Context: an optimization exercise on an open-source flow, tuned for a short achievable clock period. The choices shown serve that exercise and are no tape-out recipe. RTL that was checked went through simulation tests only; none was proved equivalent to the original. The series may have gaps, and a smaller design here may also do less where the tests do not look. Function not checked in runs 5, 7 and 8: the RTL went through the layout flow alone. Power figures rest on the tool's default switching activity, not on a simulated workload.

**design/flow/design.v**
```verilog
module RegFile(
     output logic [15:0] rdata1,   
     output logic [15:0] rdata2,   
     input logic clock,		
     input logic [15:0] wdata,    
     input logic [2:0] waddr,    
     input logic [2:0] raddr1,   
     input logic [2:0] raddr2,   
     input logic write     
     );			
reg [15:0] regcell[0:7];		 
always_ff @(posedge clock) 
     if (write==1) regcell[waddr]<=wdata;
always_comb
     begin
     if (raddr1 == 7) 	rdata1 = 0;
     else rdata1 = regcell[raddr1];
     end
always_comb
     begin
     if (raddr2 == 7) 	rdata2 = 0;
     else rdata2 = regcell[raddr2];
     end
endmodule
module ALU(
     output logic [15:0] result,  
     output logic zero_result,  
     input logic [15:0] indata0,      
     input logic [15:0] indata1,      
     input logic [2:0] select        
     );		
always_comb
	case(select)
	0: result = indata0 + indata1;
	1: result = indata0 - indata1;
	2: result = indata0;
	3: result = indata0 | indata1;
	4: result = indata0 & indata1;
	default: result = 0;
	endcase
always_comb  
	if (result == 0) 	zero_result = 1;
	else 			  	zero_result = 0;
endmodule
module MUX2(
     output logic [15:0] result,    
     input logic [15:0] indata0,   
     input logic [15:0] indata1,   
     input logic select     
     );	
always_comb
	case(select)
	0: result = indata0;
	1: result = indata1;
	endcase
endmodule
module Control(
     output logic reg2loc,
     output logic uncondbranch,
     output logic branch,
     output logic memread,
     output logic memtoreg,
     output logic [2:0] alu_select,
     output logic memwrite,
     output logic alusrc,
     output logic regwrite,
     input logic [3:0] opcode
     );
always_comb
	case(opcode)
	0:	 
		begin
		reg2loc = 0;		 
		uncondbranch = 0;	 
		branch = 0;   		 
		memread = 0;  		 
		memtoreg = 0;		 
		alu_select = 0; 	 
		memwrite = 0; 		 
		alusrc = 0; 		 
		regwrite = 1;		 
		end
	1:	 
		begin
		reg2loc = 0;		 
		uncondbranch = 0;	 
		branch = 0;   		 
		memread = 0;  		 
		memtoreg = 0;		 
		alu_select = 1; 	 
		memwrite = 0; 		 
		alusrc = 0; 		 
		regwrite = 1;		 
		end
	4:	 
		begin
		reg2loc = 1;		 
		uncondbranch = 1;	 
		branch = 1;   		 
		memread = 0;  		 
		memtoreg = 0;		 
		alu_select = 0; 	 
		memwrite = 0; 		 
		alusrc = 0; 		 
		regwrite = 0;		 
		end
	5:	 
		begin
		reg2loc = 1;		 
		uncondbranch = 0;	 
		branch = 0;   		 
		memread = 1;  		 
		memtoreg = 1;		 
		alu_select = 0; 	 
		memwrite = 0; 		 
		alusrc = 1; 		 
		regwrite = 1;		 
		end
	6:	 
		begin
		reg2loc = 1;		 
		uncondbranch = 0;	 
		branch = 0;   		 
		memread = 0;  		 
		memtoreg = 0;		 
		alu_select = 0; 	 
		memwrite = 1; 		 
		alusrc = 1; 		 
		regwrite = 0;		 
		end
	7:	 
		begin
		reg2loc = 1;		 
		uncondbranch = 0;	 
		branch = 1;   		 
		memread = 0;  		 
		memtoreg = 0;		 
		alu_select = 2; 	 
		memwrite = 0; 		 
		alusrc = 1; 		 
		regwrite = 0;		 
		end
	8:	 
		begin
		reg2loc = 0;		 
		uncondbranch = 0;	 
		branch = 0;   		 
		memread = 0;  		 
		memtoreg = 0;		 
		alu_select = 0; 	 
		memwrite = 0; 		 
		alusrc = 1; 		 
		regwrite = 1;		 
		end
	9:	 
		begin
		reg2loc = 0;		 
		uncondbranch = 0;	 
		branch = 0;   		 
		memread = 0;  		 
		memtoreg = 0;		 
		alu_select = 4; 	 
		memwrite = 0; 		 
		alusrc = 1; 		 
		regwrite = 1;		 
		end
	10:	 
		begin
		reg2loc = 0;		 
		uncondbranch = 0;	 
		branch = 0;   		 
		memread = 0;  		 
		memtoreg = 0;		 
		alu_select = 1; 	 
		memwrite = 0; 		 
		alusrc = 1; 		 
		regwrite = 1;		 
		end
	default:
		begin
		reg2loc = 0;
		uncondbranch = 0;
		branch = 0;   
		memread = 0;   
		memtoreg = 0;  
		alu_select = 0; 
		memwrite = 0; 
		alusrc = 0;    
		regwrite = 0;
		end
	endcase
endmodule
module PCLogic(
     output logic [15:0] pc,   
     input logic clock,  
     input logic [15:0] signext,	 
     input logic uncondbranch,
     input logic branch,	
     input logic alu_zero,	
     input logic reset	
     );
always_ff @(posedge clock)
	begin
	if (reset==1) 
		pc <= 0;
    else if(branch == 1 && alu_zero ==1) 
		pc <= pc + (signext << 1) ;
   	else if( uncondbranch == 1) 
		pc <= pc + (signext << 1) ;
	else 
		pc <= pc+2;  
	end
endmodule
module LEGLiteSingle(
	iaddr,		 
	daddr,		 
	dwrite,		 
	dread,		 
	dwdata,		 
	alu_out,	 
	clock,
	idata,		 
	ddata,		 
	reset,
	probe
	);
output [15:0] iaddr; 	 
output [15:0] daddr;	 
output dwrite;			 
output dread;			 
output [15:0] dwdata;	 
output [15:0] alu_out;	 
input clock;			 
input [15:0] idata; 	 
input [15:0] ddata;		 
input reset;
output [15:0] probe;
wire reg2loc;
wire uncondbranch;
wire branch;
wire memtoreg;
wire [2:0] alu_selec;
wire alusrc;
wire regwrite;
wire [15:0] rdata1;
wire [15:0] rdata2;
wire [15:0] readReg1;
wire [15:0] readReg2;
wire [15:0] writeDataReg;
wire [15:0] ALU_input2;
wire  mainALU_z_out;
assign alu_out = daddr;
wire [15:0] signextension;
assign signextension = {{10{idata[11]}}, idata[11:6]};
assign probe = signextension;
assign dwdata = rdata2;
Control legv8_control(
	reg2loc, 
	uncondbranch, 
	branch, 
	dread, 
	memtoreg, 
	alu_selec, 
	dwrite, 
	alusrc , 
	regwrite, 
	{idata [15:12]}
	);
RegFile legv8_register(
	rdata1, 
	rdata2, 
	clock, 
	writeDataReg, 
	{idata [2:0]}, 
	{idata [5:3]},  
	readReg2[2:0], 		 
	regwrite
	);
MUX2 reg2loc_mux(
	readReg2, 
	{{13'b0},idata [11:9]}, 
	{{13'b0},idata [2:0]}, 
	reg2loc
	);
MUX2 alusrc_mux(
	ALU_input2, 
	rdata2, 
	signextension, 
	alusrc
	);
MUX2 memtoreg_mux(
	writeDataReg,
	daddr,
  	ddata,
	memtoreg
	);
ALU legv8_mainALU(
	daddr,
	mainALU_z_out,
	rdata1,
	ALU_input2,
	alu_selec
	);
PCLogic legv8_pclogic(
	iaddr,
	clock,
	signextension,
	uncondbranch,
	branch,
	mainALU_z_out,
	reset
	);
endmodule
```
**design/flow/run.sh**
```bash
#!/bin/bash
# synth_recipe.tcl (not shown) runs the flow's synth.tcl, then flattens the netlist and writes it again
# the make line also repeats each setting of config.mk as NAME=value (left out here)
make -C /OpenROAD-flow-scripts/flow DESIGN_CONFIG=/design/flow/config.mk WORK_HOME=/design/flow/orfs CLKGATE_MAP_FILE= SYNTH_SCRIPT=/design/flow/synth_recipe.tcl finish
```
**design/flow/config.mk**
```make
export PLATFORM = sky130hd
export DESIGN_NAME = LEGLiteSingle
export DESIGN_NICKNAME = LEGLiteSingle
export VERILOG_FILES = /design/flow/design.v
export SDC_FILE = /design/flow/constraint.sdc
export NUM_CORES = 4
export LEC_CHECK = 0
export CAP_MARGIN = 20
export CORE_MARGIN = 2
export CORE_UTILIZATION = 40
export SETUP_SLACK_MARGIN = 2.0
export SLEW_MARGIN = 20
```
**design/flow/constraint.sdc**
```tcl
create_clock -name core_clock -period 8.5 [get_ports {clock}]
set_input_delay 1.7000 -clock core_clock [delete_from_list [all_inputs] [get_ports {clock}]]
set_output_delay 1.7000 -clock core_clock [all_outputs]
set_load 0.01 [all_outputs]
```
==> flow_summary.toml, run 1 <==
[finish]
finalCoreUtilization_pct = 59.01
final_nets = 1316

[critical_path]
critical_path.max_fanout = 5
worst_setup_path_type = "in -> out"
critPathTopFamily = "compound AO/OA/AOI/OAI gates"
cp_data_arrival_time_ns = 6.27
cp_data_required_time_ns = 6.80
setup.reg_to_reg.worst_slack_ns = 3.21
critical_path.endpoint = "alu_out[15]"

[clock_tree]
cts_tree = "built"
cts_sinks = 136
clkLatencyLatePin_ns = 0.44
cts.reportedPaths.clkPinSlew_ns = 0.07
cts_max_path_buffers = 2

[sta]
worst_hold_slack_ns = 0.6365
timing_worst_slew_pin_value_ns = 1.074
timing.final.crit_share_pct = 93.80
timing.slew.headroom_pct = 28.15
timing.clock.skew_ns = 0.01467
grt_setup_unrepaired = "true"
max_slew_violation_count = 0

[detailed_routing]
detailedRoute.firstPassIterationCount = 7
route.final.wire_length_um = 35900
drc = 0
route.antenna.remaining_nets = 0
post_drt_via_cell_ratio = 5.806

[place]
globalplace.congestion = 0.9244

[pwr]
seq_power_share_pct = 25.9
power.switching_mw = 1.263
p_int_mw = 2.156
vdd_ir_drop_max_v = 0.0001715

[floorplan]
floorplan.die_area_um2 = 26290

[status]
run_status = "no timing/DRC/antenna violations"

[yosys]
post_synth_most_frequent_cells = "121 x sky130_fd_sc_hd__edfxtp_1, 74 x sky130_fd_sc_hd__nand2_1, 73 x sky130_fd_sc_hd__nor2_1"
synth_enable_flop_cells = 121
ys_dominant_reg_cell = "sky130_fd_sc_hd__edfxtp_1"

[run]
drv.max_cap_violation_count = 0

[worst_hold_path]
cells_on_worst_hold_path = 2
## run 1: cell families (layout without fill, tap and decap cells)
kind of cell	count (synthesis)	count (layout)	synth area share, %
AOI/OAI and AO/OA	250	250	17.36
xor gates and xnor gates	46	46	4.028
adders and majority gates	41	41	5.279
buffers and inverters	110	409	6.905
DFF	136	136	39.33
muxes	94	95	13.06
other	1	2	0.03749
and+or+nand+nor	276	276	14.00
## run 1: state kept, by name, indices dropped and copies added, names as in the netlist
register and cells:
legv8_register.regcell 121, legv8_pclogic.pc 15
## run 1: worst register-to-register path, delay by kind of cell (launching register included)
family | cells | cell delay (ns)
buffers and inverters | 14 | 1.62
adder cells (fa/ha/maj) | 2 | 0.54
AO/OA/AOI/OAI | 11 | 1.60
XOR/XNOR | 2 | 0.37
AND/OR/NAND/NOR | 4 | 0.63
flip-flops | 1 | 0.39
## run 1: cell usage in the layout, fill, tap and decap left out, drive strengths merged, types with 17 or more instances in the layout
cell type / Yosys / routed
clkbuf: 21 / 21
nor3: 19 / 19
a21oi: 53 / 53
nand2: 77 / 77
a211oi: 34 / 34
a31oi: 17 / 17
inv: 28 / 33
mux4: 26 / 26
nand3: 20 / 20
edfxtp: 121 / 121
clkdlybuf4s50: 0 / 72
ha: 39 / 39
buf: 59 / 265
o21ai: 38 / 38
xor2: 27 / 27
xnor2: 19 / 19
mux2: 19 / 20
nor2: 73 / 73
mux2i: 49 / 49
## run 1: repair_timing
item                       4_1_cts  5_1_grt
resized for setup              270       67
gates cloned                     2        0
setup buffers                   49       21
pin swaps                       74       51
setup endpoints to repair       69       52
## run 1: power groups by stage
| stage | sequential, mW | clock [mW] | combinational [mW] |
|---|---|---|---|
| 2_1_floorplan | 0.894 | 0 | 0.778 |
| 3_3_place_gp | 0.898 | 0 | 1.34 |
| 3_5_place_dp | 0.899 | 0 | 1.35 |
| 4_1_cts | 0.885 | 0.729 | 1.61 |
| 5_1_grt | 0.890 | 0.755 | 1.91 |
| 6_report | 0.886 | 0.724 | 1.81 |
## run 1: layout make-up
cell class,instances,area share [%]
clock buffer,18,2.973
multi-input combinational,709,43.70
sequential,136,27.25
tap,324,2.808
antenna,1,0.01734
inverter,28,0.7454
clock inverter,14,0.9621
timing repair buffer,349,21.54
## run 1: layer usage
layer	wire length [um]	track usage, %	up-vias
met3	2577	5.797	70
met4	1074	10.26	0
met5	0	0	-
li1	-	-	4202
met2	16730	43.52	415
met1	15520	35.93	4481
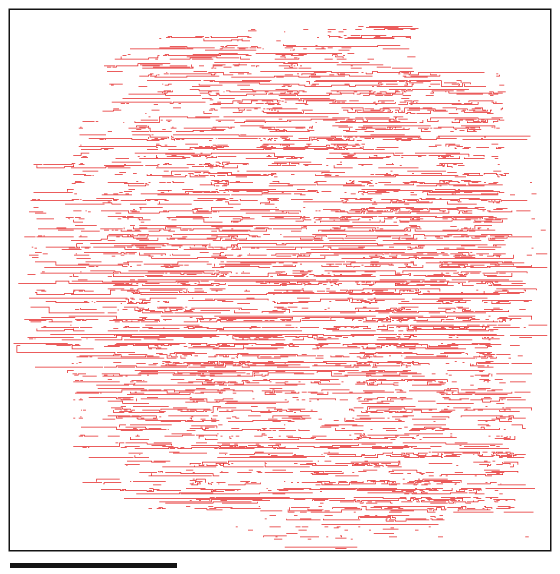
Figure 1: run 1, M1 wires.
The bar under the picture is 50 um long.
wire length on this layer: 15500 um
longest straight run: 81.9 um

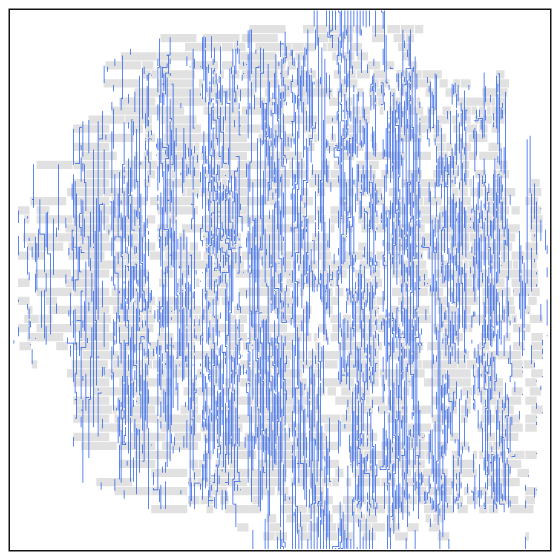
Figure 2: run 1, metal 2.
wire length on this layer: 16700 um
share of all routed wire: 47%
longest straight run: 64.3 um
nets with wire on the layer: 1167

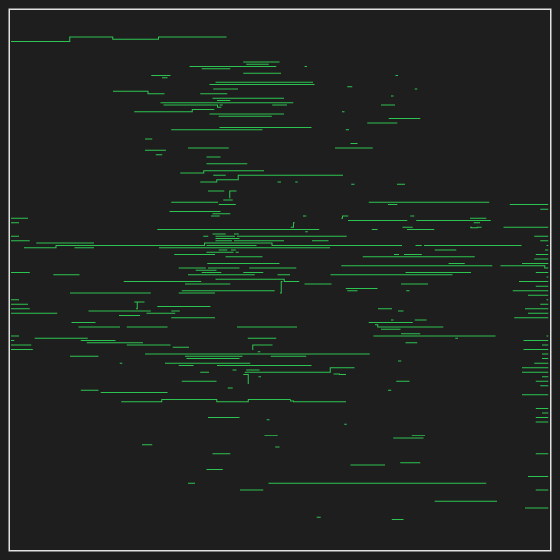
Figure 3: run 1, M3 wires.
main direction: horizontal
wire length on this layer: 2580 um

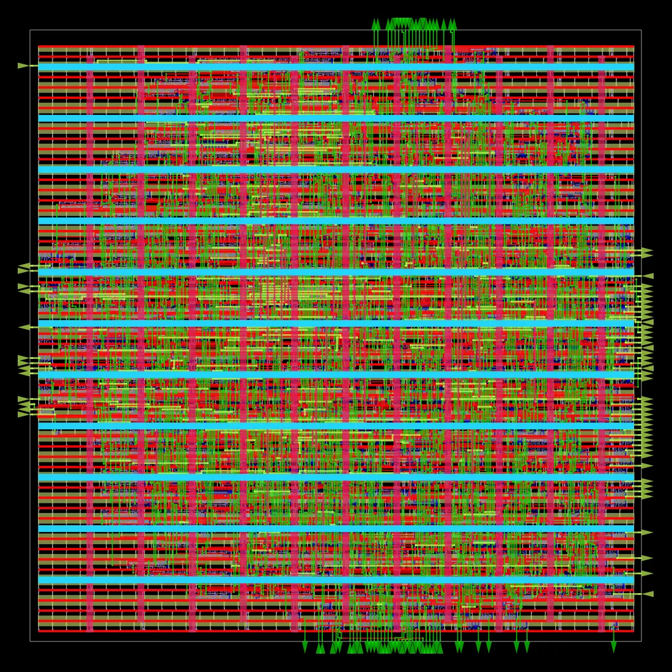
Figure 4: run 1, finished layout with every layer on.
overall die height: 162.1 um
post-route insts no fill: 1579
I/O pin count: 116
die boundary width: 162.1 um

==> inputs of run 2 (changes only) <==
==> design/flow/design.v (replaced) <==
module RegFile(
     output logic [7:0][15:0] x,      
     output logic [7:0][9:0]  hi_m,   
     output logic [7:0][9:0]  hi_p,   
     output logic [7:0]  zero,        
     input  logic        clock,
     input  logic [15:0] wdata,
     input  logic [2:0]  waddr,
     input  logic        write
     );
logic [15:0] regcell [0:6];
always_ff @(posedge clock)
	if (write && waddr != 3'd7) regcell[waddr] <= wdata;
genvar i;
generate
	for (i = 0; i < 8; i = i + 1) begin : pre
		if (i == 7) begin : xzr
			assign x[i] = 16'd0;
		end else begin : xreg
			assign x[i] = regcell[i];
		end
		assign hi_m[i] = x[i][15:6] - 10'd1;
		assign hi_p[i] = x[i][15:6] + 10'd1;
		assign zero[i] = (x[i] == 16'd0);
	end
endgenerate
endmodule
module ImmAdd(
     output logic [15:0] result,
     input  logic [15:0] x,
     input  logic [9:0]  hi_m,
     input  logic [9:0]  hi_p,
     input  logic [5:0]  imm,
     input  logic        sub
     );
wire [5:0] b   = sub ? ~imm : imm;
wire [6:0] low = {1'b0, x[5:0]} + {1'b0, b} + {6'd0, sub};
assign result[15:6] = (low[6] == b[5]) ? x[15:6] : (low[6] ? hi_p : hi_m);
assign result[5:0]  = low[5:0];
endmodule
module Control(
     output logic       memread,
     output logic       memwrite,
     output logic       regwrite,
     output logic       taken_uncond,   
     output logic       cbz,            
     output logic       cls_reg,        
     output logic       cls_addi,       
     output logic       cls_andi,       
     output logic       cls_subi,       
     input  logic [3:0] opcode
     );
assign memread      = (opcode == 4'd5);
assign memwrite     = (opcode == 4'd6);
assign taken_uncond = (opcode == 4'd4);
assign cbz          = (opcode == 4'd7);
assign regwrite     = (opcode == 4'd0) | (opcode == 4'd1) | (opcode == 4'd5) |
                      (opcode == 4'd8) | (opcode == 4'd9) | (opcode == 4'd10);
assign cls_reg  = ~opcode[3] & ~opcode[2];
assign cls_addi = (~opcode[3] & opcode[2]) | (opcode[3] & ~opcode[1] & ~opcode[0]);
assign cls_andi = opcode[3] & opcode[0];
assign cls_subi = opcode[3] & opcode[1];
endmodule
module PCLogic(
     output logic [15:0] pc,
     input  logic        clock,
     input  logic [15:0] signext,
     input  logic        taken,
     input  logic        reset
     );
always_ff @(posedge clock)
	if (reset)
		pc <= 16'd0;
	else if (taken)
		pc <= pc + {signext[14:0], 1'b0};
	else
		pc <= pc + 16'd2;
endmodule
module LEGLiteSingle(
	iaddr,		 
	daddr,		 
	dwrite,		 
	dread,		 
	dwdata,		 
	alu_out,	 
	clock,
	idata,		 
	ddata,		 
	reset,
	probe
	);
output [15:0] iaddr;
output [15:0] daddr;
output dwrite;
output dread;
output [15:0] dwdata;
output [15:0] alu_out;
input clock;
input [15:0] idata;
input [15:0] ddata;
input reset;
output [15:0] probe;
wire [3:0] op  = idata[15:12];
wire [5:0] imm = idata[11:6];
wire [2:0] rm  = idata[11:9];
wire [2:0] rn  = idata[5:3];
wire [2:0] rd  = idata[2:0];
wire [15:0] simm = {{10{imm[5]}}, imm};
assign probe = simm;
wire regwrite, taken_uncond, cbz, cls_reg, cls_addi, cls_andi, cls_subi;
Control legv8_control(
	.memread(dread), .memwrite(dwrite), .regwrite(regwrite),
	.taken_uncond(taken_uncond), .cbz(cbz),
	.cls_reg(cls_reg), .cls_addi(cls_addi), .cls_andi(cls_andi),
	.cls_subi(cls_subi), .opcode(op));
wire [7:0][15:0] x;
wire [7:0][9:0]  hi_m;
wire [7:0][9:0]  hi_p;
wire [7:0]  zero;
wire [15:0] wdata;
RegFile legv8_register(
	.x(x), .hi_m(hi_m), .hi_p(hi_p), .zero(zero),
	.clock(clock), .wdata(wdata), .waddr(rd), .write(regwrite));
wire [7:0][15:0] addi_r;
wire [7:0][15:0] subi_r;
genvar i;
generate
	for (i = 0; i < 8; i = i + 1) begin : imm_ops
		ImmAdd add_i(.result(addi_r[i]), .x(x[i]), .hi_m(hi_m[i]),
			.hi_p(hi_p[i]), .imm(imm), .sub(1'b0));
		ImmAdd sub_i(.result(subi_r[i]), .x(x[i]), .hi_m(hi_m[i]),
			.hi_p(hi_p[i]), .imm(imm), .sub(1'b1));
	end
endgenerate
wire [15:0] xn = x[rn];
wire [15:0] xm = x[rm];
wire [15:0] addi_res  = addi_r[rn];
wire [15:0] addi_res2 = addi_r[rn];   
wire [15:0] subi_res  = subi_r[rn];
wire [15:0] reg_res   = op[0] ? (xn - xm) : (xn + xm);
wire [15:0] andi_res  = xn & simm;
logic [15:0] result;
always_comb begin
	result = 16'd0;
	if (cls_reg)  result = result | reg_res;
	if (cls_addi) result = result | addi_res;
	if (cls_andi) result = result | andi_res;
	if (cls_subi) result = result | subi_res;
end
assign alu_out = result;
assign daddr   = addi_res2;
assign dwdata  = x[rd];
assign wdata   = dread ? ddata : result;
PCLogic legv8_pclogic(
	.pc(iaddr), .clock(clock), .signext(simm),
	.taken(taken_uncond | (cbz & zero[rn])), .reset(reset));
endmodule
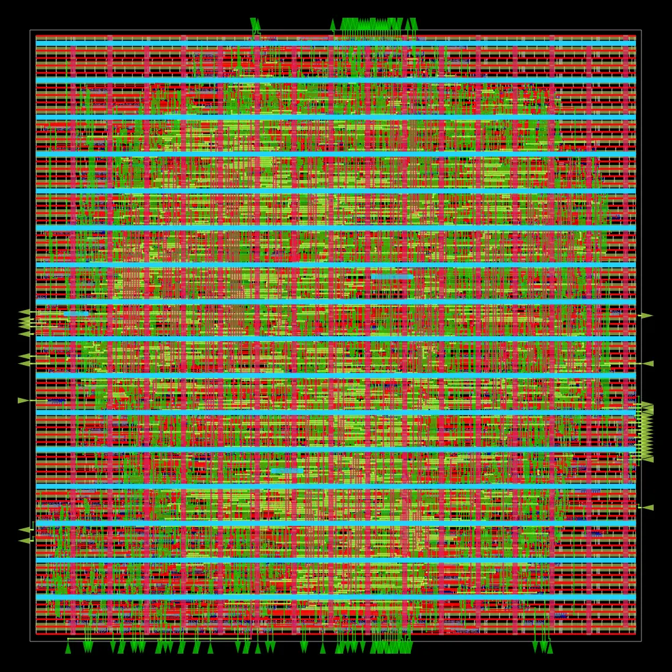
Figure 5: run 2, finished layout with every layer on.
overall die area: 50730 um2
design area: 24910 um2

==> flow_summary.toml, run 2 <==
[floorplan]
die_y_um = 225.2
pin_count = 116
placementRows = 81
floorplan.die.width_um = 225.2

[sta]
worst_hold_slack_ns = 0.6057
timing.clock.skew_ns = 0.02062
timing.final.crit_share_pct = 79.90
finalHoldViolations = 0
max_slew_violation_count = 0
grt_setup_unrepaired = "true"
timing_worst_slew_pin_value_ns = 1.114
timing.slew.headroom_pct = 25.48

[clock_tree]
cts_tree = "built"
cts.reportedPaths.clkPinSlew_ns = 0.07
clock-root-buffer = "sky130_fd_sc_hd__clkbuf_16"
cts_sinks = 127
cts_max_path_buffers = 2
clkLatencyLatePin_ns = 0.48

[yosys]
synth_enable_flop_cells = 112
ys_dominant_reg_cell = "sky130_fd_sc_hd__edfxtp_1"
post_synth_most_frequent_cells = "204 x sky130_fd_sc_hd__nand2_1, 184 x sky130_fd_sc_hd__nor2_1, 139 x sky130_fd_sc_hd__a21oi_1"

[place]
io_buffer_count = 114
globalplace.congestion = 1.064

[critical_path]
cp_data_required_time_ns = 6.80
critPathTopFamily = "compound AO/OA/AOI/OAI gates"
setup.reg_to_reg.worst_slack_ns = 2.59
worst_setup_path_type = "in -> out"
critical_path.endpoint = "alu_out[13]"
cp_cell_sequence = "buf_12, nor2b_4, buf_6, a22oi_2, nand2_2, ha_4, inv_2, o21ai_2, inv_1, ha_1, nor2b_4, o31a_1, buf_4, o211ai_1, buf_4, nand3_4, a21oi_2, xnor2_1, a222oi_1, nand2_1, buf_2"
cp_data_arrival_time_ns = 5.09
crit_cells = 21

[finish]
finalCoreUtilization_pct = 51.20
flip_flop_count_of_the_largest_register_all_copies_and_words_added = 112
regMostFlops = "legv8_register.regcell"
final_nets = 2717
layout_commonest_cell = "sky130_fd_sc_hd__nand2_1"
mostFrequentLayoutCells = "190 x sky130_fd_sc_hd__nand2_1, 177 x sky130_fd_sc_hd__buf_4, 172 x sky130_fd_sc_hd__nor2_1, 113 x sky130_fd_sc_hd__a21oi_1, 112 x sky130_fd_sc_hd__edfxtp_1"

[run]
drv.max_cap_violation_count = 0

[pwr]
vdd_ir_drop_max_v = 0.0001056

[global_routing]
grt.met2_usage_pct = 55.41
globalRouteMet3Util_pct = 8.670
busiest_layer = "met2"
grt_first_pass_wirelength_um = 137200
groute.layer.met1.usage_pct = 48.19

[detailed_routing]
drc = 0
route.antenna.remaining_nets = 0
post_drt_via_cell_ratio = 6.853
vias = 21702
detailedRoute.firstPassIterationCount = 8
route.final.wire_length_um = 97790

[status]
run_status = "no timing/DRC/antenna violations"
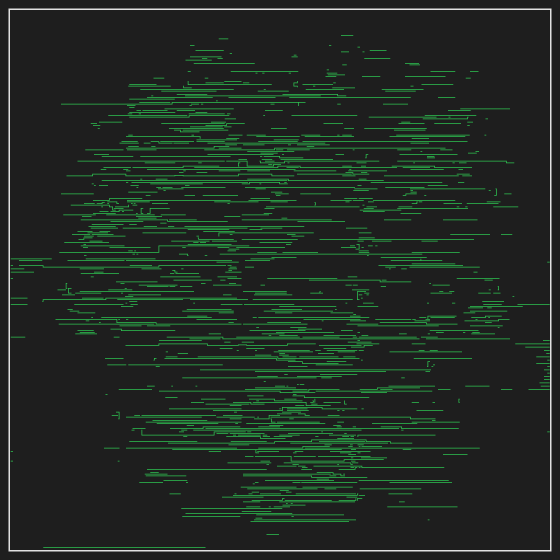
Figure 6: run 2, M3 wires.
nets with wire on the layer: 509
longest straight run: 96.1 um
main direction: horizontal
share of all routed wire: 12%
wire length on this layer: 11400 um

## run 2: cell types whose count changed in the layout (fill, tap and decap cells not counted), moves of 75 or more
cell                      change
sky130_fd_sc_hd__nand2_1    +120
sky130_fd_sc_hd__nor2_1     +108
sky130_fd_sc_hd__o21ai_0     +77
sky130_fd_sc_hd__ha_1        +76
sky130_fd_sc_hd__a21oi_1     +75
sky130_fd_sc_hd__xnor2_1     +98
## run 2: area by class of cell
class	instances	area share [%]
multi-input combinational	1943	64.93
sequential	127	14.71
timing repair buffer	339	13.26
tap	622	3.124
clock buffer	17	1.708
inverter	102	1.587
clock inverter	15	0.6580
antenna	2	0.02009
## run 2: logic make-up after synthesis
logic type                 after synthesis  share of synthesized area, %
AOI/OAI and AO/OA                      616                         21.58
and+or+nand+nor                        782                         19.95
adders and majority gates              153                         10.39
buffers and inverters                  308                         6.902
other                                    1                       0.01915
muxes                                  198                         13.86
xor gates and xnor gates               192                         8.589
DFF                                    127                         18.71
## run 2: where the power goes
| group | internal [mW] | switching (mW) |
|---|---|---|
| sequential | 0.729 | 0.0504 |
| clock | 0.394 | 0.372 |
| combinational | 0.615 | 0.837 |
| total | 1.74 | 1.26 |
## run 2: how the worst min path moves through the flow
stage	start	endpoint	cells past startpoint
global placement	legv8_pclogic.pc[1]	legv8_pclogic.pc[1]	2
global route	legv8_pclogic.pc[1]	legv8_pclogic.pc[1]	2
floorplan	legv8_pclogic.pc[1]	legv8_pclogic.pc[1]	2
finish	legv8_pclogic.pc[1]	legv8_pclogic.pc[1]	2
detailed placement	legv8_pclogic.pc[1]	legv8_pclogic.pc[1]	2
CTS	legv8_pclogic.pc[1]	legv8_pclogic.pc[1]	2
## run 2: per-layer routing
layer / routed length [um] / part of all wire [%]
met4: 7752 / 7.9
met5: 31 / 0.032
met1: 37430 / 38
met3: 11380 / 12
met2: 41200 / 42
## run 2: metrics by stage
stage                     instances  setup slack (ns)  instance area [um2]
after global routing           3165             1.614                24900
after detailed placement       2991            0.5511                21240
after global placement         2991            0.6457                21230
final                          3167             1.708                24910
after CTS                      3127             1.670                23940
after floorplan                2377             2.018                19650
## run 2: timing repair
action,in CTS,in global routing
setup buffers,102,32
gates resized for setup,355,133
endpoints found under the hold margin,0,0
hold buffers,0,0
cloned,2,6
pin swaps,111,89
setup endpoints to repair,27,31
Figure 7. Clock routing (run 2).
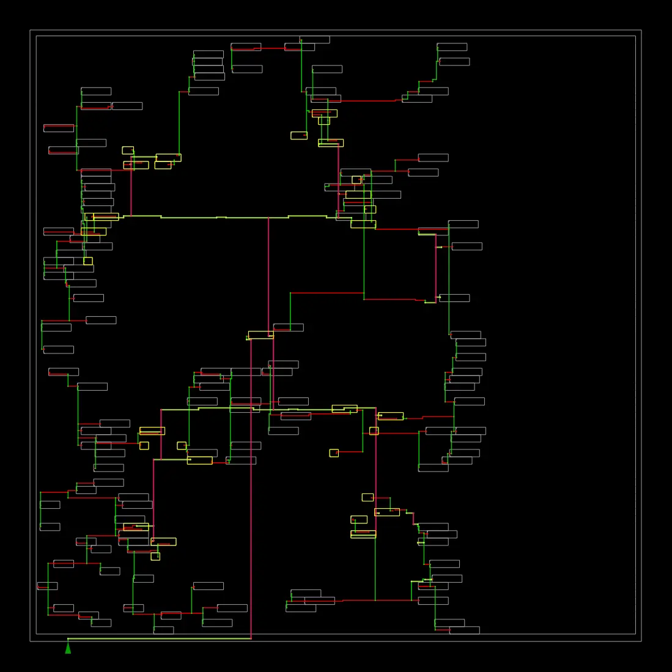

==> inputs of run 3 (changes only) <==
--- a/design/flow/config.mk
+++ b/design/flow/config.mk
@@ -5,8 +5,10 @@
 export SDC_FILE = /design/flow/constraint.sdc
 export NUM_CORES = 4
 export LEC_CHECK = 0
+export ABC_CLOCK_PERIOD_IN_PS = 10
 export CAP_MARGIN = 20
 export CORE_MARGIN = 2
 export CORE_UTILIZATION = 40
-export SETUP_SLACK_MARGIN = 2.0
+export SETUP_SLACK_MARGIN = 5
 export SLEW_MARGIN = 20
+export TNS_END_PERCENT = 100
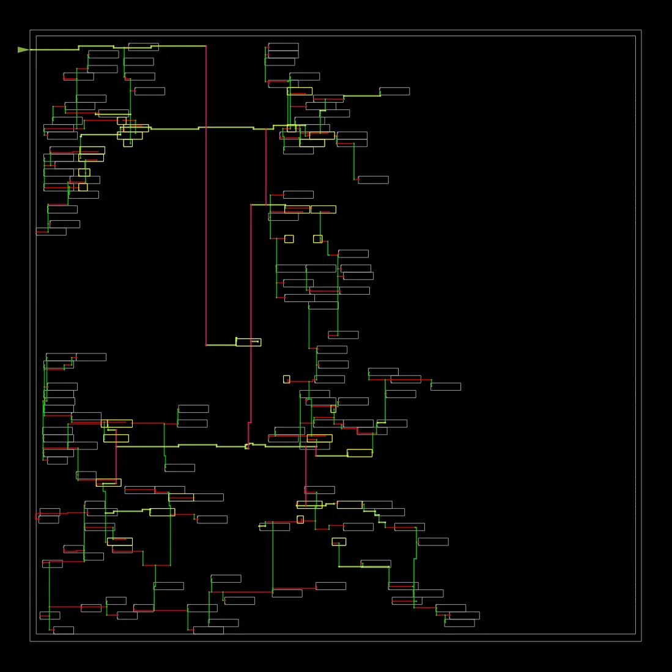
Figure 8: run 3, clock routing.
clock network latency to the later pin of the worst-skew pair: 0.46 ns
clk_buf instances: 21
flip-flop and latch count: 127
clock buffers created by TritonCTS: 17
power in the clock group: 0.767 mW

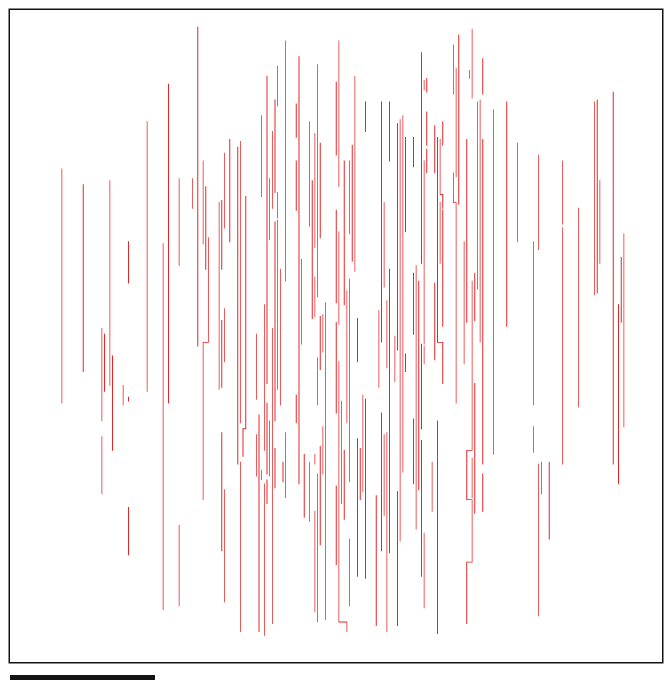
Figure 9: run 3, met4 routing.
The bar under the picture is 50 um long.
nets with wire on the layer: 150
share of all routed wire: 7.0%
wire length on this layer: 7770 um
main direction: vertical

==> flow_summary.toml, run 3 <==
[place]
placedCellCount = 3003
io_buffer_count = 114
place_worst_setup_slack_ns = 0.3435
detailed_place.area_um2 = 22150

[pwr]
p_int_mw = 1.959
comb-power_mw = 1.75
p_comb_share_pct = 53.2
seq_power_share_pct = 23.6
power-top-group = "combinational logic"
finalPower_mw = 3.299
vdd_ir_drop_max_v = 0.0001596
swShare_pct = 40.61
power.clock.fraction_pct = 23.2

[critical_path]
critical_path.max_fanout = 7
cp_cell_sequence = "buf_16, mux2i_4, a22oi_2, nand2_2, ha_4, inv_2, o21ai_4, inv_1, ha_1, nor2b_4, o31a_1, o211ai_1, buf_4, nand3_4, buf_4, a31oi_4, nor2_2, mux2i_4, o221ai_2, buf_2"
cp_data_arrival_time_ns = 5.21

[finish]
finalCoreUtilization_pct = 58.53
regMostFlops = "legv8_register.regcell"
flip_flop_count_of_the_largest_register_all_copies_and_words_added = 112
top_regs = "legv8_register.regcell x112, legv8_pclogic.pc x15"
final_nets = 2875
layout_commonest_cell = "sky130_fd_sc_hd__buf_4"
mostFrequentLayoutCells = "228 x sky130_fd_sc_hd__buf_4, 182 x sky130_fd_sc_hd__nand2_1, 154 x sky130_fd_sc_hd__nor2_1, 123 x sky130_fd_sc_hd__buf_6, 112 x sky130_fd_sc_hd__edfxtp_1"

[clock_tree]
cts_tree = "built"
cts_max_path_buffers = 2
cts_sinks = 127
cts_hold_repair.buffers = 0
cts.reportedPaths.clkPinSlew_ns = 0.07

[floorplan]
placementRows = 81
pin_count = 116
floorplan.die.width_um = 225.2
floorplan.die_area_um2 = 50730

[status]
run_status = "no timing/DRC/antenna violations"

[yosys]
synth_enable_flop_cells = 112
synth_area_leader_cell = "sky130_fd_sc_hd__edfxtp_1"
synthesized_area_per_cell_um2 = 8.236
post_synth_most_frequent_cells = "204 x sky130_fd_sc_hd__nand2_1, 184 x sky130_fd_sc_hd__nor2_1, 139 x sky130_fd_sc_hd__a21oi_1"

[run]
drv.max_cap_violation_count = 0

[sta]
max_slew_violation_count = 0
worst_hold_slack_ns = 0.6798
grt_setup_unrepaired = "true"
timing.slew.headroom_pct = 30.11
finalHoldViolations = 0
timing.final.crit_share_pct = 81.29
timing_worst_slew_pin_value_ns = 1.039
timing.final.ws_setup_ns = 1.591

[global_routing]
grt_first_pass_wirelength_um = 154800
grt.overflow.total = 0
first_global_vias = 21464

[detailed_routing]
detailedRoute.firstPassIterationCount = 8
drc = 0
-- run 3: cell count changes in the layout (fill, tap and decap cells not counted), sizes merged --
cell | previous run | this run
nand2 | 206 | 205
clkdlybuf4s15 | 0 | 4
or2 | 13 | 14
clkbuf | 24 | 26
dlygate4sd2 | 4 | 2
inv | 110 | 105
bufbuf | 2 | 8
clkinvlp | 2 | 3
dlymetal6s2s | 7 | 0
clkdlybuf4s50 | 80 | 33
and2 | 13 | 14
buf | 239 | 444
-- run 3: logic make-up (layout without fill, tap and decap cells) --
logic type / after synthesis / in the layout / synth area share, %
mux: 198 / 198 / 13.86
xor+xnor: 192 / 192 / 8.589
fa+ha+maj: 153 / 153 / 10.39
simple gates: 782 / 784 / 19.95
compound gates: 616 / 616 / 21.58
flops: 127 / 127 / 18.71
buf+inv: 308 / 630 / 6.902
other cells: 1 / 3 / 0.01915
-- run 3: path summary, 6_finish.rpt --
path / from / endpoint / slack [ns] / depth (start not counted)
worst min-delay path: legv8_pclogic.pc[1] / legv8_pclogic.pc[1] / 0.68 / 2
worst max-delay path: idata[9] / alu_out[15] / 1.59 / 20
worst min register to register: legv8_pclogic.pc[1] / legv8_pclogic.pc[1] / 0.68 / 2
worst max register to register: legv8_register.regcell[4][1] / legv8_register.regcell[2][13] / 3.45 / 27
-- run 3: repair_timing --
| action | CTS | global route |
|---|---|---|
| gates cloned | 16 | 2 |
| gates resized for setup | 710 | 243 |
| setup endpoints to repair | 305 | 226 |
| buffers inserted | 190 | 80 |
| pin swaps | 158 | 137 |
| endpoints found under the hold margin | 0 | 0 |
-- run 3: worst max-delay path: cells and delay by family --
kind / cells / cell delay, ns
and+or+nand+nor: 4 / 0.41
adders and majority gates: 2 / 0.57
buffers and inverters: 6 / 0.75
muxes: 2 / 0.42
AOI/OAI and AO/OA: 6 / 1.34
-- run 3: layout make-up --
cell class | count | share of cell area [%]
multi-input combinational | 1944 | 61.82
timing repair buffer | 496 | 18.83
sequential | 127 | 12.87
tap | 622 | 2.733
clock buffer | 21 | 1.806
inverter | 102 | 1.613
clock inverter | 11 | 0.3076
antenna | 2 | 0.01758
-- run 3: metal layers --
layer	global-route usage [%]	vias to the layer above	part of all wire, %
met2	62.77	1692	42
li1	-	9475	-
met1	55.46	11158	38
met4	25.36	0	7.0
met3	12.40	383	13
met5	0	-	0
==> inputs of run 4 (changes only) <==
==> design/flow/flow/run.sh (new file) <==
#!/bin/bash
# The standard layout, with yosys's full/half adder extraction turned
# off so that abc maps the adders itself.
bash standard.sh ADDER_MAP_FILE= finish > standard.log 2>&1
==> design/flow/standard.sh (new file) <==
#!/bin/bash
# synth_recipe.tcl (not shown) runs the flow's synth.tcl, then flattens the netlist and writes it again
# the make line also repeats each setting of config.mk as NAME=value (left out here)
make -C /OpenROAD-flow-scripts/flow DESIGN_CONFIG=/design/flow/config.mk WORK_HOME=/design/flow/orfs CLKGATE_MAP_FILE= SYNTH_SCRIPT=/design/flow/synth_recipe.tcl "${@:-finish}"
==> design/flow/config.mk (replaced) <==
export PLATFORM = sky130hd
export DESIGN_NAME = LEGLiteSingle
export DESIGN_NICKNAME = LEGLiteSingle
export VERILOG_FILES = /design/flow/design.v
export SDC_FILE = /design/flow/constraint.sdc
export NUM_CORES = 4
export LEC_CHECK = 0
export CAP_MARGIN = 20
export CORE_MARGIN = 2
export CORE_UTILIZATION = 40
export SETUP_SLACK_MARGIN = 2.0
export SLEW_MARGIN = 20
removed: design/flow/run.sh
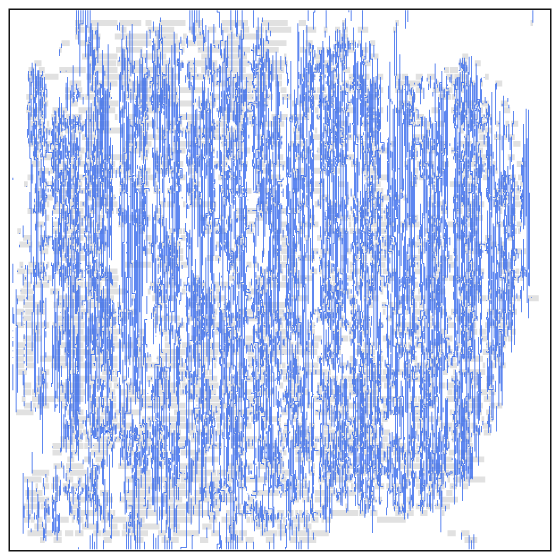
Figure 10: run 4, metal 2.
share of all routed wire: 42%
main direction: vertical
nets with wire on the layer: 2121

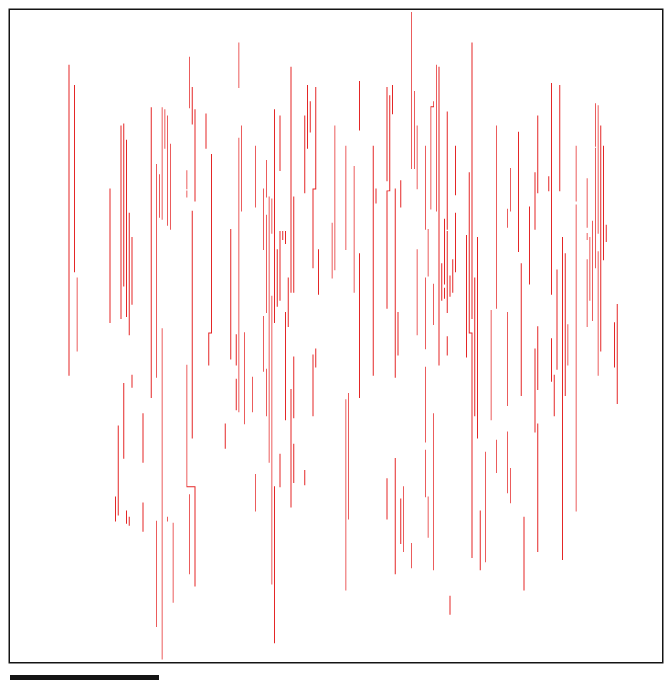
Figure 11: run 4, met4 routing.
The bar under the picture is 50 um long.
wire length on this layer: 5680 um
longest straight run: 111 um
main direction: vertical

==> flow_summary.toml, run 4 <==
[floorplan]
floorplan.die_area_um2 = 47870
placementRows = 78
floorplan.die.width_um = 218.8
pin_count = 116

[yosys]
synthesized_area_per_cell_um2 = 7.890
synth_enable_flop_cells = 112

[worst_hold_path]
hold_path_end = "legv8_pclogic.pc[15]"
cells_on_worst_hold_path = 2

[pwr]
swShare_pct = 40.34
power.switching_mw = 1.132
vdd_ir_drop_max_v = 0.0001560
power.clock.fraction_pct = 26.6

[sta]
max_slew_violation_count = 0
timing.slew.headroom_pct = 12.30
timing_worst_slew_pin_value_ns = 1.304

[global_routing]
grt_first_pass_wirelength_um = 139100
groute.layer.met1.usage_pct = 50.87
first_global_vias = 20217
globalRouteMet3Util_pct = 14.89
grt.met2_usage_pct = 59.43

[critical_path]
setup.reg_to_reg.worst_slack_ns = 3.16
critical_path.endpoint = "alu_out[14]"
cp_data_arrival_time_ns = 5.32
cp_cell_sequence = "buf_12, buf_12, mux2i_1, o221ai_1, a22oi_2, buf_6, a41oi_4, mux2_4, buf_6, maj3_2, a221o_1, a31oi_4, nor2_1, or4_4, buf_6"
critical_path.max_fanout = 7
worst-r2r-cell-count = 10

[place]
place_worst_setup_slack_ns = 0.1897
placedCellCount = 2908
globalplace.congestion = 1.089
io_buffer_count = 114

[detailed_routing]
post_drt_via_cell_ratio = 7.083
wl_met2_um = 41270
wl_met3_um = 14990
m1WireLength_um = 36460

[clock_tree]
cts_setup_buffers = 76
post_cts.resized_instances = 318
clkLatencyLatePin_ns = 0.45
cts_sinks = 127
cts_tree = "built"

[finish]
layoutNonFillerInstCount = 3069
top_regs = "legv8_register.regcell x112, legv8_pclogic.pc x15"
flip_flop_count_of_the_largest_register_all_copies_and_words_added = 112
mostFrequentLayoutCells = "194 x sky130_fd_sc_hd__nand2_1, 192 x sky130_fd_sc_hd__buf_4, 179 x sky130_fd_sc_hd__nor2_1, 163 x sky130_fd_sc_hd__xnor2_1, 112 x sky130_fd_sc_hd__edfxtp_1"

[status]
run_status = "no timing/DRC/antenna violations"
[run 4: cell types whose count changed after synthesis, moves of 14 or more]
cell                       delta
sky130_fd_sc_hd__ha_1       -137
sky130_fd_sc_hd__clkbuf_1    +65
sky130_fd_sc_hd__xnor2_1     +53
sky130_fd_sc_hd__inv_1       -46
sky130_fd_sc_hd__a21oi_1     -33
sky130_fd_sc_hd__buf_2       -28
sky130_fd_sc_hd__a22oi_1     +23
sky130_fd_sc_hd__mux2_2      +20
sky130_fd_sc_hd__mux4_2      -20
sky130_fd_sc_hd__maj3_1      +19
sky130_fd_sc_hd__nor3_1      -19
sky130_fd_sc_hd__fa_1        -16
sky130_fd_sc_hd__a221oi_1    +15
sky130_fd_sc_hd__mux2i_1     -14
[run 4: cell families after synthesis]
| family | count (synthesis) | share of synthesized area (%) |
|---|---|---|
| AND/OR/NAND/NOR | 759 | 20.22 |
| AO/OA/AOI/OAI | 680 | 26.58 |
| buffers and inverters | 312 | 7.221 |
| XOR/XNOR | 250 | 11.87 |
| multiplexers | 189 | 13.09 |
| flip-flops | 127 | 19.85 |
| adder cells (fa/ha/maj) | 21 | 1.153 |
| other | 1 | 0.02032 |
[run 4: area by class of cell]
class | instances | area, um2
Fill cell | 4428 | 22100
Multi-Input combinational cell | 1900 | 14800
Sequential cell | 127 | 3664
Timing Repair Buffer | 348 | 3323
Tap cell | 600 | 750.7
Clock buffer | 17 | 425.4
Inverter | 61 | 246.5
Clock inverter | 15 | 166.4
Antenna cell | 1 | 2.502
[run 4: stage by stage]
stage          cell area [um2]  util (%)  total power [mW]  hold slack [ns]
2_1_floorplan            18470         -             1.405           0.5793
3_3_place_gp             20100     44.19             1.808           0.5498
3_5_place_dp             20100     44.20             1.811           0.5599
4_1_cts                  22670     49.85             2.694           0.5755
5_1_grt                  23380     51.41             2.882           0.6167
6_report                 23380     51.41             2.807           0.5741
[run 4: worst min-delay path: stages (launching register included)]
cell                      delay [ns]
sky130_fd_sc_hd__dfxtp_1        0.32
sky130_fd_sc_hd__nor2_1         0.09
sky130_fd_sc_hd__mux2_2         0.14
[run 4: power by group through the flow]
stage	clock network, mW	logic [mW]	registers (mW)
after floorplan	0	0.652	0.753
after global placement	0	1.01	0.802
after detailed placement	0	1.01	0.802
after CTS	0.750	1.15	0.790
after global routing	0.774	1.31	0.796
final	0.747	1.26	0.796
==> inputs of run 5 (changes only) <==
--- a/design/flow/design.v
+++ b/design/flow/design.v
@@ -137,7 +137,21 @@
 wire [15:0] addi_res  = addi_r[rn];
 wire [15:0] addi_res2 = addi_r[rn];   
 wire [15:0] subi_res  = subi_r[rn];
-wire [15:0] reg_res   = op[0] ? (xn - xm) : (xn + xm);
+wire [127:0][15:0] pair_t;
+genvar n, m;
+generate
+	for (n = 0; n < 8; n = n + 1) begin : pn
+		for (m = 0; m < 8; m = m + 1) begin : pm
+			if (m < n) begin : share
+				assign pair_t[n*8+m] = pair_t[m*8+n];
+			end else begin : own
+				assign pair_t[n*8+m] = x[n] + x[m];
+			end
+			assign pair_t[64+n*8+m] = x[n] - x[m];
+		end
+	end
+endgenerate
+wire [15:0] reg_res = pair_t[{op[0], rn, rm}];
 wire [15:0] andi_res  = xn & simm;
 logic [15:0] result;
 always_comb begin
==> design/flow/run.sh (new file) <==
#!/bin/bash
# synth_recipe.tcl (not shown) runs the flow's synth.tcl, then flattens the netlist and writes it again
# the make line also repeats each setting of config.mk as NAME=value (left out here)
make -C /OpenROAD-flow-scripts/flow DESIGN_CONFIG=/design/flow/config.mk WORK_HOME=/design/flow/orfs CLKGATE_MAP_FILE= SYNTH_SCRIPT=/design/flow/synth_recipe.tcl finish
removed: design/flow/flow/run.sh
removed: design/flow/standard.sh
==> flow_summary.toml, run 5 <==
[clock_tree]
cts_hold_repair.buffers = 0
clock-root-buffer = "sky130_fd_sc_hd__clkbuf_16"
cts-buffers-inserted = 17
cts_sinks = 127
h-tree-depth = 4
cts_max_path_buffers = 2

[place]
globalplace.congestion = 1.368
place.detailed.hpwl_um = 517000
io_buffer_count = 114
detailed_place.area_um2 = 86320
place_worst_setup_slack_ns = -0.007507

[status]
run.stop_error = "[ERROR GRT-0232] Routing congestion too high. Check the congestion heatmap in the GUI."
outcome.stop_stage = "global routing"
run_status = "stopped before the end"

[yosys]
synth.lib_cells_used.distinct = 100
ys_async_sr_fraction_pct = 0
yosys.cell_count.top_type = "sky130_fd_sc_hd__ha_1"
synth_top_cells_by_area = "sky130_fd_sc_hd__ha_1 19%, sky130_fd_sc_hd__xnor2_1 9.6%, sky130_fd_sc_hd__a21oi_1 6.4%, sky130_fd_sc_hd__nor2_1 4.9%, sky130_fd_sc_hd__mux4_2 4.8%"
ys_dominant_reg_cell = "sky130_fd_sc_hd__edfxtp_1"
synth_enable_flop_cells = 112
synth_area_leader_cell = "sky130_fd_sc_hd__ha_1"
yosysSeqAreaShare_pct = 4.724
post_synth_most_frequent_cells = "1157 x sky130_fd_sc_hd__ha_1, 1005 x sky130_fd_sc_hd__nor2_1, 985 x sky130_fd_sc_hd__a21oi_1"
synthesized_area_per_cell_um2 = 7.248
postSynthRegisterBits = 127

[floorplan]
pin_count = 116
floorplan.die.width_um = 444.3
placementRows = 161
die_y_um = 444.3

[global_routing]
grt.overflow.total = 1
grt_start_max_net_pins = 118
## run 5: repair_timing
action                                  in CTS
buffers inserted                           226
resized for setup                          850
cloned                                       7
endpoints found under the setup margin      51
pin swaps                                  121
## run 5: kinds of logic after synthesis
logic type,Yosys count,synth area share [%]
other,1,0.004836
adders and majority gates,1235,20.68
AOI/OAI and AO/OA,3691,31.36
and+or+nand+nor,3039,18.60
xor gates and xnor gates,1024,11.57
buffers and inverters,1272,6.343
muxes,310,6.722
DFF,127,4.724
## run 5: power groups by stage
stage               registers, mW  clock network [mW]  logic (mW)
floorplan                   0.784                   0        2.33
global placement            0.763                   0        4.41
detailed placement          0.763                   0        4.41
CTS                         0.741               0.960        4.73
## run 5: worst max path at each step
stage              start          end  slack (ns)
4_1_cts         idata[6]  alu_out[13]        1.39
3_5_place_dp    idata[8]  alu_out[13]      -0.008
3_3_place_gp    idata[6]  alu_out[14]       -0.03
2_1_floorplan  idata[11]   alu_out[9]        1.93
## run 5: through the flow
stage / TNS, ns / power [mW] / std cells
CTS: 0 / 6.432 / 13693
detailed placement: -0.007507 / 5.176 / 13428
global placement: -0.02989 / 5.168 / 13426
floorplan: 0 / 3.114 / 10699
## run 5: per-layer routing
metal | GRT overflow | track usage, %
met5 | 0 | 25.25
met1 | 0 | 71.02
met2 | 1 | 87.07
met4 | 0 | 68.78
met3 | 0 | 54.05
==> run 6: a larger rewrite; changed files in full <==
removed: design/flow/run.sh
==> design/flow/design.v <==
module RegFile(
     output logic [7:0][15:0] x,      
     output logic [7:0][9:0]  hi_m,   
     output logic [7:0][9:0]  hi_p,   
     output logic [7:0]  zero,        
     input  logic        clock,
     input  logic [15:0] wdata,
     input  logic [2:0]  waddr,
     input  logic        write
     );
logic [15:0] regcell [0:6];
always_ff @(posedge clock)
	if (write && waddr != 3'd7) regcell[waddr] <= wdata;
genvar i;
generate
	for (i = 0; i < 8; i = i + 1) begin : pre
		if (i == 7) begin : xzr
			assign x[i] = 16'd0;
		end else begin : xreg
			assign x[i] = regcell[i];
		end
		assign hi_m[i] = x[i][15:6] - 10'd1;
		assign hi_p[i] = x[i][15:6] + 10'd1;
		assign zero[i] = (x[i] == 16'd0);
	end
endgenerate
endmodule
module ImmAdd(
     output logic [15:0] result,
     input  logic [15:0] x,
     input  logic [9:0]  hi_m,
     input  logic [9:0]  hi_p,
     input  logic [5:0]  imm,
     input  logic        sub
     );
wire [5:0] b   = sub ? ~imm : imm;
wire [6:0] low = {1'b0, x[5:0]} + {1'b0, b} + {6'd0, sub};
assign result[15:6] = (low[6] == b[5]) ? x[15:6] : (low[6] ? hi_p : hi_m);
assign result[5:0]  = low[5:0];
endmodule
module Control(
     output logic       memread,
     output logic       memwrite,
     output logic       regwrite,
     output logic       taken_uncond,   
     output logic       cbz,            
     output logic       cls_reg,        
     output logic       cls_addi,       
     output logic       cls_andi,       
     output logic       cls_subi,       
     input  logic [3:0] opcode
     );
assign memread      = (opcode == 4'd5);
assign memwrite     = (opcode == 4'd6);
assign taken_uncond = (opcode == 4'd4);
assign cbz          = (opcode == 4'd7);
assign regwrite     = (opcode == 4'd0) | (opcode == 4'd1) | (opcode == 4'd5) |
                      (opcode == 4'd8) | (opcode == 4'd9) | (opcode == 4'd10);
assign cls_reg  = ~opcode[3] & ~opcode[2];
assign cls_addi = (~opcode[3] & opcode[2]) | (opcode[3] & ~opcode[1] & ~opcode[0]);
assign cls_andi = opcode[3] & opcode[0];
assign cls_subi = opcode[3] & opcode[1];
endmodule
module PCLogic(
     output logic [15:0] pc,
     input  logic        clock,
     input  logic [15:0] signext,
     input  logic        taken,
     input  logic        reset
     );
always_ff @(posedge clock)
	if (reset)
		pc <= 16'd0;
	else if (taken)
		pc <= pc + {signext[14:0], 1'b0};
	else
		pc <= pc + 16'd2;
endmodule
module LEGLiteSingle(
	iaddr,		 
	daddr,		 
	dwrite,		 
	dread,		 
	dwdata,		 
	alu_out,	 
	clock,
	idata,		 
	ddata,		 
	reset,
	probe
	);
output [15:0] iaddr;
output [15:0] daddr;
output dwrite;
output dread;
output [15:0] dwdata;
output [15:0] alu_out;
input clock;
input [15:0] idata;
input [15:0] ddata;
input reset;
output [15:0] probe;
wire [3:0] op  = idata[15:12];
wire [5:0] imm = idata[11:6];
wire [2:0] rm  = idata[11:9];
wire [2:0] rn  = idata[5:3];
wire [2:0] rd  = idata[2:0];
wire [15:0] simm = {{10{imm[5]}}, imm};
assign probe = simm;
wire regwrite, taken_uncond, cbz, cls_reg, cls_addi, cls_andi, cls_subi;
Control legv8_control(
	.memread(dread), .memwrite(dwrite), .regwrite(regwrite),
	.taken_uncond(taken_uncond), .cbz(cbz),
	.cls_reg(cls_reg), .cls_addi(cls_addi), .cls_andi(cls_andi),
	.cls_subi(cls_subi), .opcode(op));
wire [7:0][15:0] x;
wire [7:0][9:0]  hi_m;
wire [7:0][9:0]  hi_p;
wire [7:0]  zero;
wire [15:0] wdata;
RegFile legv8_register(
	.x(x), .hi_m(hi_m), .hi_p(hi_p), .zero(zero),
	.clock(clock), .wdata(wdata), .waddr(rd), .write(regwrite));
wire [7:0][15:0] addi_r;
wire [7:0][15:0] subi_r;
genvar i;
generate
	for (i = 0; i < 8; i = i + 1) begin : imm_ops
		ImmAdd add_i(.result(addi_r[i]), .x(x[i]), .hi_m(hi_m[i]),
			.hi_p(hi_p[i]), .imm(imm), .sub(1'b0));
		ImmAdd sub_i(.result(subi_r[i]), .x(x[i]), .hi_m(hi_m[i]),
			.hi_p(hi_p[i]), .imm(imm), .sub(1'b1));
	end
endgenerate
wire [15:0] xn = x[rn];
wire [15:0] xm = x[rm];
wire [15:0] addi_res  = addi_r[rn];
wire [15:0] addi_res2 = addi_r[rn];   
wire [15:0] subi_res  = subi_r[rn];
wire [15:0] reg_res   = op[0] ? (xn - xm) : (xn + xm);
wire [15:0] andi_res  = xn & simm;
logic [15:0] result;
always_comb begin
	result = 16'd0;
	if (cls_reg)  result = result | reg_res;
	if (cls_addi) result = result | addi_res;
	if (cls_andi) result = result | andi_res;
	if (cls_subi) result = result | subi_res;
end
assign alu_out = result;
assign daddr   = addi_res2;
assign dwdata  = x[rd];
assign wdata   = dread ? ddata : result;
PCLogic legv8_pclogic(
	.pc(iaddr), .clock(clock), .signext(simm),
	.taken(taken_uncond | (cbz & zero[rn])), .reset(reset));
endmodule
==> design/flow/flow/run.sh <==
#!/bin/bash
# The standard layout with two synthesis changes, both for speed:
#  - no yosys full/half adder extraction (ADDER_MAP_FILE empty), so abc maps
#    the adders itself;
#  - the slow non-inverting complex cells (and4, or4, mux2, maj3, a221o, ...)
#    added to the platform's don't-use list, so abc and the resizer build the
#    logic from faster inverting gates.
PLATFORM_DONT_USE="sky130_fd_sc_hd__probe_p_8 sky130_fd_sc_hd__probec_p_8 sky130_fd_sc_hd__lpflow_bleeder_1 sky130_fd_sc_hd__lpflow_clkbufkapwr_1 sky130_fd_sc_hd__lpflow_clkbufkapwr_16 sky130_fd_sc_hd__lpflow_clkbufkapwr_2 sky130_fd_sc_hd__lpflow_clkbufkapwr_4 sky130_fd_sc_hd__lpflow_clkbufkapwr_8 sky130_fd_sc_hd__lpflow_clkinvkapwr_1 sky130_fd_sc_hd__lpflow_clkinvkapwr_16 sky130_fd_sc_hd__lpflow_clkinvkapwr_2 sky130_fd_sc_hd__lpflow_clkinvkapwr_4 sky130_fd_sc_hd__lpflow_clkinvkapwr_8 sky130_fd_sc_hd__lpflow_decapkapwr_12 sky130_fd_sc_hd__lpflow_decapkapwr_3 sky130_fd_sc_hd__lpflow_decapkapwr_4 sky130_fd_sc_hd__lpflow_decapkapwr_6 sky130_fd_sc_hd__lpflow_decapkapwr_8 sky130_fd_sc_hd__lpflow_inputiso0n_1 sky130_fd_sc_hd__lpflow_inputiso0p_1 sky130_fd_sc_hd__lpflow_inputiso1n_1 sky130_fd_sc_hd__lpflow_inputiso1p_1 sky130_fd_sc_hd__lpflow_inputisolatch_1 sky130_fd_sc_hd__lpflow_isobufsrc_1 sky130_fd_sc_hd__lpflow_isobufsrc_16 sky130_fd_sc_hd__lpflow_isobufsrc_2 sky130_fd_sc_hd__lpflow_isobufsrc_4 sky130_fd_sc_hd__lpflow_isobufsrc_8 sky130_fd_sc_hd__lpflow_isobufsrckapwr_16 sky130_fd_sc_hd__lpflow_lsbuf_lh_hl_isowell_tap_1 sky130_fd_sc_hd__lpflow_lsbuf_lh_hl_isowell_tap_2 sky130_fd_sc_hd__lpflow_lsbuf_lh_hl_isowell_tap_4 sky130_fd_sc_hd__lpflow_lsbuf_lh_isowell_4 sky130_fd_sc_hd__lpflow_lsbuf_lh_isowell_tap_1 sky130_fd_sc_hd__lpflow_lsbuf_lh_isowell_tap_2 sky130_fd_sc_hd__lpflow_lsbuf_lh_isowell_tap_4"
SLOW_CELLS="sky130_fd_sc_hd__a2111o_1 sky130_fd_sc_hd__a2111o_2 sky130_fd_sc_hd__a2111o_4 sky130_fd_sc_hd__a2111oi_0 sky130_fd_sc_hd__a2111oi_1 sky130_fd_sc_hd__a2111oi_2 sky130_fd_sc_hd__a2111oi_4 sky130_fd_sc_hd__a211o_1 sky130_fd_sc_hd__a211o_2 sky130_fd_sc_hd__a211o_4 sky130_fd_sc_hd__a211oi_1 sky130_fd_sc_hd__a211oi_2 sky130_fd_sc_hd__a211oi_4 sky130_fd_sc_hd__a21boi_0 sky130_fd_sc_hd__a21boi_1 sky130_fd_sc_hd__a21boi_2 sky130_fd_sc_hd__a21boi_4 sky130_fd_sc_hd__a221o_1 sky130_fd_sc_hd__a221o_2 sky130_fd_sc_hd__a221o_4 sky130_fd_sc_hd__a221oi_1 sky130_fd_sc_hd__a221oi_2 sky130_fd_sc_hd__a221oi_4 sky130_fd_sc_hd__a222oi_1 sky130_fd_sc_hd__a2bb2o_1 sky130_fd_sc_hd__a2bb2o_2 sky130_fd_sc_hd__a2bb2o_4 sky130_fd_sc_hd__a2bb2oi_1 sky130_fd_sc_hd__a2bb2oi_2 sky130_fd_sc_hd__a2bb2oi_4 sky130_fd_sc_hd__a311o_1 sky130_fd_sc_hd__a311o_2 sky130_fd_sc_hd__a311o_4 sky130_fd_sc_hd__a311oi_1 sky130_fd_sc_hd__a311oi_2 sky130_fd_sc_hd__a311oi_4 sky130_fd_sc_hd__a32o_1 sky130_fd_sc_hd__a32o_2 sky130_fd_sc_hd__a32o_4 sky130_fd_sc_hd__a32oi_1 sky130_fd_sc_hd__a32oi_2 sky130_fd_sc_hd__a32oi_4 sky130_fd_sc_hd__a41o_1 sky130_fd_sc_hd__a41o_2 sky130_fd_sc_hd__a41o_4 sky130_fd_sc_hd__a41oi_1 sky130_fd_sc_hd__a41oi_2 sky130_fd_sc_hd__a41oi_4 sky130_fd_sc_hd__and3b_1 sky130_fd_sc_hd__and3b_2 sky130_fd_sc_hd__and3b_4 sky130_fd_sc_hd__and4_1 sky130_fd_sc_hd__and4_2 sky130_fd_sc_hd__and4_4 sky130_fd_sc_hd__and4b_1 sky130_fd_sc_hd__and4b_2 sky130_fd_sc_hd__and4b_4 sky130_fd_sc_hd__and4bb_1 sky130_fd_sc_hd__and4bb_2 sky130_fd_sc_hd__and4bb_4 sky130_fd_sc_hd__maj3_1 sky130_fd_sc_hd__maj3_2 sky130_fd_sc_hd__maj3_4 sky130_fd_sc_hd__mux2_1 sky130_fd_sc_hd__mux2_2 sky130_fd_sc_hd__mux2_4 sky130_fd_sc_hd__mux2_8 sky130_fd_sc_hd__mux2i_1 sky130_fd_sc_hd__mux2i_2 sky130_fd_sc_hd__mux2i_4 sky130_fd_sc_hd__mux4_1 sky130_fd_sc_hd__mux4_2 sky130_fd_sc_hd__mux4_4 sky130_fd_sc_hd__nor4_1 sky130_fd_sc_hd__nor4_2 sky130_fd_sc_hd__nor4_4 sky130_fd_sc_hd__nor4b_1 sky130_fd_sc_hd__nor4b_2 sky130_fd_sc_hd__nor4b_4 sky130_fd_sc_hd__nor4bb_1 sky130_fd_sc_hd__nor4bb_2 sky130_fd_sc_hd__nor4bb_4 sky130_fd_sc_hd__o2111a_1 sky130_fd_sc_hd__o2111a_2 sky130_fd_sc_hd__o2111a_4 sky130_fd_sc_hd__o2111ai_1 sky130_fd_sc_hd__o2111ai_2 sky130_fd_sc_hd__o2111ai_4 sky130_fd_sc_hd__o211a_1 sky130_fd_sc_hd__o211a_2 sky130_fd_sc_hd__o211a_4 sky130_fd_sc_hd__o211ai_1 sky130_fd_sc_hd__o211ai_2 sky130_fd_sc_hd__o211ai_4 sky130_fd_sc_hd__o21ba_1 sky130_fd_sc_hd__o21ba_2 sky130_fd_sc_hd__o21ba_4 sky130_fd_sc_hd__o21bai_1 sky130_fd_sc_hd__o21bai_2 sky130_fd_sc_hd__o21bai_4 sky130_fd_sc_hd__o221a_1 sky130_fd_sc_hd__o221a_2 sky130_fd_sc_hd__o221a_4 sky130_fd_sc_hd__o221ai_1 sky130_fd_sc_hd__o221ai_2 sky130_fd_sc_hd__o221ai_4 sky130_fd_sc_hd__o2bb2a_1 sky130_fd_sc_hd__o2bb2a_2 sky130_fd_sc_hd__o2bb2a_4 sky130_fd_sc_hd__o2bb2ai_1 sky130_fd_sc_hd__o2bb2ai_2 sky130_fd_sc_hd__o2bb2ai_4 sky130_fd_sc_hd__o311a_1 sky130_fd_sc_hd__o311a_2 sky130_fd_sc_hd__o311a_4 sky130_fd_sc_hd__o311ai_0 sky130_fd_sc_hd__o311ai_1 sky130_fd_sc_hd__o311ai_2 sky130_fd_sc_hd__o311ai_4 sky130_fd_sc_hd__o32a_1 sky130_fd_sc_hd__o32a_2 sky130_fd_sc_hd__o32a_4 sky130_fd_sc_hd__o32ai_1 sky130_fd_sc_hd__o32ai_2 sky130_fd_sc_hd__o32ai_4 sky130_fd_sc_hd__o41a_1 sky130_fd_sc_hd__o41a_2 sky130_fd_sc_hd__o41a_4 sky130_fd_sc_hd__o41ai_1 sky130_fd_sc_hd__o41ai_2 sky130_fd_sc_hd__o41ai_4 sky130_fd_sc_hd__or2b_1 sky130_fd_sc_hd__or2b_2 sky130_fd_sc_hd__or2b_4 sky130_fd_sc_hd__or3_1 sky130_fd_sc_hd__or3_2 sky130_fd_sc_hd__or3_4 sky130_fd_sc_hd__or3b_1 sky130_fd_sc_hd__or3b_2 sky130_fd_sc_hd__or3b_4 sky130_fd_sc_hd__or4_1 sky130_fd_sc_hd__or4_2 sky130_fd_sc_hd__or4_4 sky130_fd_sc_hd__or4b_1 sky130_fd_sc_hd__or4b_2 sky130_fd_sc_hd__or4b_4 sky130_fd_sc_hd__or4bb_1 sky130_fd_sc_hd__or4bb_2 sky130_fd_sc_hd__or4bb_4 sky130_fd_sc_hd__xnor3_1 sky130_fd_sc_hd__xnor3_2 sky130_fd_sc_hd__xnor3_4 sky130_fd_sc_hd__xor3_1 sky130_fd_sc_hd__xor3_2 sky130_fd_sc_hd__xor3_4"
bash standard.sh ADDER_MAP_FILE= "DONT_USE_CELLS=$PLATFORM_DONT_USE $SLOW_CELLS" finish > standard.log 2>&1
==> design/flow/standard.sh <==
#!/bin/bash
# synth_recipe.tcl (not shown) runs the flow's synth.tcl, then flattens the netlist and writes it again
# the make line also repeats each setting of config.mk as NAME=value (left out here)
make -C /OpenROAD-flow-scripts/flow DESIGN_CONFIG=/design/flow/config.mk WORK_HOME=/design/flow/orfs CLKGATE_MAP_FILE= SYNTH_SCRIPT=/design/flow/synth_recipe.tcl "${@:-finish}"
==> flow_summary.toml, run 6 <==
[status]
run_status = "no timing/DRC/antenna violations"

[critical_path]
buffers_and_inverters_on_the_worst_path = 5
timing.rr.start = "legv8_register.regcell[4][6]"
critPathTopFamily = "compound AO/OA/AOI/OAI gates"
cp_data_arrival_time_ns = 4.91

[worst_hold_path]
hold_start = "legv8_pclogic.pc[15]"

[yosys]
ys_async_sr_fraction_pct = 0
synth_area_leader_cell = "sky130_fd_sc_hd__edfxtp_1"
synthesized_area_per_cell_um2 = 6.455
post_synth_most_frequent_cells = "416 x sky130_fd_sc_hd__nand2_1, 308 x sky130_fd_sc_hd__o21ai_0, 298 x sky130_fd_sc_hd__nor2_1"
yosys.cell_count.top_type = "sky130_fd_sc_hd__nand2_1"

[global_routing]
grt_first_pass_wirelength_um = 153600
grt.overflow.total = 0

[clock_tree]
cts-buffers-inserted = 17
h-tree-depth = 4
cts_hold_repair.buffers = 0
post_cts.resized_instances = 309
cts_setup_buffers = 62
cts_max_path_buffers = 2

[finish]
layout_commonest_cell = "sky130_fd_sc_hd__nand2_1"
fill_cells = 4830
finalCoreUtilization_pct = 50.29

[floorplan]
pin_count = 116
floorplan.die.width_um = 223.7

[pwr]
vdd_ir_drop_max_v = 0.0001354
p_comb_share_pct = 45.4

[detailed_routing]
route.antenna.remaining_nets = 0
drc = 0

[sta]
timing.slew.headroom_pct = 14.02
grt_setup_unrepaired = "true"

[run]
drv.max_cap_violation_count = 0

[place]
globalplace.congestion = 1.017
==> run 6: logic make-up after synthesis <==
group,Yosys count,share of synthesized area (%)
flip-flops,127,18.98
XOR/XNOR,234,10.69
AND/OR/NAND/NOR,1377,34.52
buffers and inverters,343,7.848
other,1,0.01942
AO/OA/AOI/OAI,909,27.95
==> run 6: path summary, 6_finish.rpt <==
kind                                   end  slack, ns  cells past startpoint
min reg2reg           legv8_pclogic.pc[15]       0.55                      2
min                   legv8_pclogic.pc[15]       0.55                      2
max reg2reg  legv8_register.regcell[2][12]       3.73                     13
max                            alu_out[10]       1.89                     18
==> run 6: layout make-up <==
type                            instances  area share, %
Clock inverter                         14         0.6370
Inverter                               91          1.478
Timing Repair Buffer                  313          12.71
Tap cell                              615          3.211
Multi-Input combinational cell       2522          64.76
Sequential cell                       127          15.29
Antenna cell                            3        0.03133
Clock buffer                           18          1.880
==> run 6: power groups by stage <==
| stage | sequential (mW) | combinational, mW | clock [mW] |
|---|---|---|---|
| final | 0.786 | 1.32 | 0.797 |
| after global routing | 0.786 | 1.37 | 0.825 |
| after CTS | 0.781 | 1.21 | 0.807 |
| after detailed placement | 0.794 | 1.09 | 0 |
| after global placement | 0.795 | 1.09 | 0 |
| after floorplan | 0.753 | 0.664 | 0 |
==> run 6: worst register-to-register path, delay by kind of cell (launching register included) <==
kind	cells	cell delay (ns)
AOI/OAI and AO/OA	7	2.32
DFF	1	0.86
and+or+nand+nor	4	0.59
buffers and inverters	1	0.48
xor gates and xnor gates	1	0.13
==> run 6: per-layer routing <==
layer  share of wire (%)  vias to the layer above  routed length (um)  global-route usage [%]
li1                    -                    10684                   -                       -
met1                  39                    11678               43020                   55.73
met2                  43                     1696               47160                   63.98
met3                  13                      307               13850                   12.37
met4                 5.1                        4                5609                   18.67
met5               0.022                        -                  24                       0
==> run 6: per-stage QoR <==
| stage | hold slack [ns] | std cells | cell area (um2) | power [mW] | setup slack (ns) |
|---|---|---|---|---|---|
| finish | 0.5462 | 3703 | 23960 | 2.899 | 1.894 |
| global placement | 0.5057 | 3571 | 20840 | 1.880 | 0.4659 |
| floorplan | 0.5495 | 2991 | 19310 | 1.417 | 2.560 |
| detailed placement | 0.5378 | 3571 | 20850 | 1.888 | 0.4669 |
| global route | 0.5736 | 3702 | 23960 | 2.982 | 1.827 |
| CTS | 0.5508 | 3673 | 23250 | 2.802 | 1.929 |
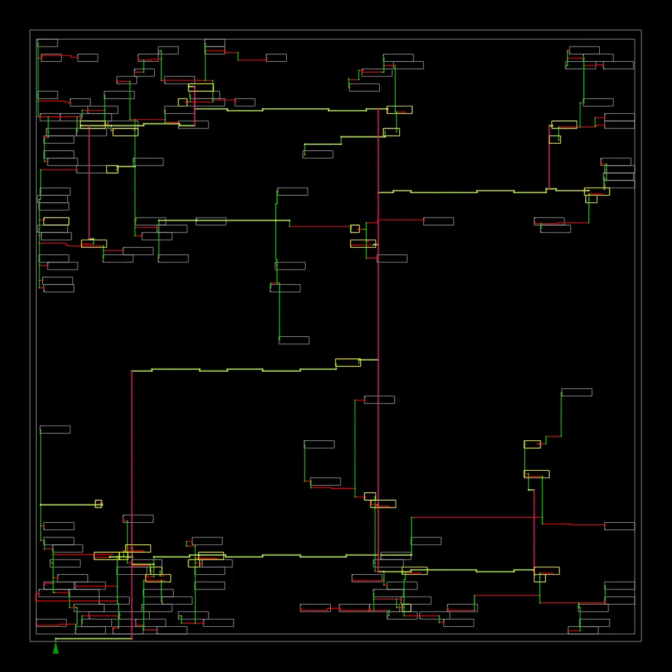
Figure 12: run 6, clock routing.
final setup skew: 0.02131 ns
clk_buf instances: 18
clock network latency to the later pin of the worst-skew pair: 0.51 ns

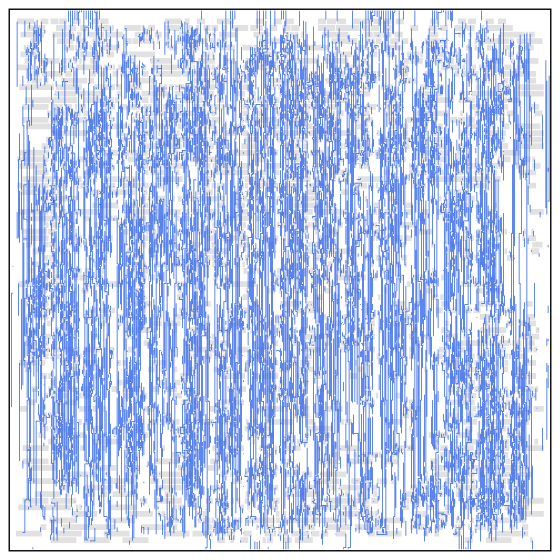
Figure 13: run 6, metal 2.
longest straight run: 144 um
main direction: vertical

--- run 7 (changed files replaced; the others as in run 6) ---
==> design/flow/design.v <==
module RegFile(
     output logic [7:0][15:0] x,      
     output logic [7:0][9:0]  hi_m,   
     output logic [7:0][9:0]  hi_p,   
     output logic [7:0]  zero,        
     input  logic        clock,
     input  logic [15:0] wdata,
     input  logic [2:0]  waddr,
     input  logic        write
     );
logic [15:0] regcell [0:6];
always_ff @(posedge clock)
	if (write && waddr != 3'd7) regcell[waddr] <= wdata;
genvar i;
generate
	for (i = 0; i < 8; i = i + 1) begin : pre
		if (i == 7) begin : xzr
			assign x[i] = 16'd0;
		end else begin : xreg
			assign x[i] = regcell[i];
		end
		assign hi_m[i] = x[i][15:6] - 10'd1;
		assign hi_p[i] = x[i][15:6] + 10'd1;
		assign zero[i] = (x[i] == 16'd0);
	end
endgenerate
endmodule
module ImmAdd(
     output logic [15:0] result,
     input  logic [15:0] x,
     input  logic [9:0]  hi_m,
     input  logic [9:0]  hi_p,
     input  logic [5:0]  imm,
     input  logic        sub
     );
wire [5:0] b   = sub ? ~imm : imm;
wire [6:0] low = {1'b0, x[5:0]} + {1'b0, b} + {6'd0, sub};
assign result[15:6] = (low[6] == b[5]) ? x[15:6] : (low[6] ? hi_p : hi_m);
assign result[5:0]  = low[5:0];
endmodule
module Control(
     output logic       memread,
     output logic       memwrite,
     output logic       regwrite,
     output logic       taken_uncond,   
     output logic       cbz,            
     output logic       cls_reg,        
     output logic       cls_addi,       
     output logic       cls_andi,       
     output logic       cls_subi,       
     input  logic [3:0] opcode
     );
assign memread      = (opcode == 4'd5);
assign memwrite     = (opcode == 4'd6);
assign taken_uncond = (opcode == 4'd4);
assign cbz          = (opcode == 4'd7);
assign regwrite     = (opcode == 4'd0) | (opcode == 4'd1) | (opcode == 4'd5) |
                      (opcode == 4'd8) | (opcode == 4'd9) | (opcode == 4'd10);
assign cls_reg  = ~opcode[3] & ~opcode[2];
assign cls_addi = (~opcode[3] & opcode[2]) | (opcode[3] & ~opcode[1] & ~opcode[0]);
assign cls_andi = opcode[3] & opcode[0];
assign cls_subi = opcode[3] & opcode[1];
endmodule
module PCLogic(
     output logic [15:0] pc,
     input  logic        clock,
     input  logic [15:0] signext,
     input  logic        taken,
     input  logic        reset
     );
always_ff @(posedge clock)
	if (reset)
		pc <= 16'd0;
	else if (taken)
		pc <= pc + {signext[14:0], 1'b0};
	else
		pc <= pc + 16'd2;
endmodule
module LEGLiteSingle(
	iaddr,		 
	daddr,		 
	dwrite,		 
	dread,		 
	dwdata,		 
	alu_out,	 
	clock,
	idata,		 
	ddata,		 
	reset,
	probe
	);
output [15:0] iaddr;
output [15:0] daddr;
output dwrite;
output dread;
output [15:0] dwdata;
output [15:0] alu_out;
input clock;
input [15:0] idata;
input [15:0] ddata;
input reset;
output [15:0] probe;
wire [3:0] op  = idata[15:12];
wire [5:0] imm = idata[11:6];
wire [2:0] rm  = idata[11:9];
wire [2:0] rn  = idata[5:3];
wire [2:0] rd  = idata[2:0];
wire [15:0] simm = {{10{imm[5]}}, imm};
assign probe = simm;
wire regwrite, taken_uncond, cbz, cls_reg, cls_addi, cls_andi, cls_subi;
Control legv8_control(
	.memread(dread), .memwrite(dwrite), .regwrite(regwrite),
	.taken_uncond(taken_uncond), .cbz(cbz),
	.cls_reg(cls_reg), .cls_addi(cls_addi), .cls_andi(cls_andi),
	.cls_subi(cls_subi), .opcode(op));
wire [7:0][15:0] x;
wire [7:0][9:0]  hi_m;
wire [7:0][9:0]  hi_p;
wire [7:0]  zero;
wire [15:0] wdata;
RegFile legv8_register(
	.x(x), .hi_m(hi_m), .hi_p(hi_p), .zero(zero),
	.clock(clock), .wdata(wdata), .waddr(rd), .write(regwrite));
wire [7:0][15:0] addi_r;
wire [7:0][15:0] subi_r;
genvar i;
generate
	for (i = 0; i < 8; i = i + 1) begin : imm_ops
		ImmAdd add_i(.result(addi_r[i]), .x(x[i]), .hi_m(hi_m[i]),
			.hi_p(hi_p[i]), .imm(imm), .sub(1'b0));
		ImmAdd sub_i(.result(subi_r[i]), .x(x[i]), .hi_m(hi_m[i]),
			.hi_p(hi_p[i]), .imm(imm), .sub(1'b1));
	end
endgenerate
wire [15:0] xn = x[rn];
wire [15:0] xm = x[rm];
wire [15:0] addi_res  = addi_r[rn];
wire [15:0] addi_res2 = addi_r[rn];   
wire [15:0] subi_res  = subi_r[rn];
wire [15:0] reg_res   = xn + (op[0] ? ~xm : xm) + {15'd0, op[0]};
wire [15:0] andi_res  = xn & simm;
logic [15:0] result;
always_comb begin
	result = 16'd0;
	if (cls_reg)  result = result | reg_res;
	if (cls_addi) result = result | addi_res;
	if (cls_andi) result = result | andi_res;
	if (cls_subi) result = result | subi_res;
end
assign alu_out = result;
assign daddr   = addi_res2;
assign dwdata  = x[rd];
assign wdata   = dread ? ddata : result;
PCLogic legv8_pclogic(
	.pc(iaddr), .clock(clock), .signext(simm),
	.taken(taken_uncond | (cbz & zero[rn])), .reset(reset));
endmodule
==> design/flow/flow/run.sh <==
#!/bin/bash
# The standard layout with two synthesis changes, both for speed:
#  - no yosys full/half adder extraction (ADDER_MAP_FILE empty), so abc maps
#    the adders itself;
#  - slow cells added to the platform's don't-use list: the non-inverting
#    complex gates (and4, or4, mux2, maj3, a221o, ...), so abc builds the logic
#    from faster inverting gates, and the delay cells (clkdlybuf4s*, dlygate*,
#    dlymetal*), which the resizer would otherwise pick as port buffers.
PLATFORM_DONT_USE="sky130_fd_sc_hd__probe_p_8 sky130_fd_sc_hd__probec_p_8 sky130_fd_sc_hd__lpflow_bleeder_1 sky130_fd_sc_hd__lpflow_clkbufkapwr_1 sky130_fd_sc_hd__lpflow_clkbufkapwr_16 sky130_fd_sc_hd__lpflow_clkbufkapwr_2 sky130_fd_sc_hd__lpflow_clkbufkapwr_4 sky130_fd_sc_hd__lpflow_clkbufkapwr_8 sky130_fd_sc_hd__lpflow_clkinvkapwr_1 sky130_fd_sc_hd__lpflow_clkinvkapwr_16 sky130_fd_sc_hd__lpflow_clkinvkapwr_2 sky130_fd_sc_hd__lpflow_clkinvkapwr_4 sky130_fd_sc_hd__lpflow_clkinvkapwr_8 sky130_fd_sc_hd__lpflow_decapkapwr_12 sky130_fd_sc_hd__lpflow_decapkapwr_3 sky130_fd_sc_hd__lpflow_decapkapwr_4 sky130_fd_sc_hd__lpflow_decapkapwr_6 sky130_fd_sc_hd__lpflow_decapkapwr_8 sky130_fd_sc_hd__lpflow_inputiso0n_1 sky130_fd_sc_hd__lpflow_inputiso0p_1 sky130_fd_sc_hd__lpflow_inputiso1n_1 sky130_fd_sc_hd__lpflow_inputiso1p_1 sky130_fd_sc_hd__lpflow_inputisolatch_1 sky130_fd_sc_hd__lpflow_isobufsrc_1 sky130_fd_sc_hd__lpflow_isobufsrc_16 sky130_fd_sc_hd__lpflow_isobufsrc_2 sky130_fd_sc_hd__lpflow_isobufsrc_4 sky130_fd_sc_hd__lpflow_isobufsrc_8 sky130_fd_sc_hd__lpflow_isobufsrckapwr_16 sky130_fd_sc_hd__lpflow_lsbuf_lh_hl_isowell_tap_1 sky130_fd_sc_hd__lpflow_lsbuf_lh_hl_isowell_tap_2 sky130_fd_sc_hd__lpflow_lsbuf_lh_hl_isowell_tap_4 sky130_fd_sc_hd__lpflow_lsbuf_lh_isowell_4 sky130_fd_sc_hd__lpflow_lsbuf_lh_isowell_tap_1 sky130_fd_sc_hd__lpflow_lsbuf_lh_isowell_tap_2 sky130_fd_sc_hd__lpflow_lsbuf_lh_isowell_tap_4"
SLOW_CELLS="sky130_fd_sc_hd__a2111o_1 sky130_fd_sc_hd__a2111o_2 sky130_fd_sc_hd__a2111o_4 sky130_fd_sc_hd__a2111oi_0 sky130_fd_sc_hd__a2111oi_1 sky130_fd_sc_hd__a2111oi_2 sky130_fd_sc_hd__a2111oi_4 sky130_fd_sc_hd__a211o_1 sky130_fd_sc_hd__a211o_2 sky130_fd_sc_hd__a211o_4 sky130_fd_sc_hd__a211oi_1 sky130_fd_sc_hd__a211oi_2 sky130_fd_sc_hd__a211oi_4 sky130_fd_sc_hd__a21boi_0 sky130_fd_sc_hd__a21boi_1 sky130_fd_sc_hd__a21boi_2 sky130_fd_sc_hd__a21boi_4 sky130_fd_sc_hd__a221o_1 sky130_fd_sc_hd__a221o_2 sky130_fd_sc_hd__a221o_4 sky130_fd_sc_hd__a221oi_1 sky130_fd_sc_hd__a221oi_2 sky130_fd_sc_hd__a221oi_4 sky130_fd_sc_hd__a222oi_1 sky130_fd_sc_hd__a2bb2o_1 sky130_fd_sc_hd__a2bb2o_2 sky130_fd_sc_hd__a2bb2o_4 sky130_fd_sc_hd__a2bb2oi_1 sky130_fd_sc_hd__a2bb2oi_2 sky130_fd_sc_hd__a2bb2oi_4 sky130_fd_sc_hd__a311o_1 sky130_fd_sc_hd__a311o_2 sky130_fd_sc_hd__a311o_4 sky130_fd_sc_hd__a311oi_1 sky130_fd_sc_hd__a311oi_2 sky130_fd_sc_hd__a311oi_4 sky130_fd_sc_hd__a32o_1 sky130_fd_sc_hd__a32o_2 sky130_fd_sc_hd__a32o_4 sky130_fd_sc_hd__a32oi_1 sky130_fd_sc_hd__a32oi_2 sky130_fd_sc_hd__a32oi_4 sky130_fd_sc_hd__a41o_1 sky130_fd_sc_hd__a41o_2 sky130_fd_sc_hd__a41o_4 sky130_fd_sc_hd__a41oi_1 sky130_fd_sc_hd__a41oi_2 sky130_fd_sc_hd__a41oi_4 sky130_fd_sc_hd__and3b_1 sky130_fd_sc_hd__and3b_2 sky130_fd_sc_hd__and3b_4 sky130_fd_sc_hd__and4_1 sky130_fd_sc_hd__and4_2 sky130_fd_sc_hd__and4_4 sky130_fd_sc_hd__and4b_1 sky130_fd_sc_hd__and4b_2 sky130_fd_sc_hd__and4b_4 sky130_fd_sc_hd__and4bb_1 sky130_fd_sc_hd__and4bb_2 sky130_fd_sc_hd__and4bb_4 sky130_fd_sc_hd__maj3_1 sky130_fd_sc_hd__maj3_2 sky130_fd_sc_hd__maj3_4 sky130_fd_sc_hd__mux2_1 sky130_fd_sc_hd__mux2_2 sky130_fd_sc_hd__mux2_4 sky130_fd_sc_hd__mux2_8 sky130_fd_sc_hd__mux2i_1 sky130_fd_sc_hd__mux2i_2 sky130_fd_sc_hd__mux2i_4 sky130_fd_sc_hd__mux4_1 sky130_fd_sc_hd__mux4_2 sky130_fd_sc_hd__mux4_4 sky130_fd_sc_hd__nor4_1 sky130_fd_sc_hd__nor4_2 sky130_fd_sc_hd__nor4_4 sky130_fd_sc_hd__nor4b_1 sky130_fd_sc_hd__nor4b_2 sky130_fd_sc_hd__nor4b_4 sky130_fd_sc_hd__nor4bb_1 sky130_fd_sc_hd__nor4bb_2 sky130_fd_sc_hd__nor4bb_4 sky130_fd_sc_hd__o2111a_1 sky130_fd_sc_hd__o2111a_2 sky130_fd_sc_hd__o2111a_4 sky130_fd_sc_hd__o2111ai_1 sky130_fd_sc_hd__o2111ai_2 sky130_fd_sc_hd__o2111ai_4 sky130_fd_sc_hd__o211a_1 sky130_fd_sc_hd__o211a_2 sky130_fd_sc_hd__o211a_4 sky130_fd_sc_hd__o211ai_1 sky130_fd_sc_hd__o211ai_2 sky130_fd_sc_hd__o211ai_4 sky130_fd_sc_hd__o21ba_1 sky130_fd_sc_hd__o21ba_2 sky130_fd_sc_hd__o21ba_4 sky130_fd_sc_hd__o21bai_1 sky130_fd_sc_hd__o21bai_2 sky130_fd_sc_hd__o21bai_4 sky130_fd_sc_hd__o221a_1 sky130_fd_sc_hd__o221a_2 sky130_fd_sc_hd__o221a_4 sky130_fd_sc_hd__o221ai_1 sky130_fd_sc_hd__o221ai_2 sky130_fd_sc_hd__o221ai_4 sky130_fd_sc_hd__o2bb2a_1 sky130_fd_sc_hd__o2bb2a_2 sky130_fd_sc_hd__o2bb2a_4 sky130_fd_sc_hd__o2bb2ai_1 sky130_fd_sc_hd__o2bb2ai_2 sky130_fd_sc_hd__o2bb2ai_4 sky130_fd_sc_hd__o311a_1 sky130_fd_sc_hd__o311a_2 sky130_fd_sc_hd__o311a_4 sky130_fd_sc_hd__o311ai_0 sky130_fd_sc_hd__o311ai_1 sky130_fd_sc_hd__o311ai_2 sky130_fd_sc_hd__o311ai_4 sky130_fd_sc_hd__o32a_1 sky130_fd_sc_hd__o32a_2 sky130_fd_sc_hd__o32a_4 sky130_fd_sc_hd__o32ai_1 sky130_fd_sc_hd__o32ai_2 sky130_fd_sc_hd__o32ai_4 sky130_fd_sc_hd__o41a_1 sky130_fd_sc_hd__o41a_2 sky130_fd_sc_hd__o41a_4 sky130_fd_sc_hd__o41ai_1 sky130_fd_sc_hd__o41ai_2 sky130_fd_sc_hd__o41ai_4 sky130_fd_sc_hd__or2b_1 sky130_fd_sc_hd__or2b_2 sky130_fd_sc_hd__or2b_4 sky130_fd_sc_hd__or3_1 sky130_fd_sc_hd__or3_2 sky130_fd_sc_hd__or3_4 sky130_fd_sc_hd__or3b_1 sky130_fd_sc_hd__or3b_2 sky130_fd_sc_hd__or3b_4 sky130_fd_sc_hd__or4_1 sky130_fd_sc_hd__or4_2 sky130_fd_sc_hd__or4_4 sky130_fd_sc_hd__or4b_1 sky130_fd_sc_hd__or4b_2 sky130_fd_sc_hd__or4b_4 sky130_fd_sc_hd__or4bb_1 sky130_fd_sc_hd__or4bb_2 sky130_fd_sc_hd__or4bb_4 sky130_fd_sc_hd__xnor3_1 sky130_fd_sc_hd__xnor3_2 sky130_fd_sc_hd__xnor3_4 sky130_fd_sc_hd__xor3_1 sky130_fd_sc_hd__xor3_2 sky130_fd_sc_hd__xor3_4 sky130_fd_sc_hd__clkdlybuf4s15_1 sky130_fd_sc_hd__clkdlybuf4s15_2 sky130_fd_sc_hd__clkdlybuf4s18_1 sky130_fd_sc_hd__clkdlybuf4s18_2 sky130_fd_sc_hd__clkdlybuf4s25_1 sky130_fd_sc_hd__clkdlybuf4s25_2 sky130_fd_sc_hd__clkdlybuf4s50_1 sky130_fd_sc_hd__clkdlybuf4s50_2 sky130_fd_sc_hd__dlygate4sd1_1 sky130_fd_sc_hd__dlygate4sd2_1 sky130_fd_sc_hd__dlygate4sd3_1 sky130_fd_sc_hd__dlymetal6s2s_1 sky130_fd_sc_hd__dlymetal6s4s_1 sky130_fd_sc_hd__dlymetal6s6s_1"
bash standard.sh ADDER_MAP_FILE= "DONT_USE_CELLS=$PLATFORM_DONT_USE $SLOW_CELLS" finish > standard.log 2>&1
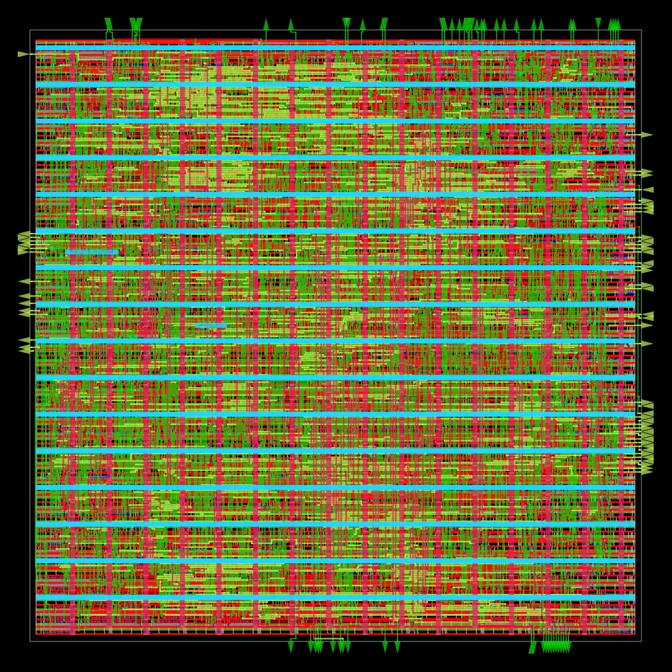
Figure 14: run 7, finished layout with every layer on.
die boundary width: 226.9 um
design area: 22540 um2
overall die area: 51490 um2

==> flow_summary.toml, run 7 <==
[finish]
flip_flop_count_of_the_largest_register_all_copies_and_words_added = 112
top_regs = "legv8_register.regcell x112, legv8_pclogic.pc x15"
finalCoreUtilization_pct = 46.04
layout_commonest_cell = "sky130_fd_sc_hd__nand2_1"

[detailed_routing]
post_drt_via_cell_ratio = 6.658
vias = 25041
route.antenna.remaining_nets = 0

[yosys]
ys_dominant_reg_cell = "sky130_fd_sc_hd__edfxtp_1"
synth_top_cells_by_area = "sky130_fd_sc_hd__edfxtp_1 17%, sky130_fd_sc_hd__nand2_1 8.0%, sky130_fd_sc_hd__o21ai_0 7.2%, sky130_fd_sc_hd__xnor2_1 6.7%, sky130_fd_sc_hd__a21oi_1 5.8%"

[pwr]
p_comb_share_pct = 42.7
p_int_mw = 1.553
seq_power_share_pct = 28.4
vdd_ir_drop_max_v = 0.0001391
swShare_pct = 44.55
power.switching_mw = 1.247

[critical_path]
cp_cell_sequence = "clkbuf_2, clkinvlp_4, buf_2, buf_2, nand2_1, o31ai_4, a31oi_2, nand2_1, nand3_1, or2_1, clkbuf_2"
cp_data_arrival_time_ns = 4.77

[worst_hold_path]
hold_path_end = "legv8_pclogic.pc[14]"
hold_start = "legv8_pclogic.pc[14]"

[sta]
grt_setup_unrepaired = "true"
timing_worst_slew_pin_value_ns = 1.207

[clock_tree]
cts.reportedPaths.clkPinSlew_ns = 0.07
cts-buffers-inserted = 17
cts_sinks = 127

[global_routing]
grt_first_pass_wirelength_um = 159000

[status]
run_status = "no timing/DRC/antenna violations"

[place]
io_buffer_count = 114
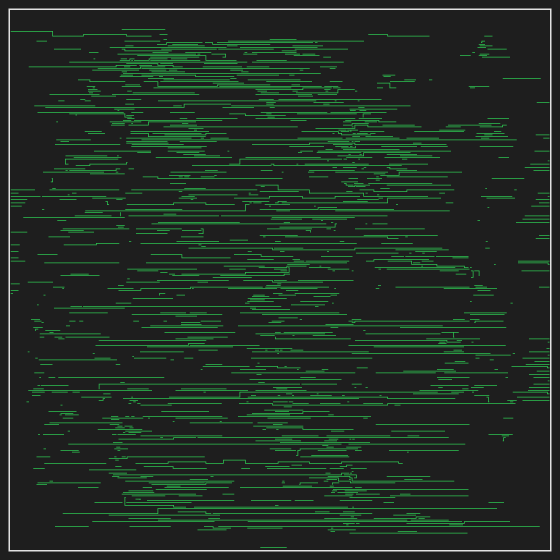
Figure 15: run 7, M3 wires.
share of all routed wire: 13%
wire length on this layer: 14500 um
longest straight run: 157 um
nets with wire on the layer: 589

## run 7: routing by layer
metal	global-route usage, %	up-vias
li1	-	10921
met1	57.15	11937
met2	65.41	1827
met3	12.56	352
met4	19.57	4
met5	0	-
## run 7: power by group through the flow
stage	registers, mW	logic [mW]	clock network, mW
after global placement	0.804	1.03	0
after detailed placement	0.804	1.04	0
final	0.796	1.19	0.809
after floorplan	0.758	0.684	0
after global routing	0.796	1.25	0.836
after CTS	0.791	1.08	0.816
## run 7: cells by family after synthesis
kind of cell / after synthesis / share of synthesized area [%]
simple gates: 1414 / 35.00
compound gates: 960 / 29.33
buf+inv: 360 / 8.485
xor+xnor: 193 / 8.731
flops: 127 / 18.43
other cells: 1 / 0.01887
## run 7: layout make-up
type | instances | area, um2
antenna | 7 | 17.52
clock buffer | 22 | 529.3
clock inverter | 10 | 83.83
fill | 5228 | 26410
inverter | 90 | 370.4
multi-input combinational | 2568 | 15420
sequential | 127 | 3664
tap | 664 | 830.8
timing repair buffer | 273 | 1618
## run 7: critical path, delay by kind of cell
| kind | cells | cell delay [ns] |
|---|---|---|
| AO/OA/AOI/OAI | 2 | 0.63 |
| AND/OR/NAND/NOR | 4 | 0.93 |
| buffers and inverters | 5 | 1.45 |
## run 7: worst max-delay path by stage
| stage | end | slack, ns |
|---|---|---|
| floorplan | alu_out[10] | 2.85 |
| detailed placement | alu_out[15] | 0.98 |
| global route | alu_out[10] | 1.97 |
| global placement | alu_out[15] | 1.00 |
| finish | alu_out[10] | 2.03 |
| CTS | alu_out[6] | 1.96 |
## run 7: repair_timing
| item | in CTS | in global routing |
|---|---|---|
| setup buffers | 22 | 37 |
| pin swaps | 13 | 25 |
| gates cloned | 1 | 4 |
| gates resized for setup | 139 | 160 |
| setup endpoints to repair | 23 | 19 |
## run 7: stage by stage
stage	hold WS [ns]	cells	setup slack, ns	total power [mW]	area [um2]
3_3_place_gp	0.5099	3658	1.000	1.838	20290
2_1_floorplan	0.5157	3055	2.845	1.442	19880
5_1_grt	0.5522	3754	1.973	2.885	22520
6_report	0.5200	3761	2.028	2.800	22540
3_5_place_dp	0.5247	3658	0.9840	1.842	20300
4_1_cts	0.5348	3713	1.961	2.692	21610
==> inputs of run 8 (changes only) <==
--- a/design/flow/config.mk
+++ b/design/flow/config.mk
@@ -7,6 +7,6 @@
 export LEC_CHECK = 0
 export CAP_MARGIN = 20
 export CORE_MARGIN = 2
-export CORE_UTILIZATION = 40
-export SETUP_SLACK_MARGIN = 2.0
+export CORE_UTILIZATION = 50
+export SETUP_SLACK_MARGIN = 5.0
 export SLEW_MARGIN = 20
==> flow_summary.toml, run 8 <==
[yosys]
synth_area_leader_cell = "sky130_fd_sc_hd__edfxtp_1"
synth_cells = 3055
yosys_warnings = 3
yosysSeqAreaShare_pct = 18.43
synth_top_cells_by_area = "sky130_fd_sc_hd__edfxtp_1 17%, sky130_fd_sc_hd__nand2_1 8.0%, sky130_fd_sc_hd__o21ai_0 7.2%, sky130_fd_sc_hd__xnor2_1 6.7%, sky130_fd_sc_hd__a21oi_1 5.8%"
synthesized_area_per_cell_um2 = 6.506
synth_top_area_share_pct = 16.92
yosys.cell_count.top_type = "sky130_fd_sc_hd__nand2_1"
ys_dominant_reg_cell = "sky130_fd_sc_hd__edfxtp_1"
synth.lib_cells_used.distinct = 69
postSynthRegisterBits = 127
synth_enable_flop_cells = 112
post_synth_most_frequent_cells = "421 x sky130_fd_sc_hd__nand2_1, 298 x sky130_fd_sc_hd__nor2_1, 285 x sky130_fd_sc_hd__o21ai_0"
ys_async_sr_fraction_pct = 0
syn-cell-area_um2 = 19880

[clock_tree]
clock-root-buffer = "sky130_fd_sc_hd__clkbuf_16"
h-tree-depth = 4
cts_hold_repair.buffers = 0
cts-buffers-inserted = 17
cts_max_path_buffers = 2
cts_sinks = 127

[status]
run.stop_error = "[ERROR GRT-0232] Routing congestion too high. Check the congestion heatmap in the GUI."
outcome.stop_stage = "global routing"
run_status = "stopped before the end"

[place]
placedCellCount = 3480
detailed_place.area_um2 = 20990
globalplace.congestion = 1.091
place.detailed.hpwl_um = 80110
place_worst_setup_slack_ns = 0.8860
io_buffer_count = 114

[floorplan]
die_y_um = 203.4
pin_count = 116
placementRows = 73
floorplan.die.width_um = 203.4
initial_core_util_pct = 50.37

[global_routing]
grt_usage_pct = 79.08
grt_start_max_net_pins = 37
grt.overflow.total = 135
==> run 8: power by group through the flow <==
stage / clock [mW] / sequential [mW] / combinational (mW)
global placement: 0 / 0.804 / 1.07
CTS: 0.745 / 0.793 / 1.50
detailed placement: 0 / 0.804 / 1.08
floorplan: 0 / 0.758 / 0.782
==> run 8: kinds of logic after synthesis <==
kind of cell,synth area share (%)
other,0.01887
and+or+nand+nor,35.00
buffers and inverters,8.485
DFF,18.43
xor gates and xnor gates,8.731
AOI/OAI and AO/OA,29.33
==> run 8: how the worst max path moves through the flow <==
stage | from | end | slack, ns
3_3_place_gp | idata[6] | alu_out[15] | 0.83
3_5_place_dp | idata[10] | alu_out[12] | 0.89
4_1_cts | idata[9] | alu_out[12] | 2.39
2_1_floorplan | idata[9] | alu_out[11] | 2.94
==> run 8: timing repair <==
| item | in CTS |
|---|---|
| cloned | 47 |
| buffers inserted | 311 |
| gates resized for setup | 759 |
| pin swaps | 214 |
| setup endpoints to repair | 305 |
==> run 8: metal layers <==
metal / track usage (%) / overflow
met5: 40.48 / 0
met4: 73.15 / 58
met3: 64.97 / 9
met2: 92.05 / 65
met1: 82.76 / 3
==> inputs of run 9 (changes only) <==
--- a/design/flow/design.v
+++ b/design/flow/design.v
@@ -134,19 +134,11 @@
 endgenerate
 wire [15:0] xn = x[rn];
 wire [15:0] xm = x[rm];
-wire [15:0] addi_res  = addi_r[rn];
 wire [15:0] addi_res2 = addi_r[rn];   
-wire [15:0] subi_res  = subi_r[rn];
-wire [15:0] reg_res   = xn + (op[0] ? ~xm : xm) + {15'd0, op[0]};
-wire [15:0] andi_res  = xn & simm;
-logic [15:0] result;
-always_comb begin
-	result = 16'd0;
-	if (cls_reg)  result = result | reg_res;
-	if (cls_addi) result = result | addi_res;
-	if (cls_andi) result = result | andi_res;
-	if (cls_subi) result = result | subi_res;
-end
+wire        sub     = cls_reg ? op[0] : cls_subi;
+wire [15:0] op2     = cls_reg ? xm : simm;
+wire [15:0] sum     = xn + (sub ? ~op2 : op2) + {15'd0, sub};
+wire [15:0] result  = cls_andi ? (xn & simm) : sum;
 assign alu_out = result;
 assign daddr   = addi_res2;
 assign dwdata  = x[rd];
--- a/design/flow/config.mk
+++ b/design/flow/config.mk
@@ -10,3 +10,5 @@
 export CORE_UTILIZATION = 50
 export SETUP_SLACK_MARGIN = 5.0
 export SLEW_MARGIN = 20
+export SYNTH_HIERARCHICAL = 1
+export SYNTH_MINIMUM_KEEP_SIZE = 0
==> flow_summary.toml, run 9 <==
[floorplan]
die_y_um = 223.6
pin_count = 116

[finish]
mostFrequentLayoutCells = "425 x sky130_fd_sc_hd__nand2_1, 308 x sky130_fd_sc_hd__nand2b_1, 287 x sky130_fd_sc_hd__inv_1, 219 x sky130_fd_sc_hd__a21oi_1, 198 x sky130_fd_sc_hd__nor2_1"
layout_commonest_cell = "sky130_fd_sc_hd__nand2_1"
fin_area_um2 = 30920
finalCoreUtilization_pct = 64.91
regMostFlops = "legv8_register.regcell"
flip_flop_count_of_the_largest_register_all_copies_and_words_added = 112
top_regs = "legv8_register.regcell x112, legv8_pclogic.pc x15"
fill_cells = 4164
layoutNonFillerInstCount = 4574
final_nets = 3979
multi_input_area_um2 = 20480

[critical_path]
critPathTopFamily = "compound AO/OA/AOI/OAI gates"
buffers_and_inverters_on_the_worst_path = 4
cp_cell_sequence = "buf_12, nor2_4, buf_2, nand2_4, nand2_4, clkbuf_4, nand4_1, nand4b_4, xor2_2, nand2_2, o31ai_4, a31oi_4, a22oi_4, nand4_1, a21oi_2, xnor2_1, o21ai_1, buf_2"

[place]
detailed_place.area_um2 = 25100
io_buffer_count = 114
placedCellCount = 4227
place.detailed.hpwl_um = 64850

[clock_tree]
h-tree-depth = 4
cts-buffers-inserted = 17
clkLatencyLatePin_ns = 0.48
cts_hold_repair.buffers = 0
clock-root-buffer = "sky130_fd_sc_hd__clkbuf_16"
cts_sinks = 127

[detailed_routing]
route.final.wire_length_um = 103800
post_drt_via_cell_ratio = 6.204
route.antenna.remaining_nets = 0
vias = 28375
drc = 0

[pwr]
p_int_mw = 2.061
p_comb_share_pct = 57.0
swShare_pct = 45.01
vdd_ir_drop_max_v = 0.0001618

[sta]
finalHoldViolations = 0
timing.slew.headroom_pct = 34.69
timing.clock.skew_ns = 0.02364
timing_worst_slew_pin_value_ns = 0.9765
timing.final.crit_share_pct = 74.83
grt_setup_unrepaired = "true"

[global_routing]
grt_first_pass_wirelength_um = 150600
first_global_vias = 25220

[worst_hold_path]
cells_on_worst_hold_path = 2

[run]
drv.max_cap_violation_count = 0

[status]
run_status = "no timing/DRC/antenna violations"

[yosys]
synth_cells = 3708
-- run 9: power by group through the flow --
stage | clock (mW) | combinational, mW | sequential (mW)
after CTS | 0.770 | 1.90 | 0.843
after global placement | 0 | 1.52 | 0.857
after floorplan | 0 | 1.19 | 0.812
after global routing | 0.798 | 2.25 | 0.851
final | 0.765 | 2.14 | 0.848
after detailed placement | 0 | 1.54 | 0.858
-- run 9: repair_timing --
item | CTS | global route
setup endpoints to repair | 282 | 227
pin swaps | 131 | 92
buffers inserted | 150 | 116
gates cloned | 40 | 7
gates resized for setup | 409 | 246
-- run 9: per-stage QoR --
step | total power, mW | setup WS, ns | hold slack (ns)
floorplan | 2.006 | 2.887 | 0.6717
global placement | 2.379 | 1.526 | 0.6170
detailed placement | 2.395 | 1.525 | 0.6244
CTS | 3.511 | 2.415 | 0.6389
global route | 3.901 | 2.040 | 0.6867
finish | 3.749 | 2.140 | 0.6402
-- run 9: cell type report --
| type | count | share of cell area [%] |
|---|---|---|
| Antenna cell | 1 | 0.008092 |
| Clock buffer | 17 | 1.376 |
| Clock inverter | 15 | 0.4815 |
| Inverter | 299 | 3.666 |
| Multi-Input combinational cell | 3034 | 66.23 |
| Sequential cell | 127 | 11.85 |
| Tap cell | 615 | 2.488 |
| Timing Repair Buffer | 466 | 13.91 |
-- run 9: layer usage --
layer / global-route usage (%) / part of all wire (%) / routed length, um
met1: 52.30 / 40 / 41720
met2: 62.07 / 45 / 46620
met3: 7.109 / 10 / 10620
met4: 16.82 / 4.7 / 4870
met5: 0 / 0.013 / 14
-- run 9: worst paths after layout --
| kind | startpoint | to | slack, ns |
|---|---|---|---|
| max | idata[15] | alu_out[15] | 2.14 |
| min | legv8_pclogic.pc[2] | legv8_pclogic.pc[2] | 0.64 |
| min reg2reg | legv8_pclogic.pc[2] | legv8_pclogic.pc[2] | 0.64 |
| max reg2reg | legv8_register.regcell[2][6] | legv8_pclogic.pc[10] | 4.39 |
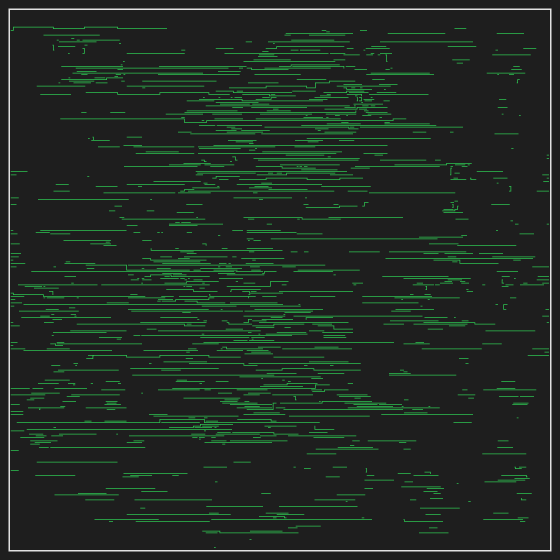
Figure 16: run 9, M3 wires.
main direction: horizontal
share of all routed wire: 10%
longest straight run: 107 um
nets with wire on the layer: 534

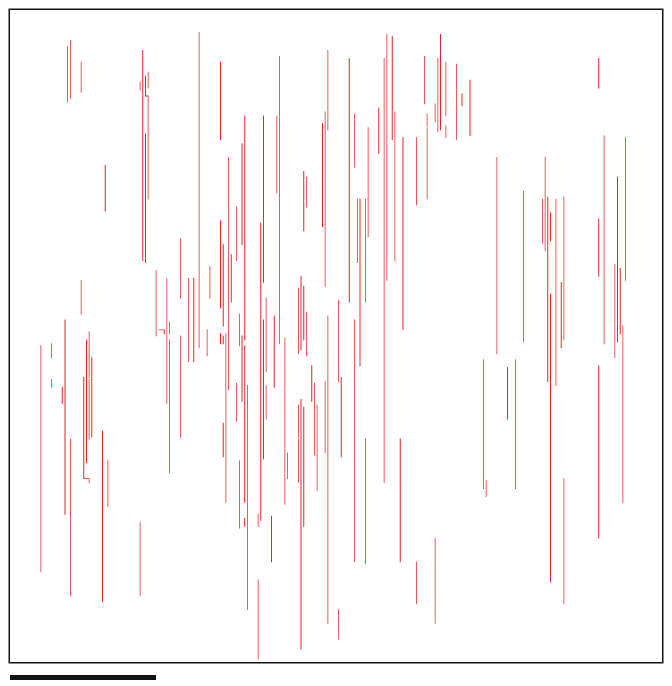
Figure 17: run 9, met4 routing.
The bar under the picture is 50 um long.
share of all routed wire: 4.7%
main direction: vertical
wire length on this layer: 4870 um

==> inputs of run 10 (changes only) <==
--- a/design/flow/config.mk
+++ b/design/flow/config.mk
@@ -10,5 +10,3 @@
 export CORE_UTILIZATION = 50
 export SETUP_SLACK_MARGIN = 5.0
 export SLEW_MARGIN = 20
-export SYNTH_HIERARCHICAL = 1
-export SYNTH_MINIMUM_KEEP_SIZE = 0
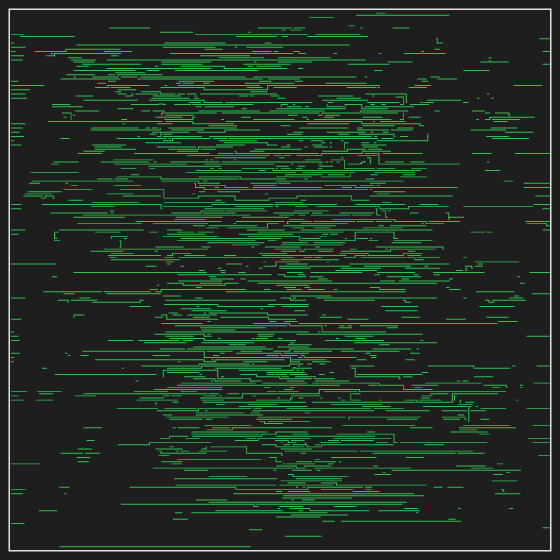
Figure 18: run 10, M3 wires.
main direction: horizontal
wire length on this layer: 11100 um
share of all routed wire: 15%
nets with wire on the layer: 562

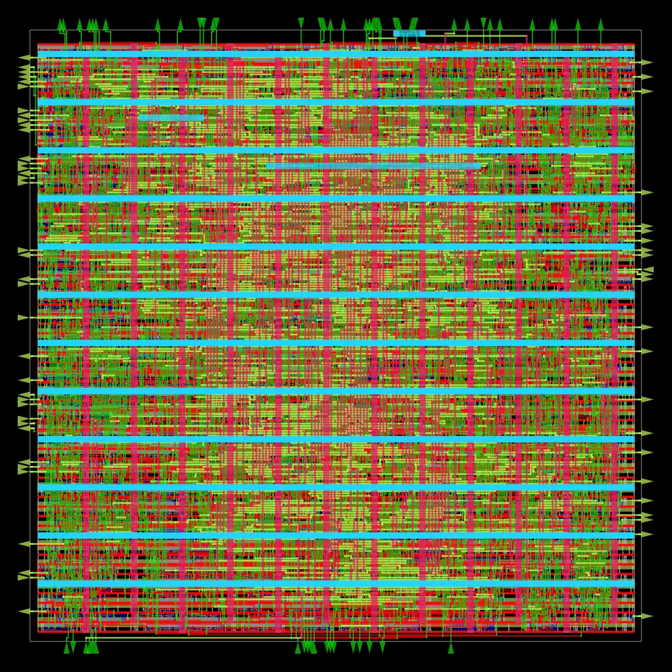
Figure 19: run 10, finished layout with every layer on.
overall die height: 172.7 um
Final Core Density: 75.84%
die boundary width: 172.7 um

==> flow_summary.toml, run 10 <==
[yosys]
yosys_warnings = 2
post_synth_most_frequent_cells = "307 x sky130_fd_sc_hd__nand2_1, 221 x sky130_fd_sc_hd__nor2_1, 185 x sky130_fd_sc_hd__a21oi_1"

[critical_path]
worst_setup_path_type = "in -> out"
critical_path.max_fanout = 18

[pwr]
vdd_ir_drop_max_v = 0.0001306
p_comb_share_pct = 43.6
swShare_pct = 38.41
power.clock.fraction_pct = 27.5
power.switching_mw = 1.099

[finish]
final_nets = 2456
layoutNonFillerInstCount = 2815
regMostFlops = "legv8_register.regcell"
top_regs = "legv8_register.regcell x112, legv8_pclogic.pc x15"
fin_area_um2 = 21190
flip_flop_count_of_the_largest_register_all_copies_and_words_added = 112

[global_routing]
grt.overflow.total = 0

[run]
drv.max_cap_violation_count = 0

[clock_tree]
cts.reportedPaths.clkPinSlew_ns = 0.07
cts_max_path_buffers = 2
clkLatencyLatePin_ns = 0.46
cts_tree = "built"

[place]
globalplace.congestion = 1.019
io_buffer_count = 114

[sta]
max_slew_violation_count = 0
timing.final.crit_share_pct = 71.70
timing_worst_slew_pin_value_ns = 1.020

[worst_hold_path]
hold_start = "legv8_pclogic.pc[15]"

[floorplan]
placementRows = 61
pin_count = 116

[status]
run_status = "no timing/DRC/antenna violations"

[detailed_routing]
m1WireLength_um = 26340
## run 10: layout make-up
| class | count | area [um2] |
|---|---|---|
| Antenna cell | 2 | 5.005 |
| Inverter | 53 | 250.2 |
| Fill cell | 2012 | 6749 |
| Sequential cell | 127 | 3664 |
| Multi-Input combinational cell | 1711 | 11970 |
| Timing Repair inverter | 3 | 27.53 |
| Timing Repair Buffer | 509 | 4189 |
| Clock buffer | 18 | 429.2 |
| Tap cell | 378 | 473.0 |
| Clock inverter | 14 | 181.4 |
## run 10: power groups by stage
| stage | Sequential (mW) | Clock [mW] | Combinational [mW] |
|---|---|---|---|
| 2_1_floorplan | 0.784 | 0 | 0.626 |
| 6_report | 0.825 | 0.788 | 1.25 |
| 4_1_cts | 0.815 | 0.778 | 1.07 |
| 3_5_place_dp | 0.827 | 0 | 0.772 |
| 5_1_grt | 0.823 | 0.811 | 1.30 |
| 3_3_place_gp | 0.827 | 0 | 0.764 |
## run 10: critical path, cell delays in order
cell	delay [ns]
sky130_fd_sc_hd__buf_16	0.16
sky130_fd_sc_hd__clkinvlp_4	0.14
sky130_fd_sc_hd__buf_2	0.19
sky130_fd_sc_hd__a21oi_1	0.25
sky130_fd_sc_hd__o21ai_2	0.12
sky130_fd_sc_hd__a31oi_2	0.20
sky130_fd_sc_hd__xnor2_2	0.11
sky130_fd_sc_hd__buf_4	0.15
sky130_fd_sc_hd__a31oi_4	0.21
sky130_fd_sc_hd__o21ai_4	0.13
sky130_fd_sc_hd__o21ai_4	0.23
sky130_fd_sc_hd__buf_2	0.16
sky130_fd_sc_hd__nand4_1	0.11
sky130_fd_sc_hd__nand4_1	0.15
sky130_fd_sc_hd__xnor2_1	0.13
sky130_fd_sc_hd__o21ai_1	0.07
sky130_fd_sc_hd__buf_2	0.16
## run 10: logic make-up (layout without fill, tap and decap cells)
| group | after synthesis | after routing | share of synthesized area (%) |
|---|---|---|---|
| buffers and inverters | 238 | 597 | 7.543 |
| AND/OR/NAND/NOR | 944 | 947 | 32.19 |
| XOR/XNOR | 153 | 153 | 9.522 |
| flip-flops | 127 | 127 | 25.74 |
| other | 1 | 3 | 0.02635 |
| AO/OA/AOI/OAI | 610 | 610 | 24.98 |
## run 10: repair_timing
item                       4_1_cts  5_1_grt
gates cloned                    30        5
pin swaps                      174      171
setup endpoints to repair      260      243
gates resized for setup        552      251
setup buffers                  224      111
==> inputs of run 11 (changes only) <==
--- a/design/flow/config.mk
+++ b/design/flow/config.mk
@@ -7,6 +7,6 @@
 export LEC_CHECK = 0
 export CAP_MARGIN = 20
 export CORE_MARGIN = 2
-export CORE_UTILIZATION = 50
-export SETUP_SLACK_MARGIN = 5.0
+export CORE_UTILIZATION = 40
+export SETUP_SLACK_MARGIN = 4.0
 export SLEW_MARGIN = 20
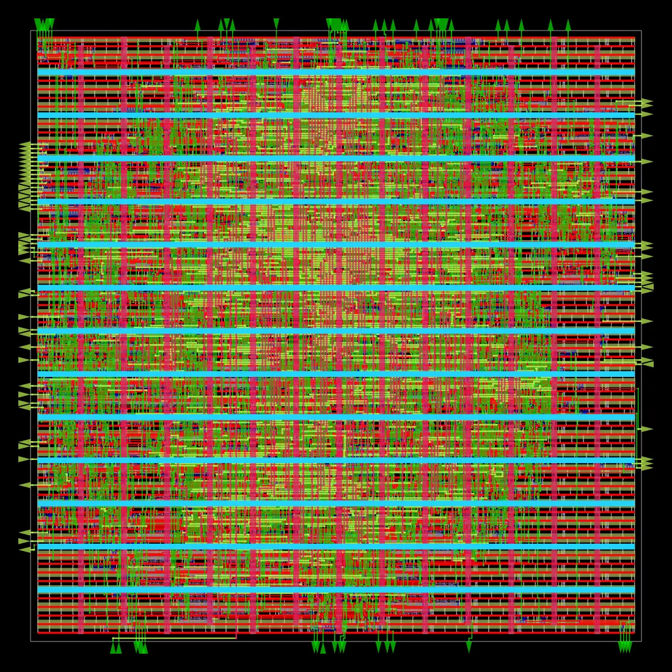
Figure 20: run 11, finished layout with every layer on.
design area: 20020 um2
detailed-route wire length: 69730 um
overall die area: 37100 um2
overall die height: 192.6 um
post-route insts no fill: 2803

==> flow_summary.toml, run 11 <==
[global_routing]
grt.overflow.total = 0
grt_usage_pct = 36.22
grt_first_pass_wirelength_um = 99350

[yosys]
yosys_warnings = 2
postSynthRegisterBits = 127
post_synth_most_frequent_cells = "307 x sky130_fd_sc_hd__nand2_1, 221 x sky130_fd_sc_hd__nor2_1, 185 x sky130_fd_sc_hd__a21oi_1"
synth.lib_cells_used.distinct = 58
ys_async_sr_fraction_pct = 0
dominant_combinational_cell_family_by_area_after_synthesis = "simple AND/OR/NAND/NOR gates"
yosys.cell_count.top_type = "sky130_fd_sc_hd__nand2_1"
synth_compound_area_share_pct = 24.98
synth_enable_flop_cells = 112
synth_adder_area_share_pct = 0

[floorplan]
pin_count = 116
initial_core_util_pct = 40.30

[run]
drv.max_cap_violation_count = 0

[critical_path]
worst_setup_path_type = "in -> out"
cp_data_required_time_ns = 6.80
worst_r2r_endpoint = "legv8_pclogic.pc[15]"
critical_path.max_fanout = 7

[sta]
finalHoldViolations = 0
timing.final.crit_share_pct = 71.88
timing_worst_slew_pin_value_ns = 1.148
max_slew_violation_count = 0

[finish]
finalCoreUtilization_pct = 56.71

[pwr]
pg_clk_mw = 0.809
power.switching_mw = 1.061
swShare_pct = 38.20

[place]
place.detailed.hpwl_um = 43430
globalplace.congestion = 1.027
io_buffer_count = 114
place_worst_setup_slack_ns = 1.526

[detailed_routing]
vias = 17764
post_drt_via_cell_ratio = 6.337
drc = 0

[clock_tree]
cts_max_path_buffers = 2
cts.reportedPaths.clkPinSlew_ns = 0.06

[status]
run_status = "no timing/DRC/antenna violations"

[worst_hold_path]
hold_path_end = "legv8_pclogic.pc[15]"
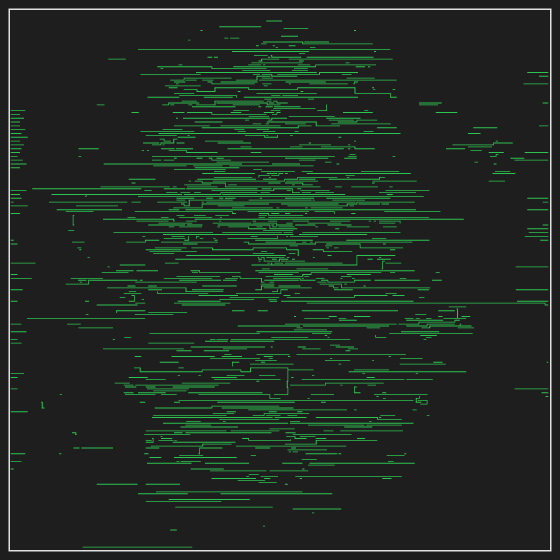
Figure 21: run 11, M3 wires.
nets with wire on the layer: 456
main direction: horizontal
wire length on this layer: 8770 um

run 11: cell counts after synthesis:
Identical to the previous run, type by type.
run 11: stage by stage:
step,instances,hold WS [ns]
after floorplan,2073,0.5194
after global placement,2493,0.4955
after detailed placement,2493,0.5058
after CTS,2731,0.5206
after global routing,2802,0.5608
final,2803,0.5164
run 11: what timing repair did:
item,CTS,global route
setup endpoints to repair,183,107
hold buffers,0,0
hold endpoints to repair,0,0
setup buffers,181,69
gates resized for setup,432,214
gates cloned,25,2
pin swaps,160,138
run 11: worst max-delay path: stages:
cell	delay (ns)
sky130_fd_sc_hd__clkbuf_16	0.16
sky130_fd_sc_hd__buf_12	0.13
sky130_fd_sc_hd__buf_6	0.12
sky130_fd_sc_hd__nor3_4	0.25
sky130_fd_sc_hd__o21a_1	0.22
sky130_fd_sc_hd__buf_1	0.12
sky130_fd_sc_hd__o21a_1	0.13
sky130_fd_sc_hd__nand4bb_4	0.19
sky130_fd_sc_hd__buf_2	0.14
sky130_fd_sc_hd__a21oi_2	0.05
sky130_fd_sc_hd__or2_4	0.24
sky130_fd_sc_hd__and3_4	0.19
sky130_fd_sc_hd__o21ai_4	0.09
sky130_fd_sc_hd__a31oi_4	0.13
sky130_fd_sc_hd__nand4bb_1	0.19
sky130_fd_sc_hd__o21a_1	0.18
sky130_fd_sc_hd__nand2_2	0.05
sky130_fd_sc_hd__buf_2	0.13
run 11: logic make-up (layout without fill, tap and decap cells):
logic type                after synthesis  count (layout)
xor gates and xnor gates              153             153
and+or+nand+nor                       944             946
other                                   1               2
buffers and inverters                 238             504
DFF                                   127             127
AOI/OAI and AO/OA                     610             610
run 11: layout make-up:
type | instances | area (um2)
clock inverters | 15 | 197.7
clock buffers | 17 | 425.4
well taps | 461 | 576.8
multi-input cells | 1710 | 11640
diodes | 1 | 2.502
inverters | 53 | 222.7
flip-flops and latches | 127 | 3664
repair buffers | 419 | 3294
fillers | 3163 | 15290
run 11: how the worst max path moves through the flow:
stage,endpoint,cells after the start,slack (ns)
CTS,alu_out[14],15,2.52
detailed placement,alu_out[14],15,1.53
global route,alu_out[12],18,2.27
floorplan,daddr[14],14,3.04
finish,alu_out[15],18,2.39
global placement,alu_out[14],15,1.48
run 11: metal layers:
layer  vias to the layer above  routed length, um  share of wire, %
li1                       7762                  -                 -
met1                      8249              25550                37
met2                      1344              29830                43
met3                       409               8771                13
met4                         0               5584               8.0
met5                         -                  0                 0

==> screenshots <==
Met4 routing.
The bar under the picture is 50 um long.
shot_01.png
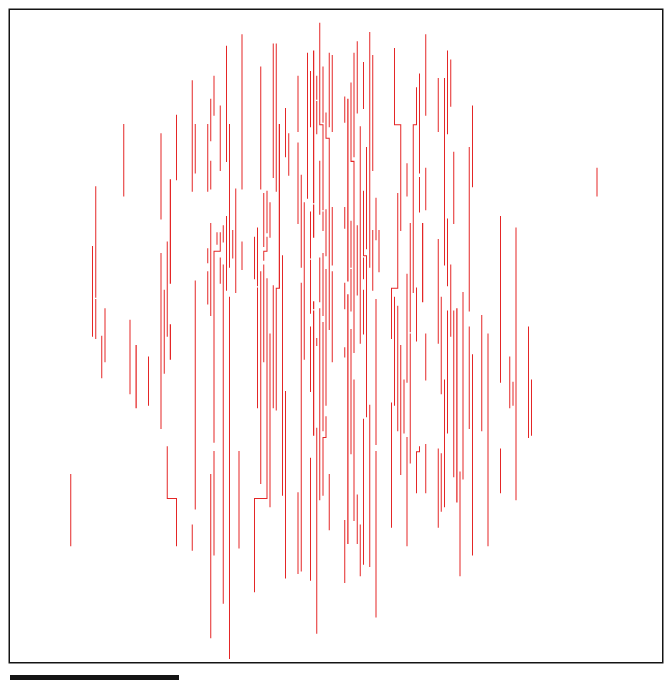
shot_02.png
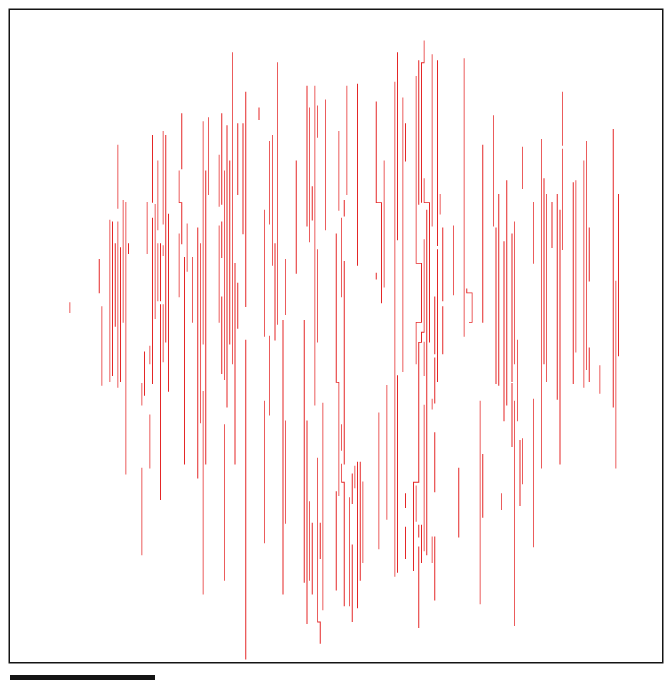
shot_03.png
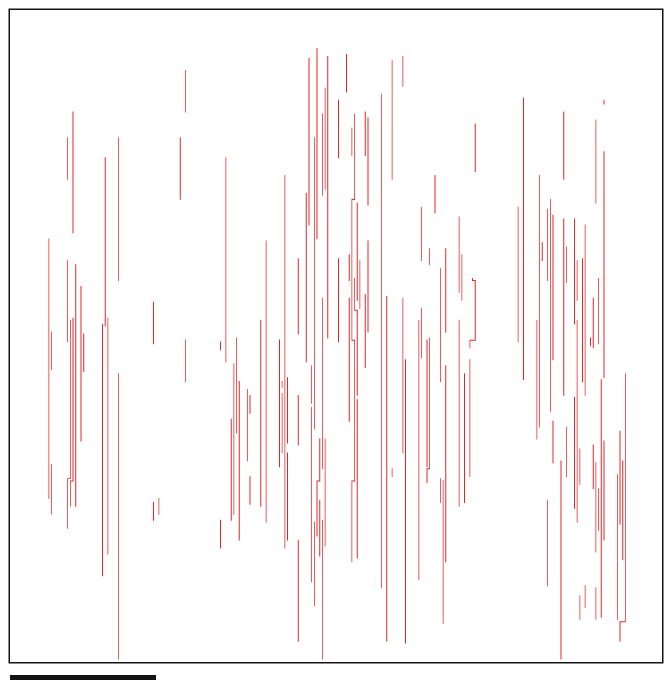
shot_04.png
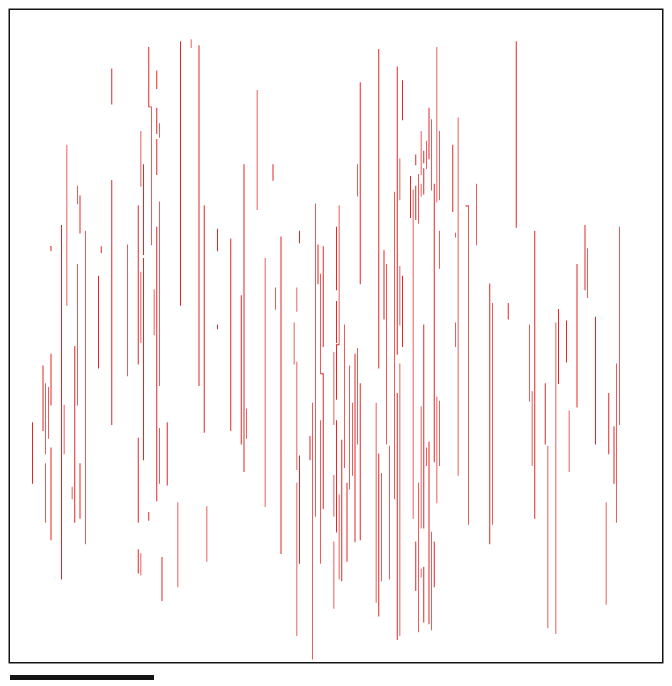
shot_05.png
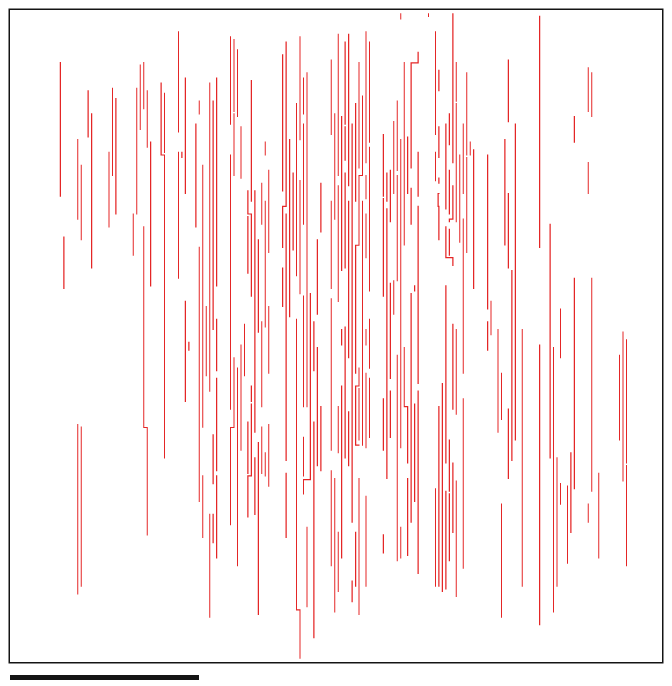
| picture | from |
|---|---|
| shot_04.png | run 7 |
| shot_05.png | run 10 |
| shot_02.png | run 2 |
| shot_03.png | run 6 |
| shot_01.png | run 11 |

Key to shot_04.png:
main direction: vertical
nets with wire on the layer: 134
wire length on this layer: 6350 um
longest straight run: 124 um
share of all routed wire: 5.5%


==> notes/layouts.md <==
Pictures saved along the way, in no particular order.

Finished layout with every layer on.
Plate I
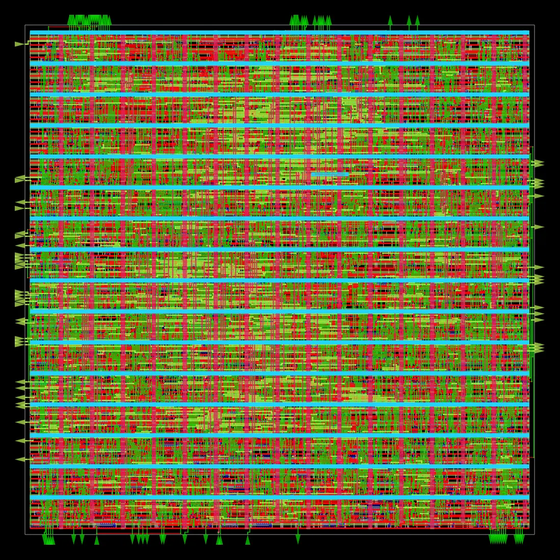
Plate II
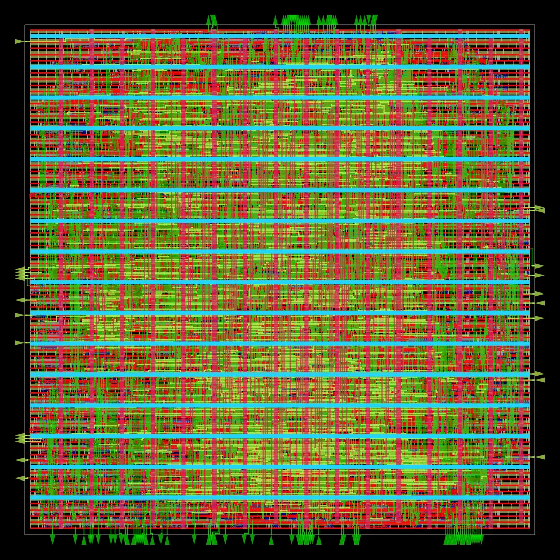
Plate III
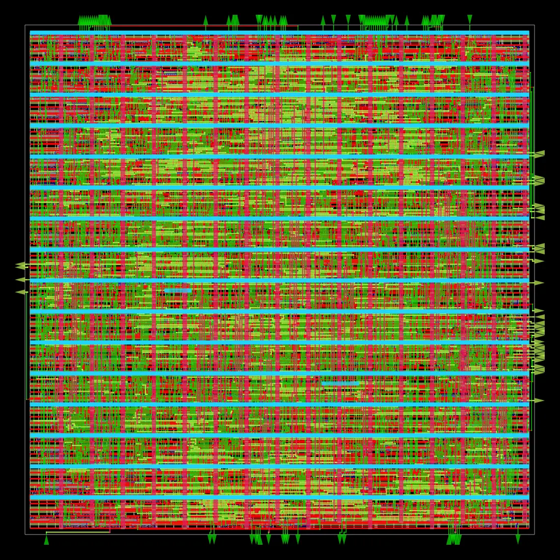
Plate IV
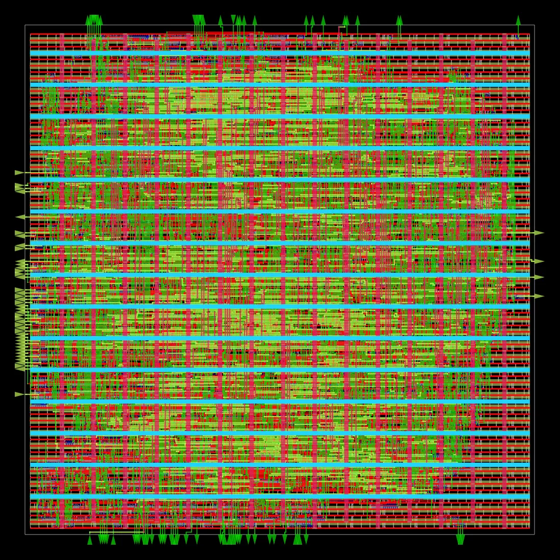
Of these, most cells: Plate I
Plate IV: run 4
Plate II: run 3
Plate I: run 9
Plate III: run 6

[afterwards: timing with drivers on the ports]
How much do the figures lean on ideal ports? The routed layouts below were timed once more, with nothing changed but the port constraints. Step 1, drivers: a clkbuf_16 drives clock and a buf_2 each remaining input, both assumed. Step 2 also shifts input and output timing later by t, the mid clock arrival at the registers, as if the neighbouring blocks saw the same clock. Three values: no drivers, after step 1, after step 2; two values: the first two.
| run | t, ns | setup slack, ns | worst setup path after step 2 | worst data-port slew with drivers (ns) |
|---|---|---|---|---|
| run 1 | 0.477 | 0.527 / 0.472 / 0.472 | input to output | 0.07 |
| run 2 | 0.518 | 1.708 / 1.566 / 1.207 | input to register | 0.19 |
| run 3 | 0.510 | 1.591 / 1.356 / 1.356 | input to output | 0.28 |
| run 4 | 0.496 | 1.484 / 1.401 / 1.401 | input to output | 0.08 |
| run 6 | 0.557 | 1.894 / 1.801 / 1.801 | input to output | 0.14 |
| run 7 | 0.562 | 2.028 / 1.972 / 1.972 | input to output | 0.08 |
| run 9 | 0.529 | 2.140 / 1.909 / 1.909 | input to output | 0.37 |
| run 10 | 0.498 | 2.406 / 2.224 / 2.224 | input to output | 0.21 |
| run 11 | 0.508 | 2.390 / 2.243 / 2.243 | input to output | 0.22 |
After both steps every run listed still meets setup and hold. For run 2, which loses most, drivers alone change the setup slack by -0.142 ns; drivers and shift together by -0.501 ns.
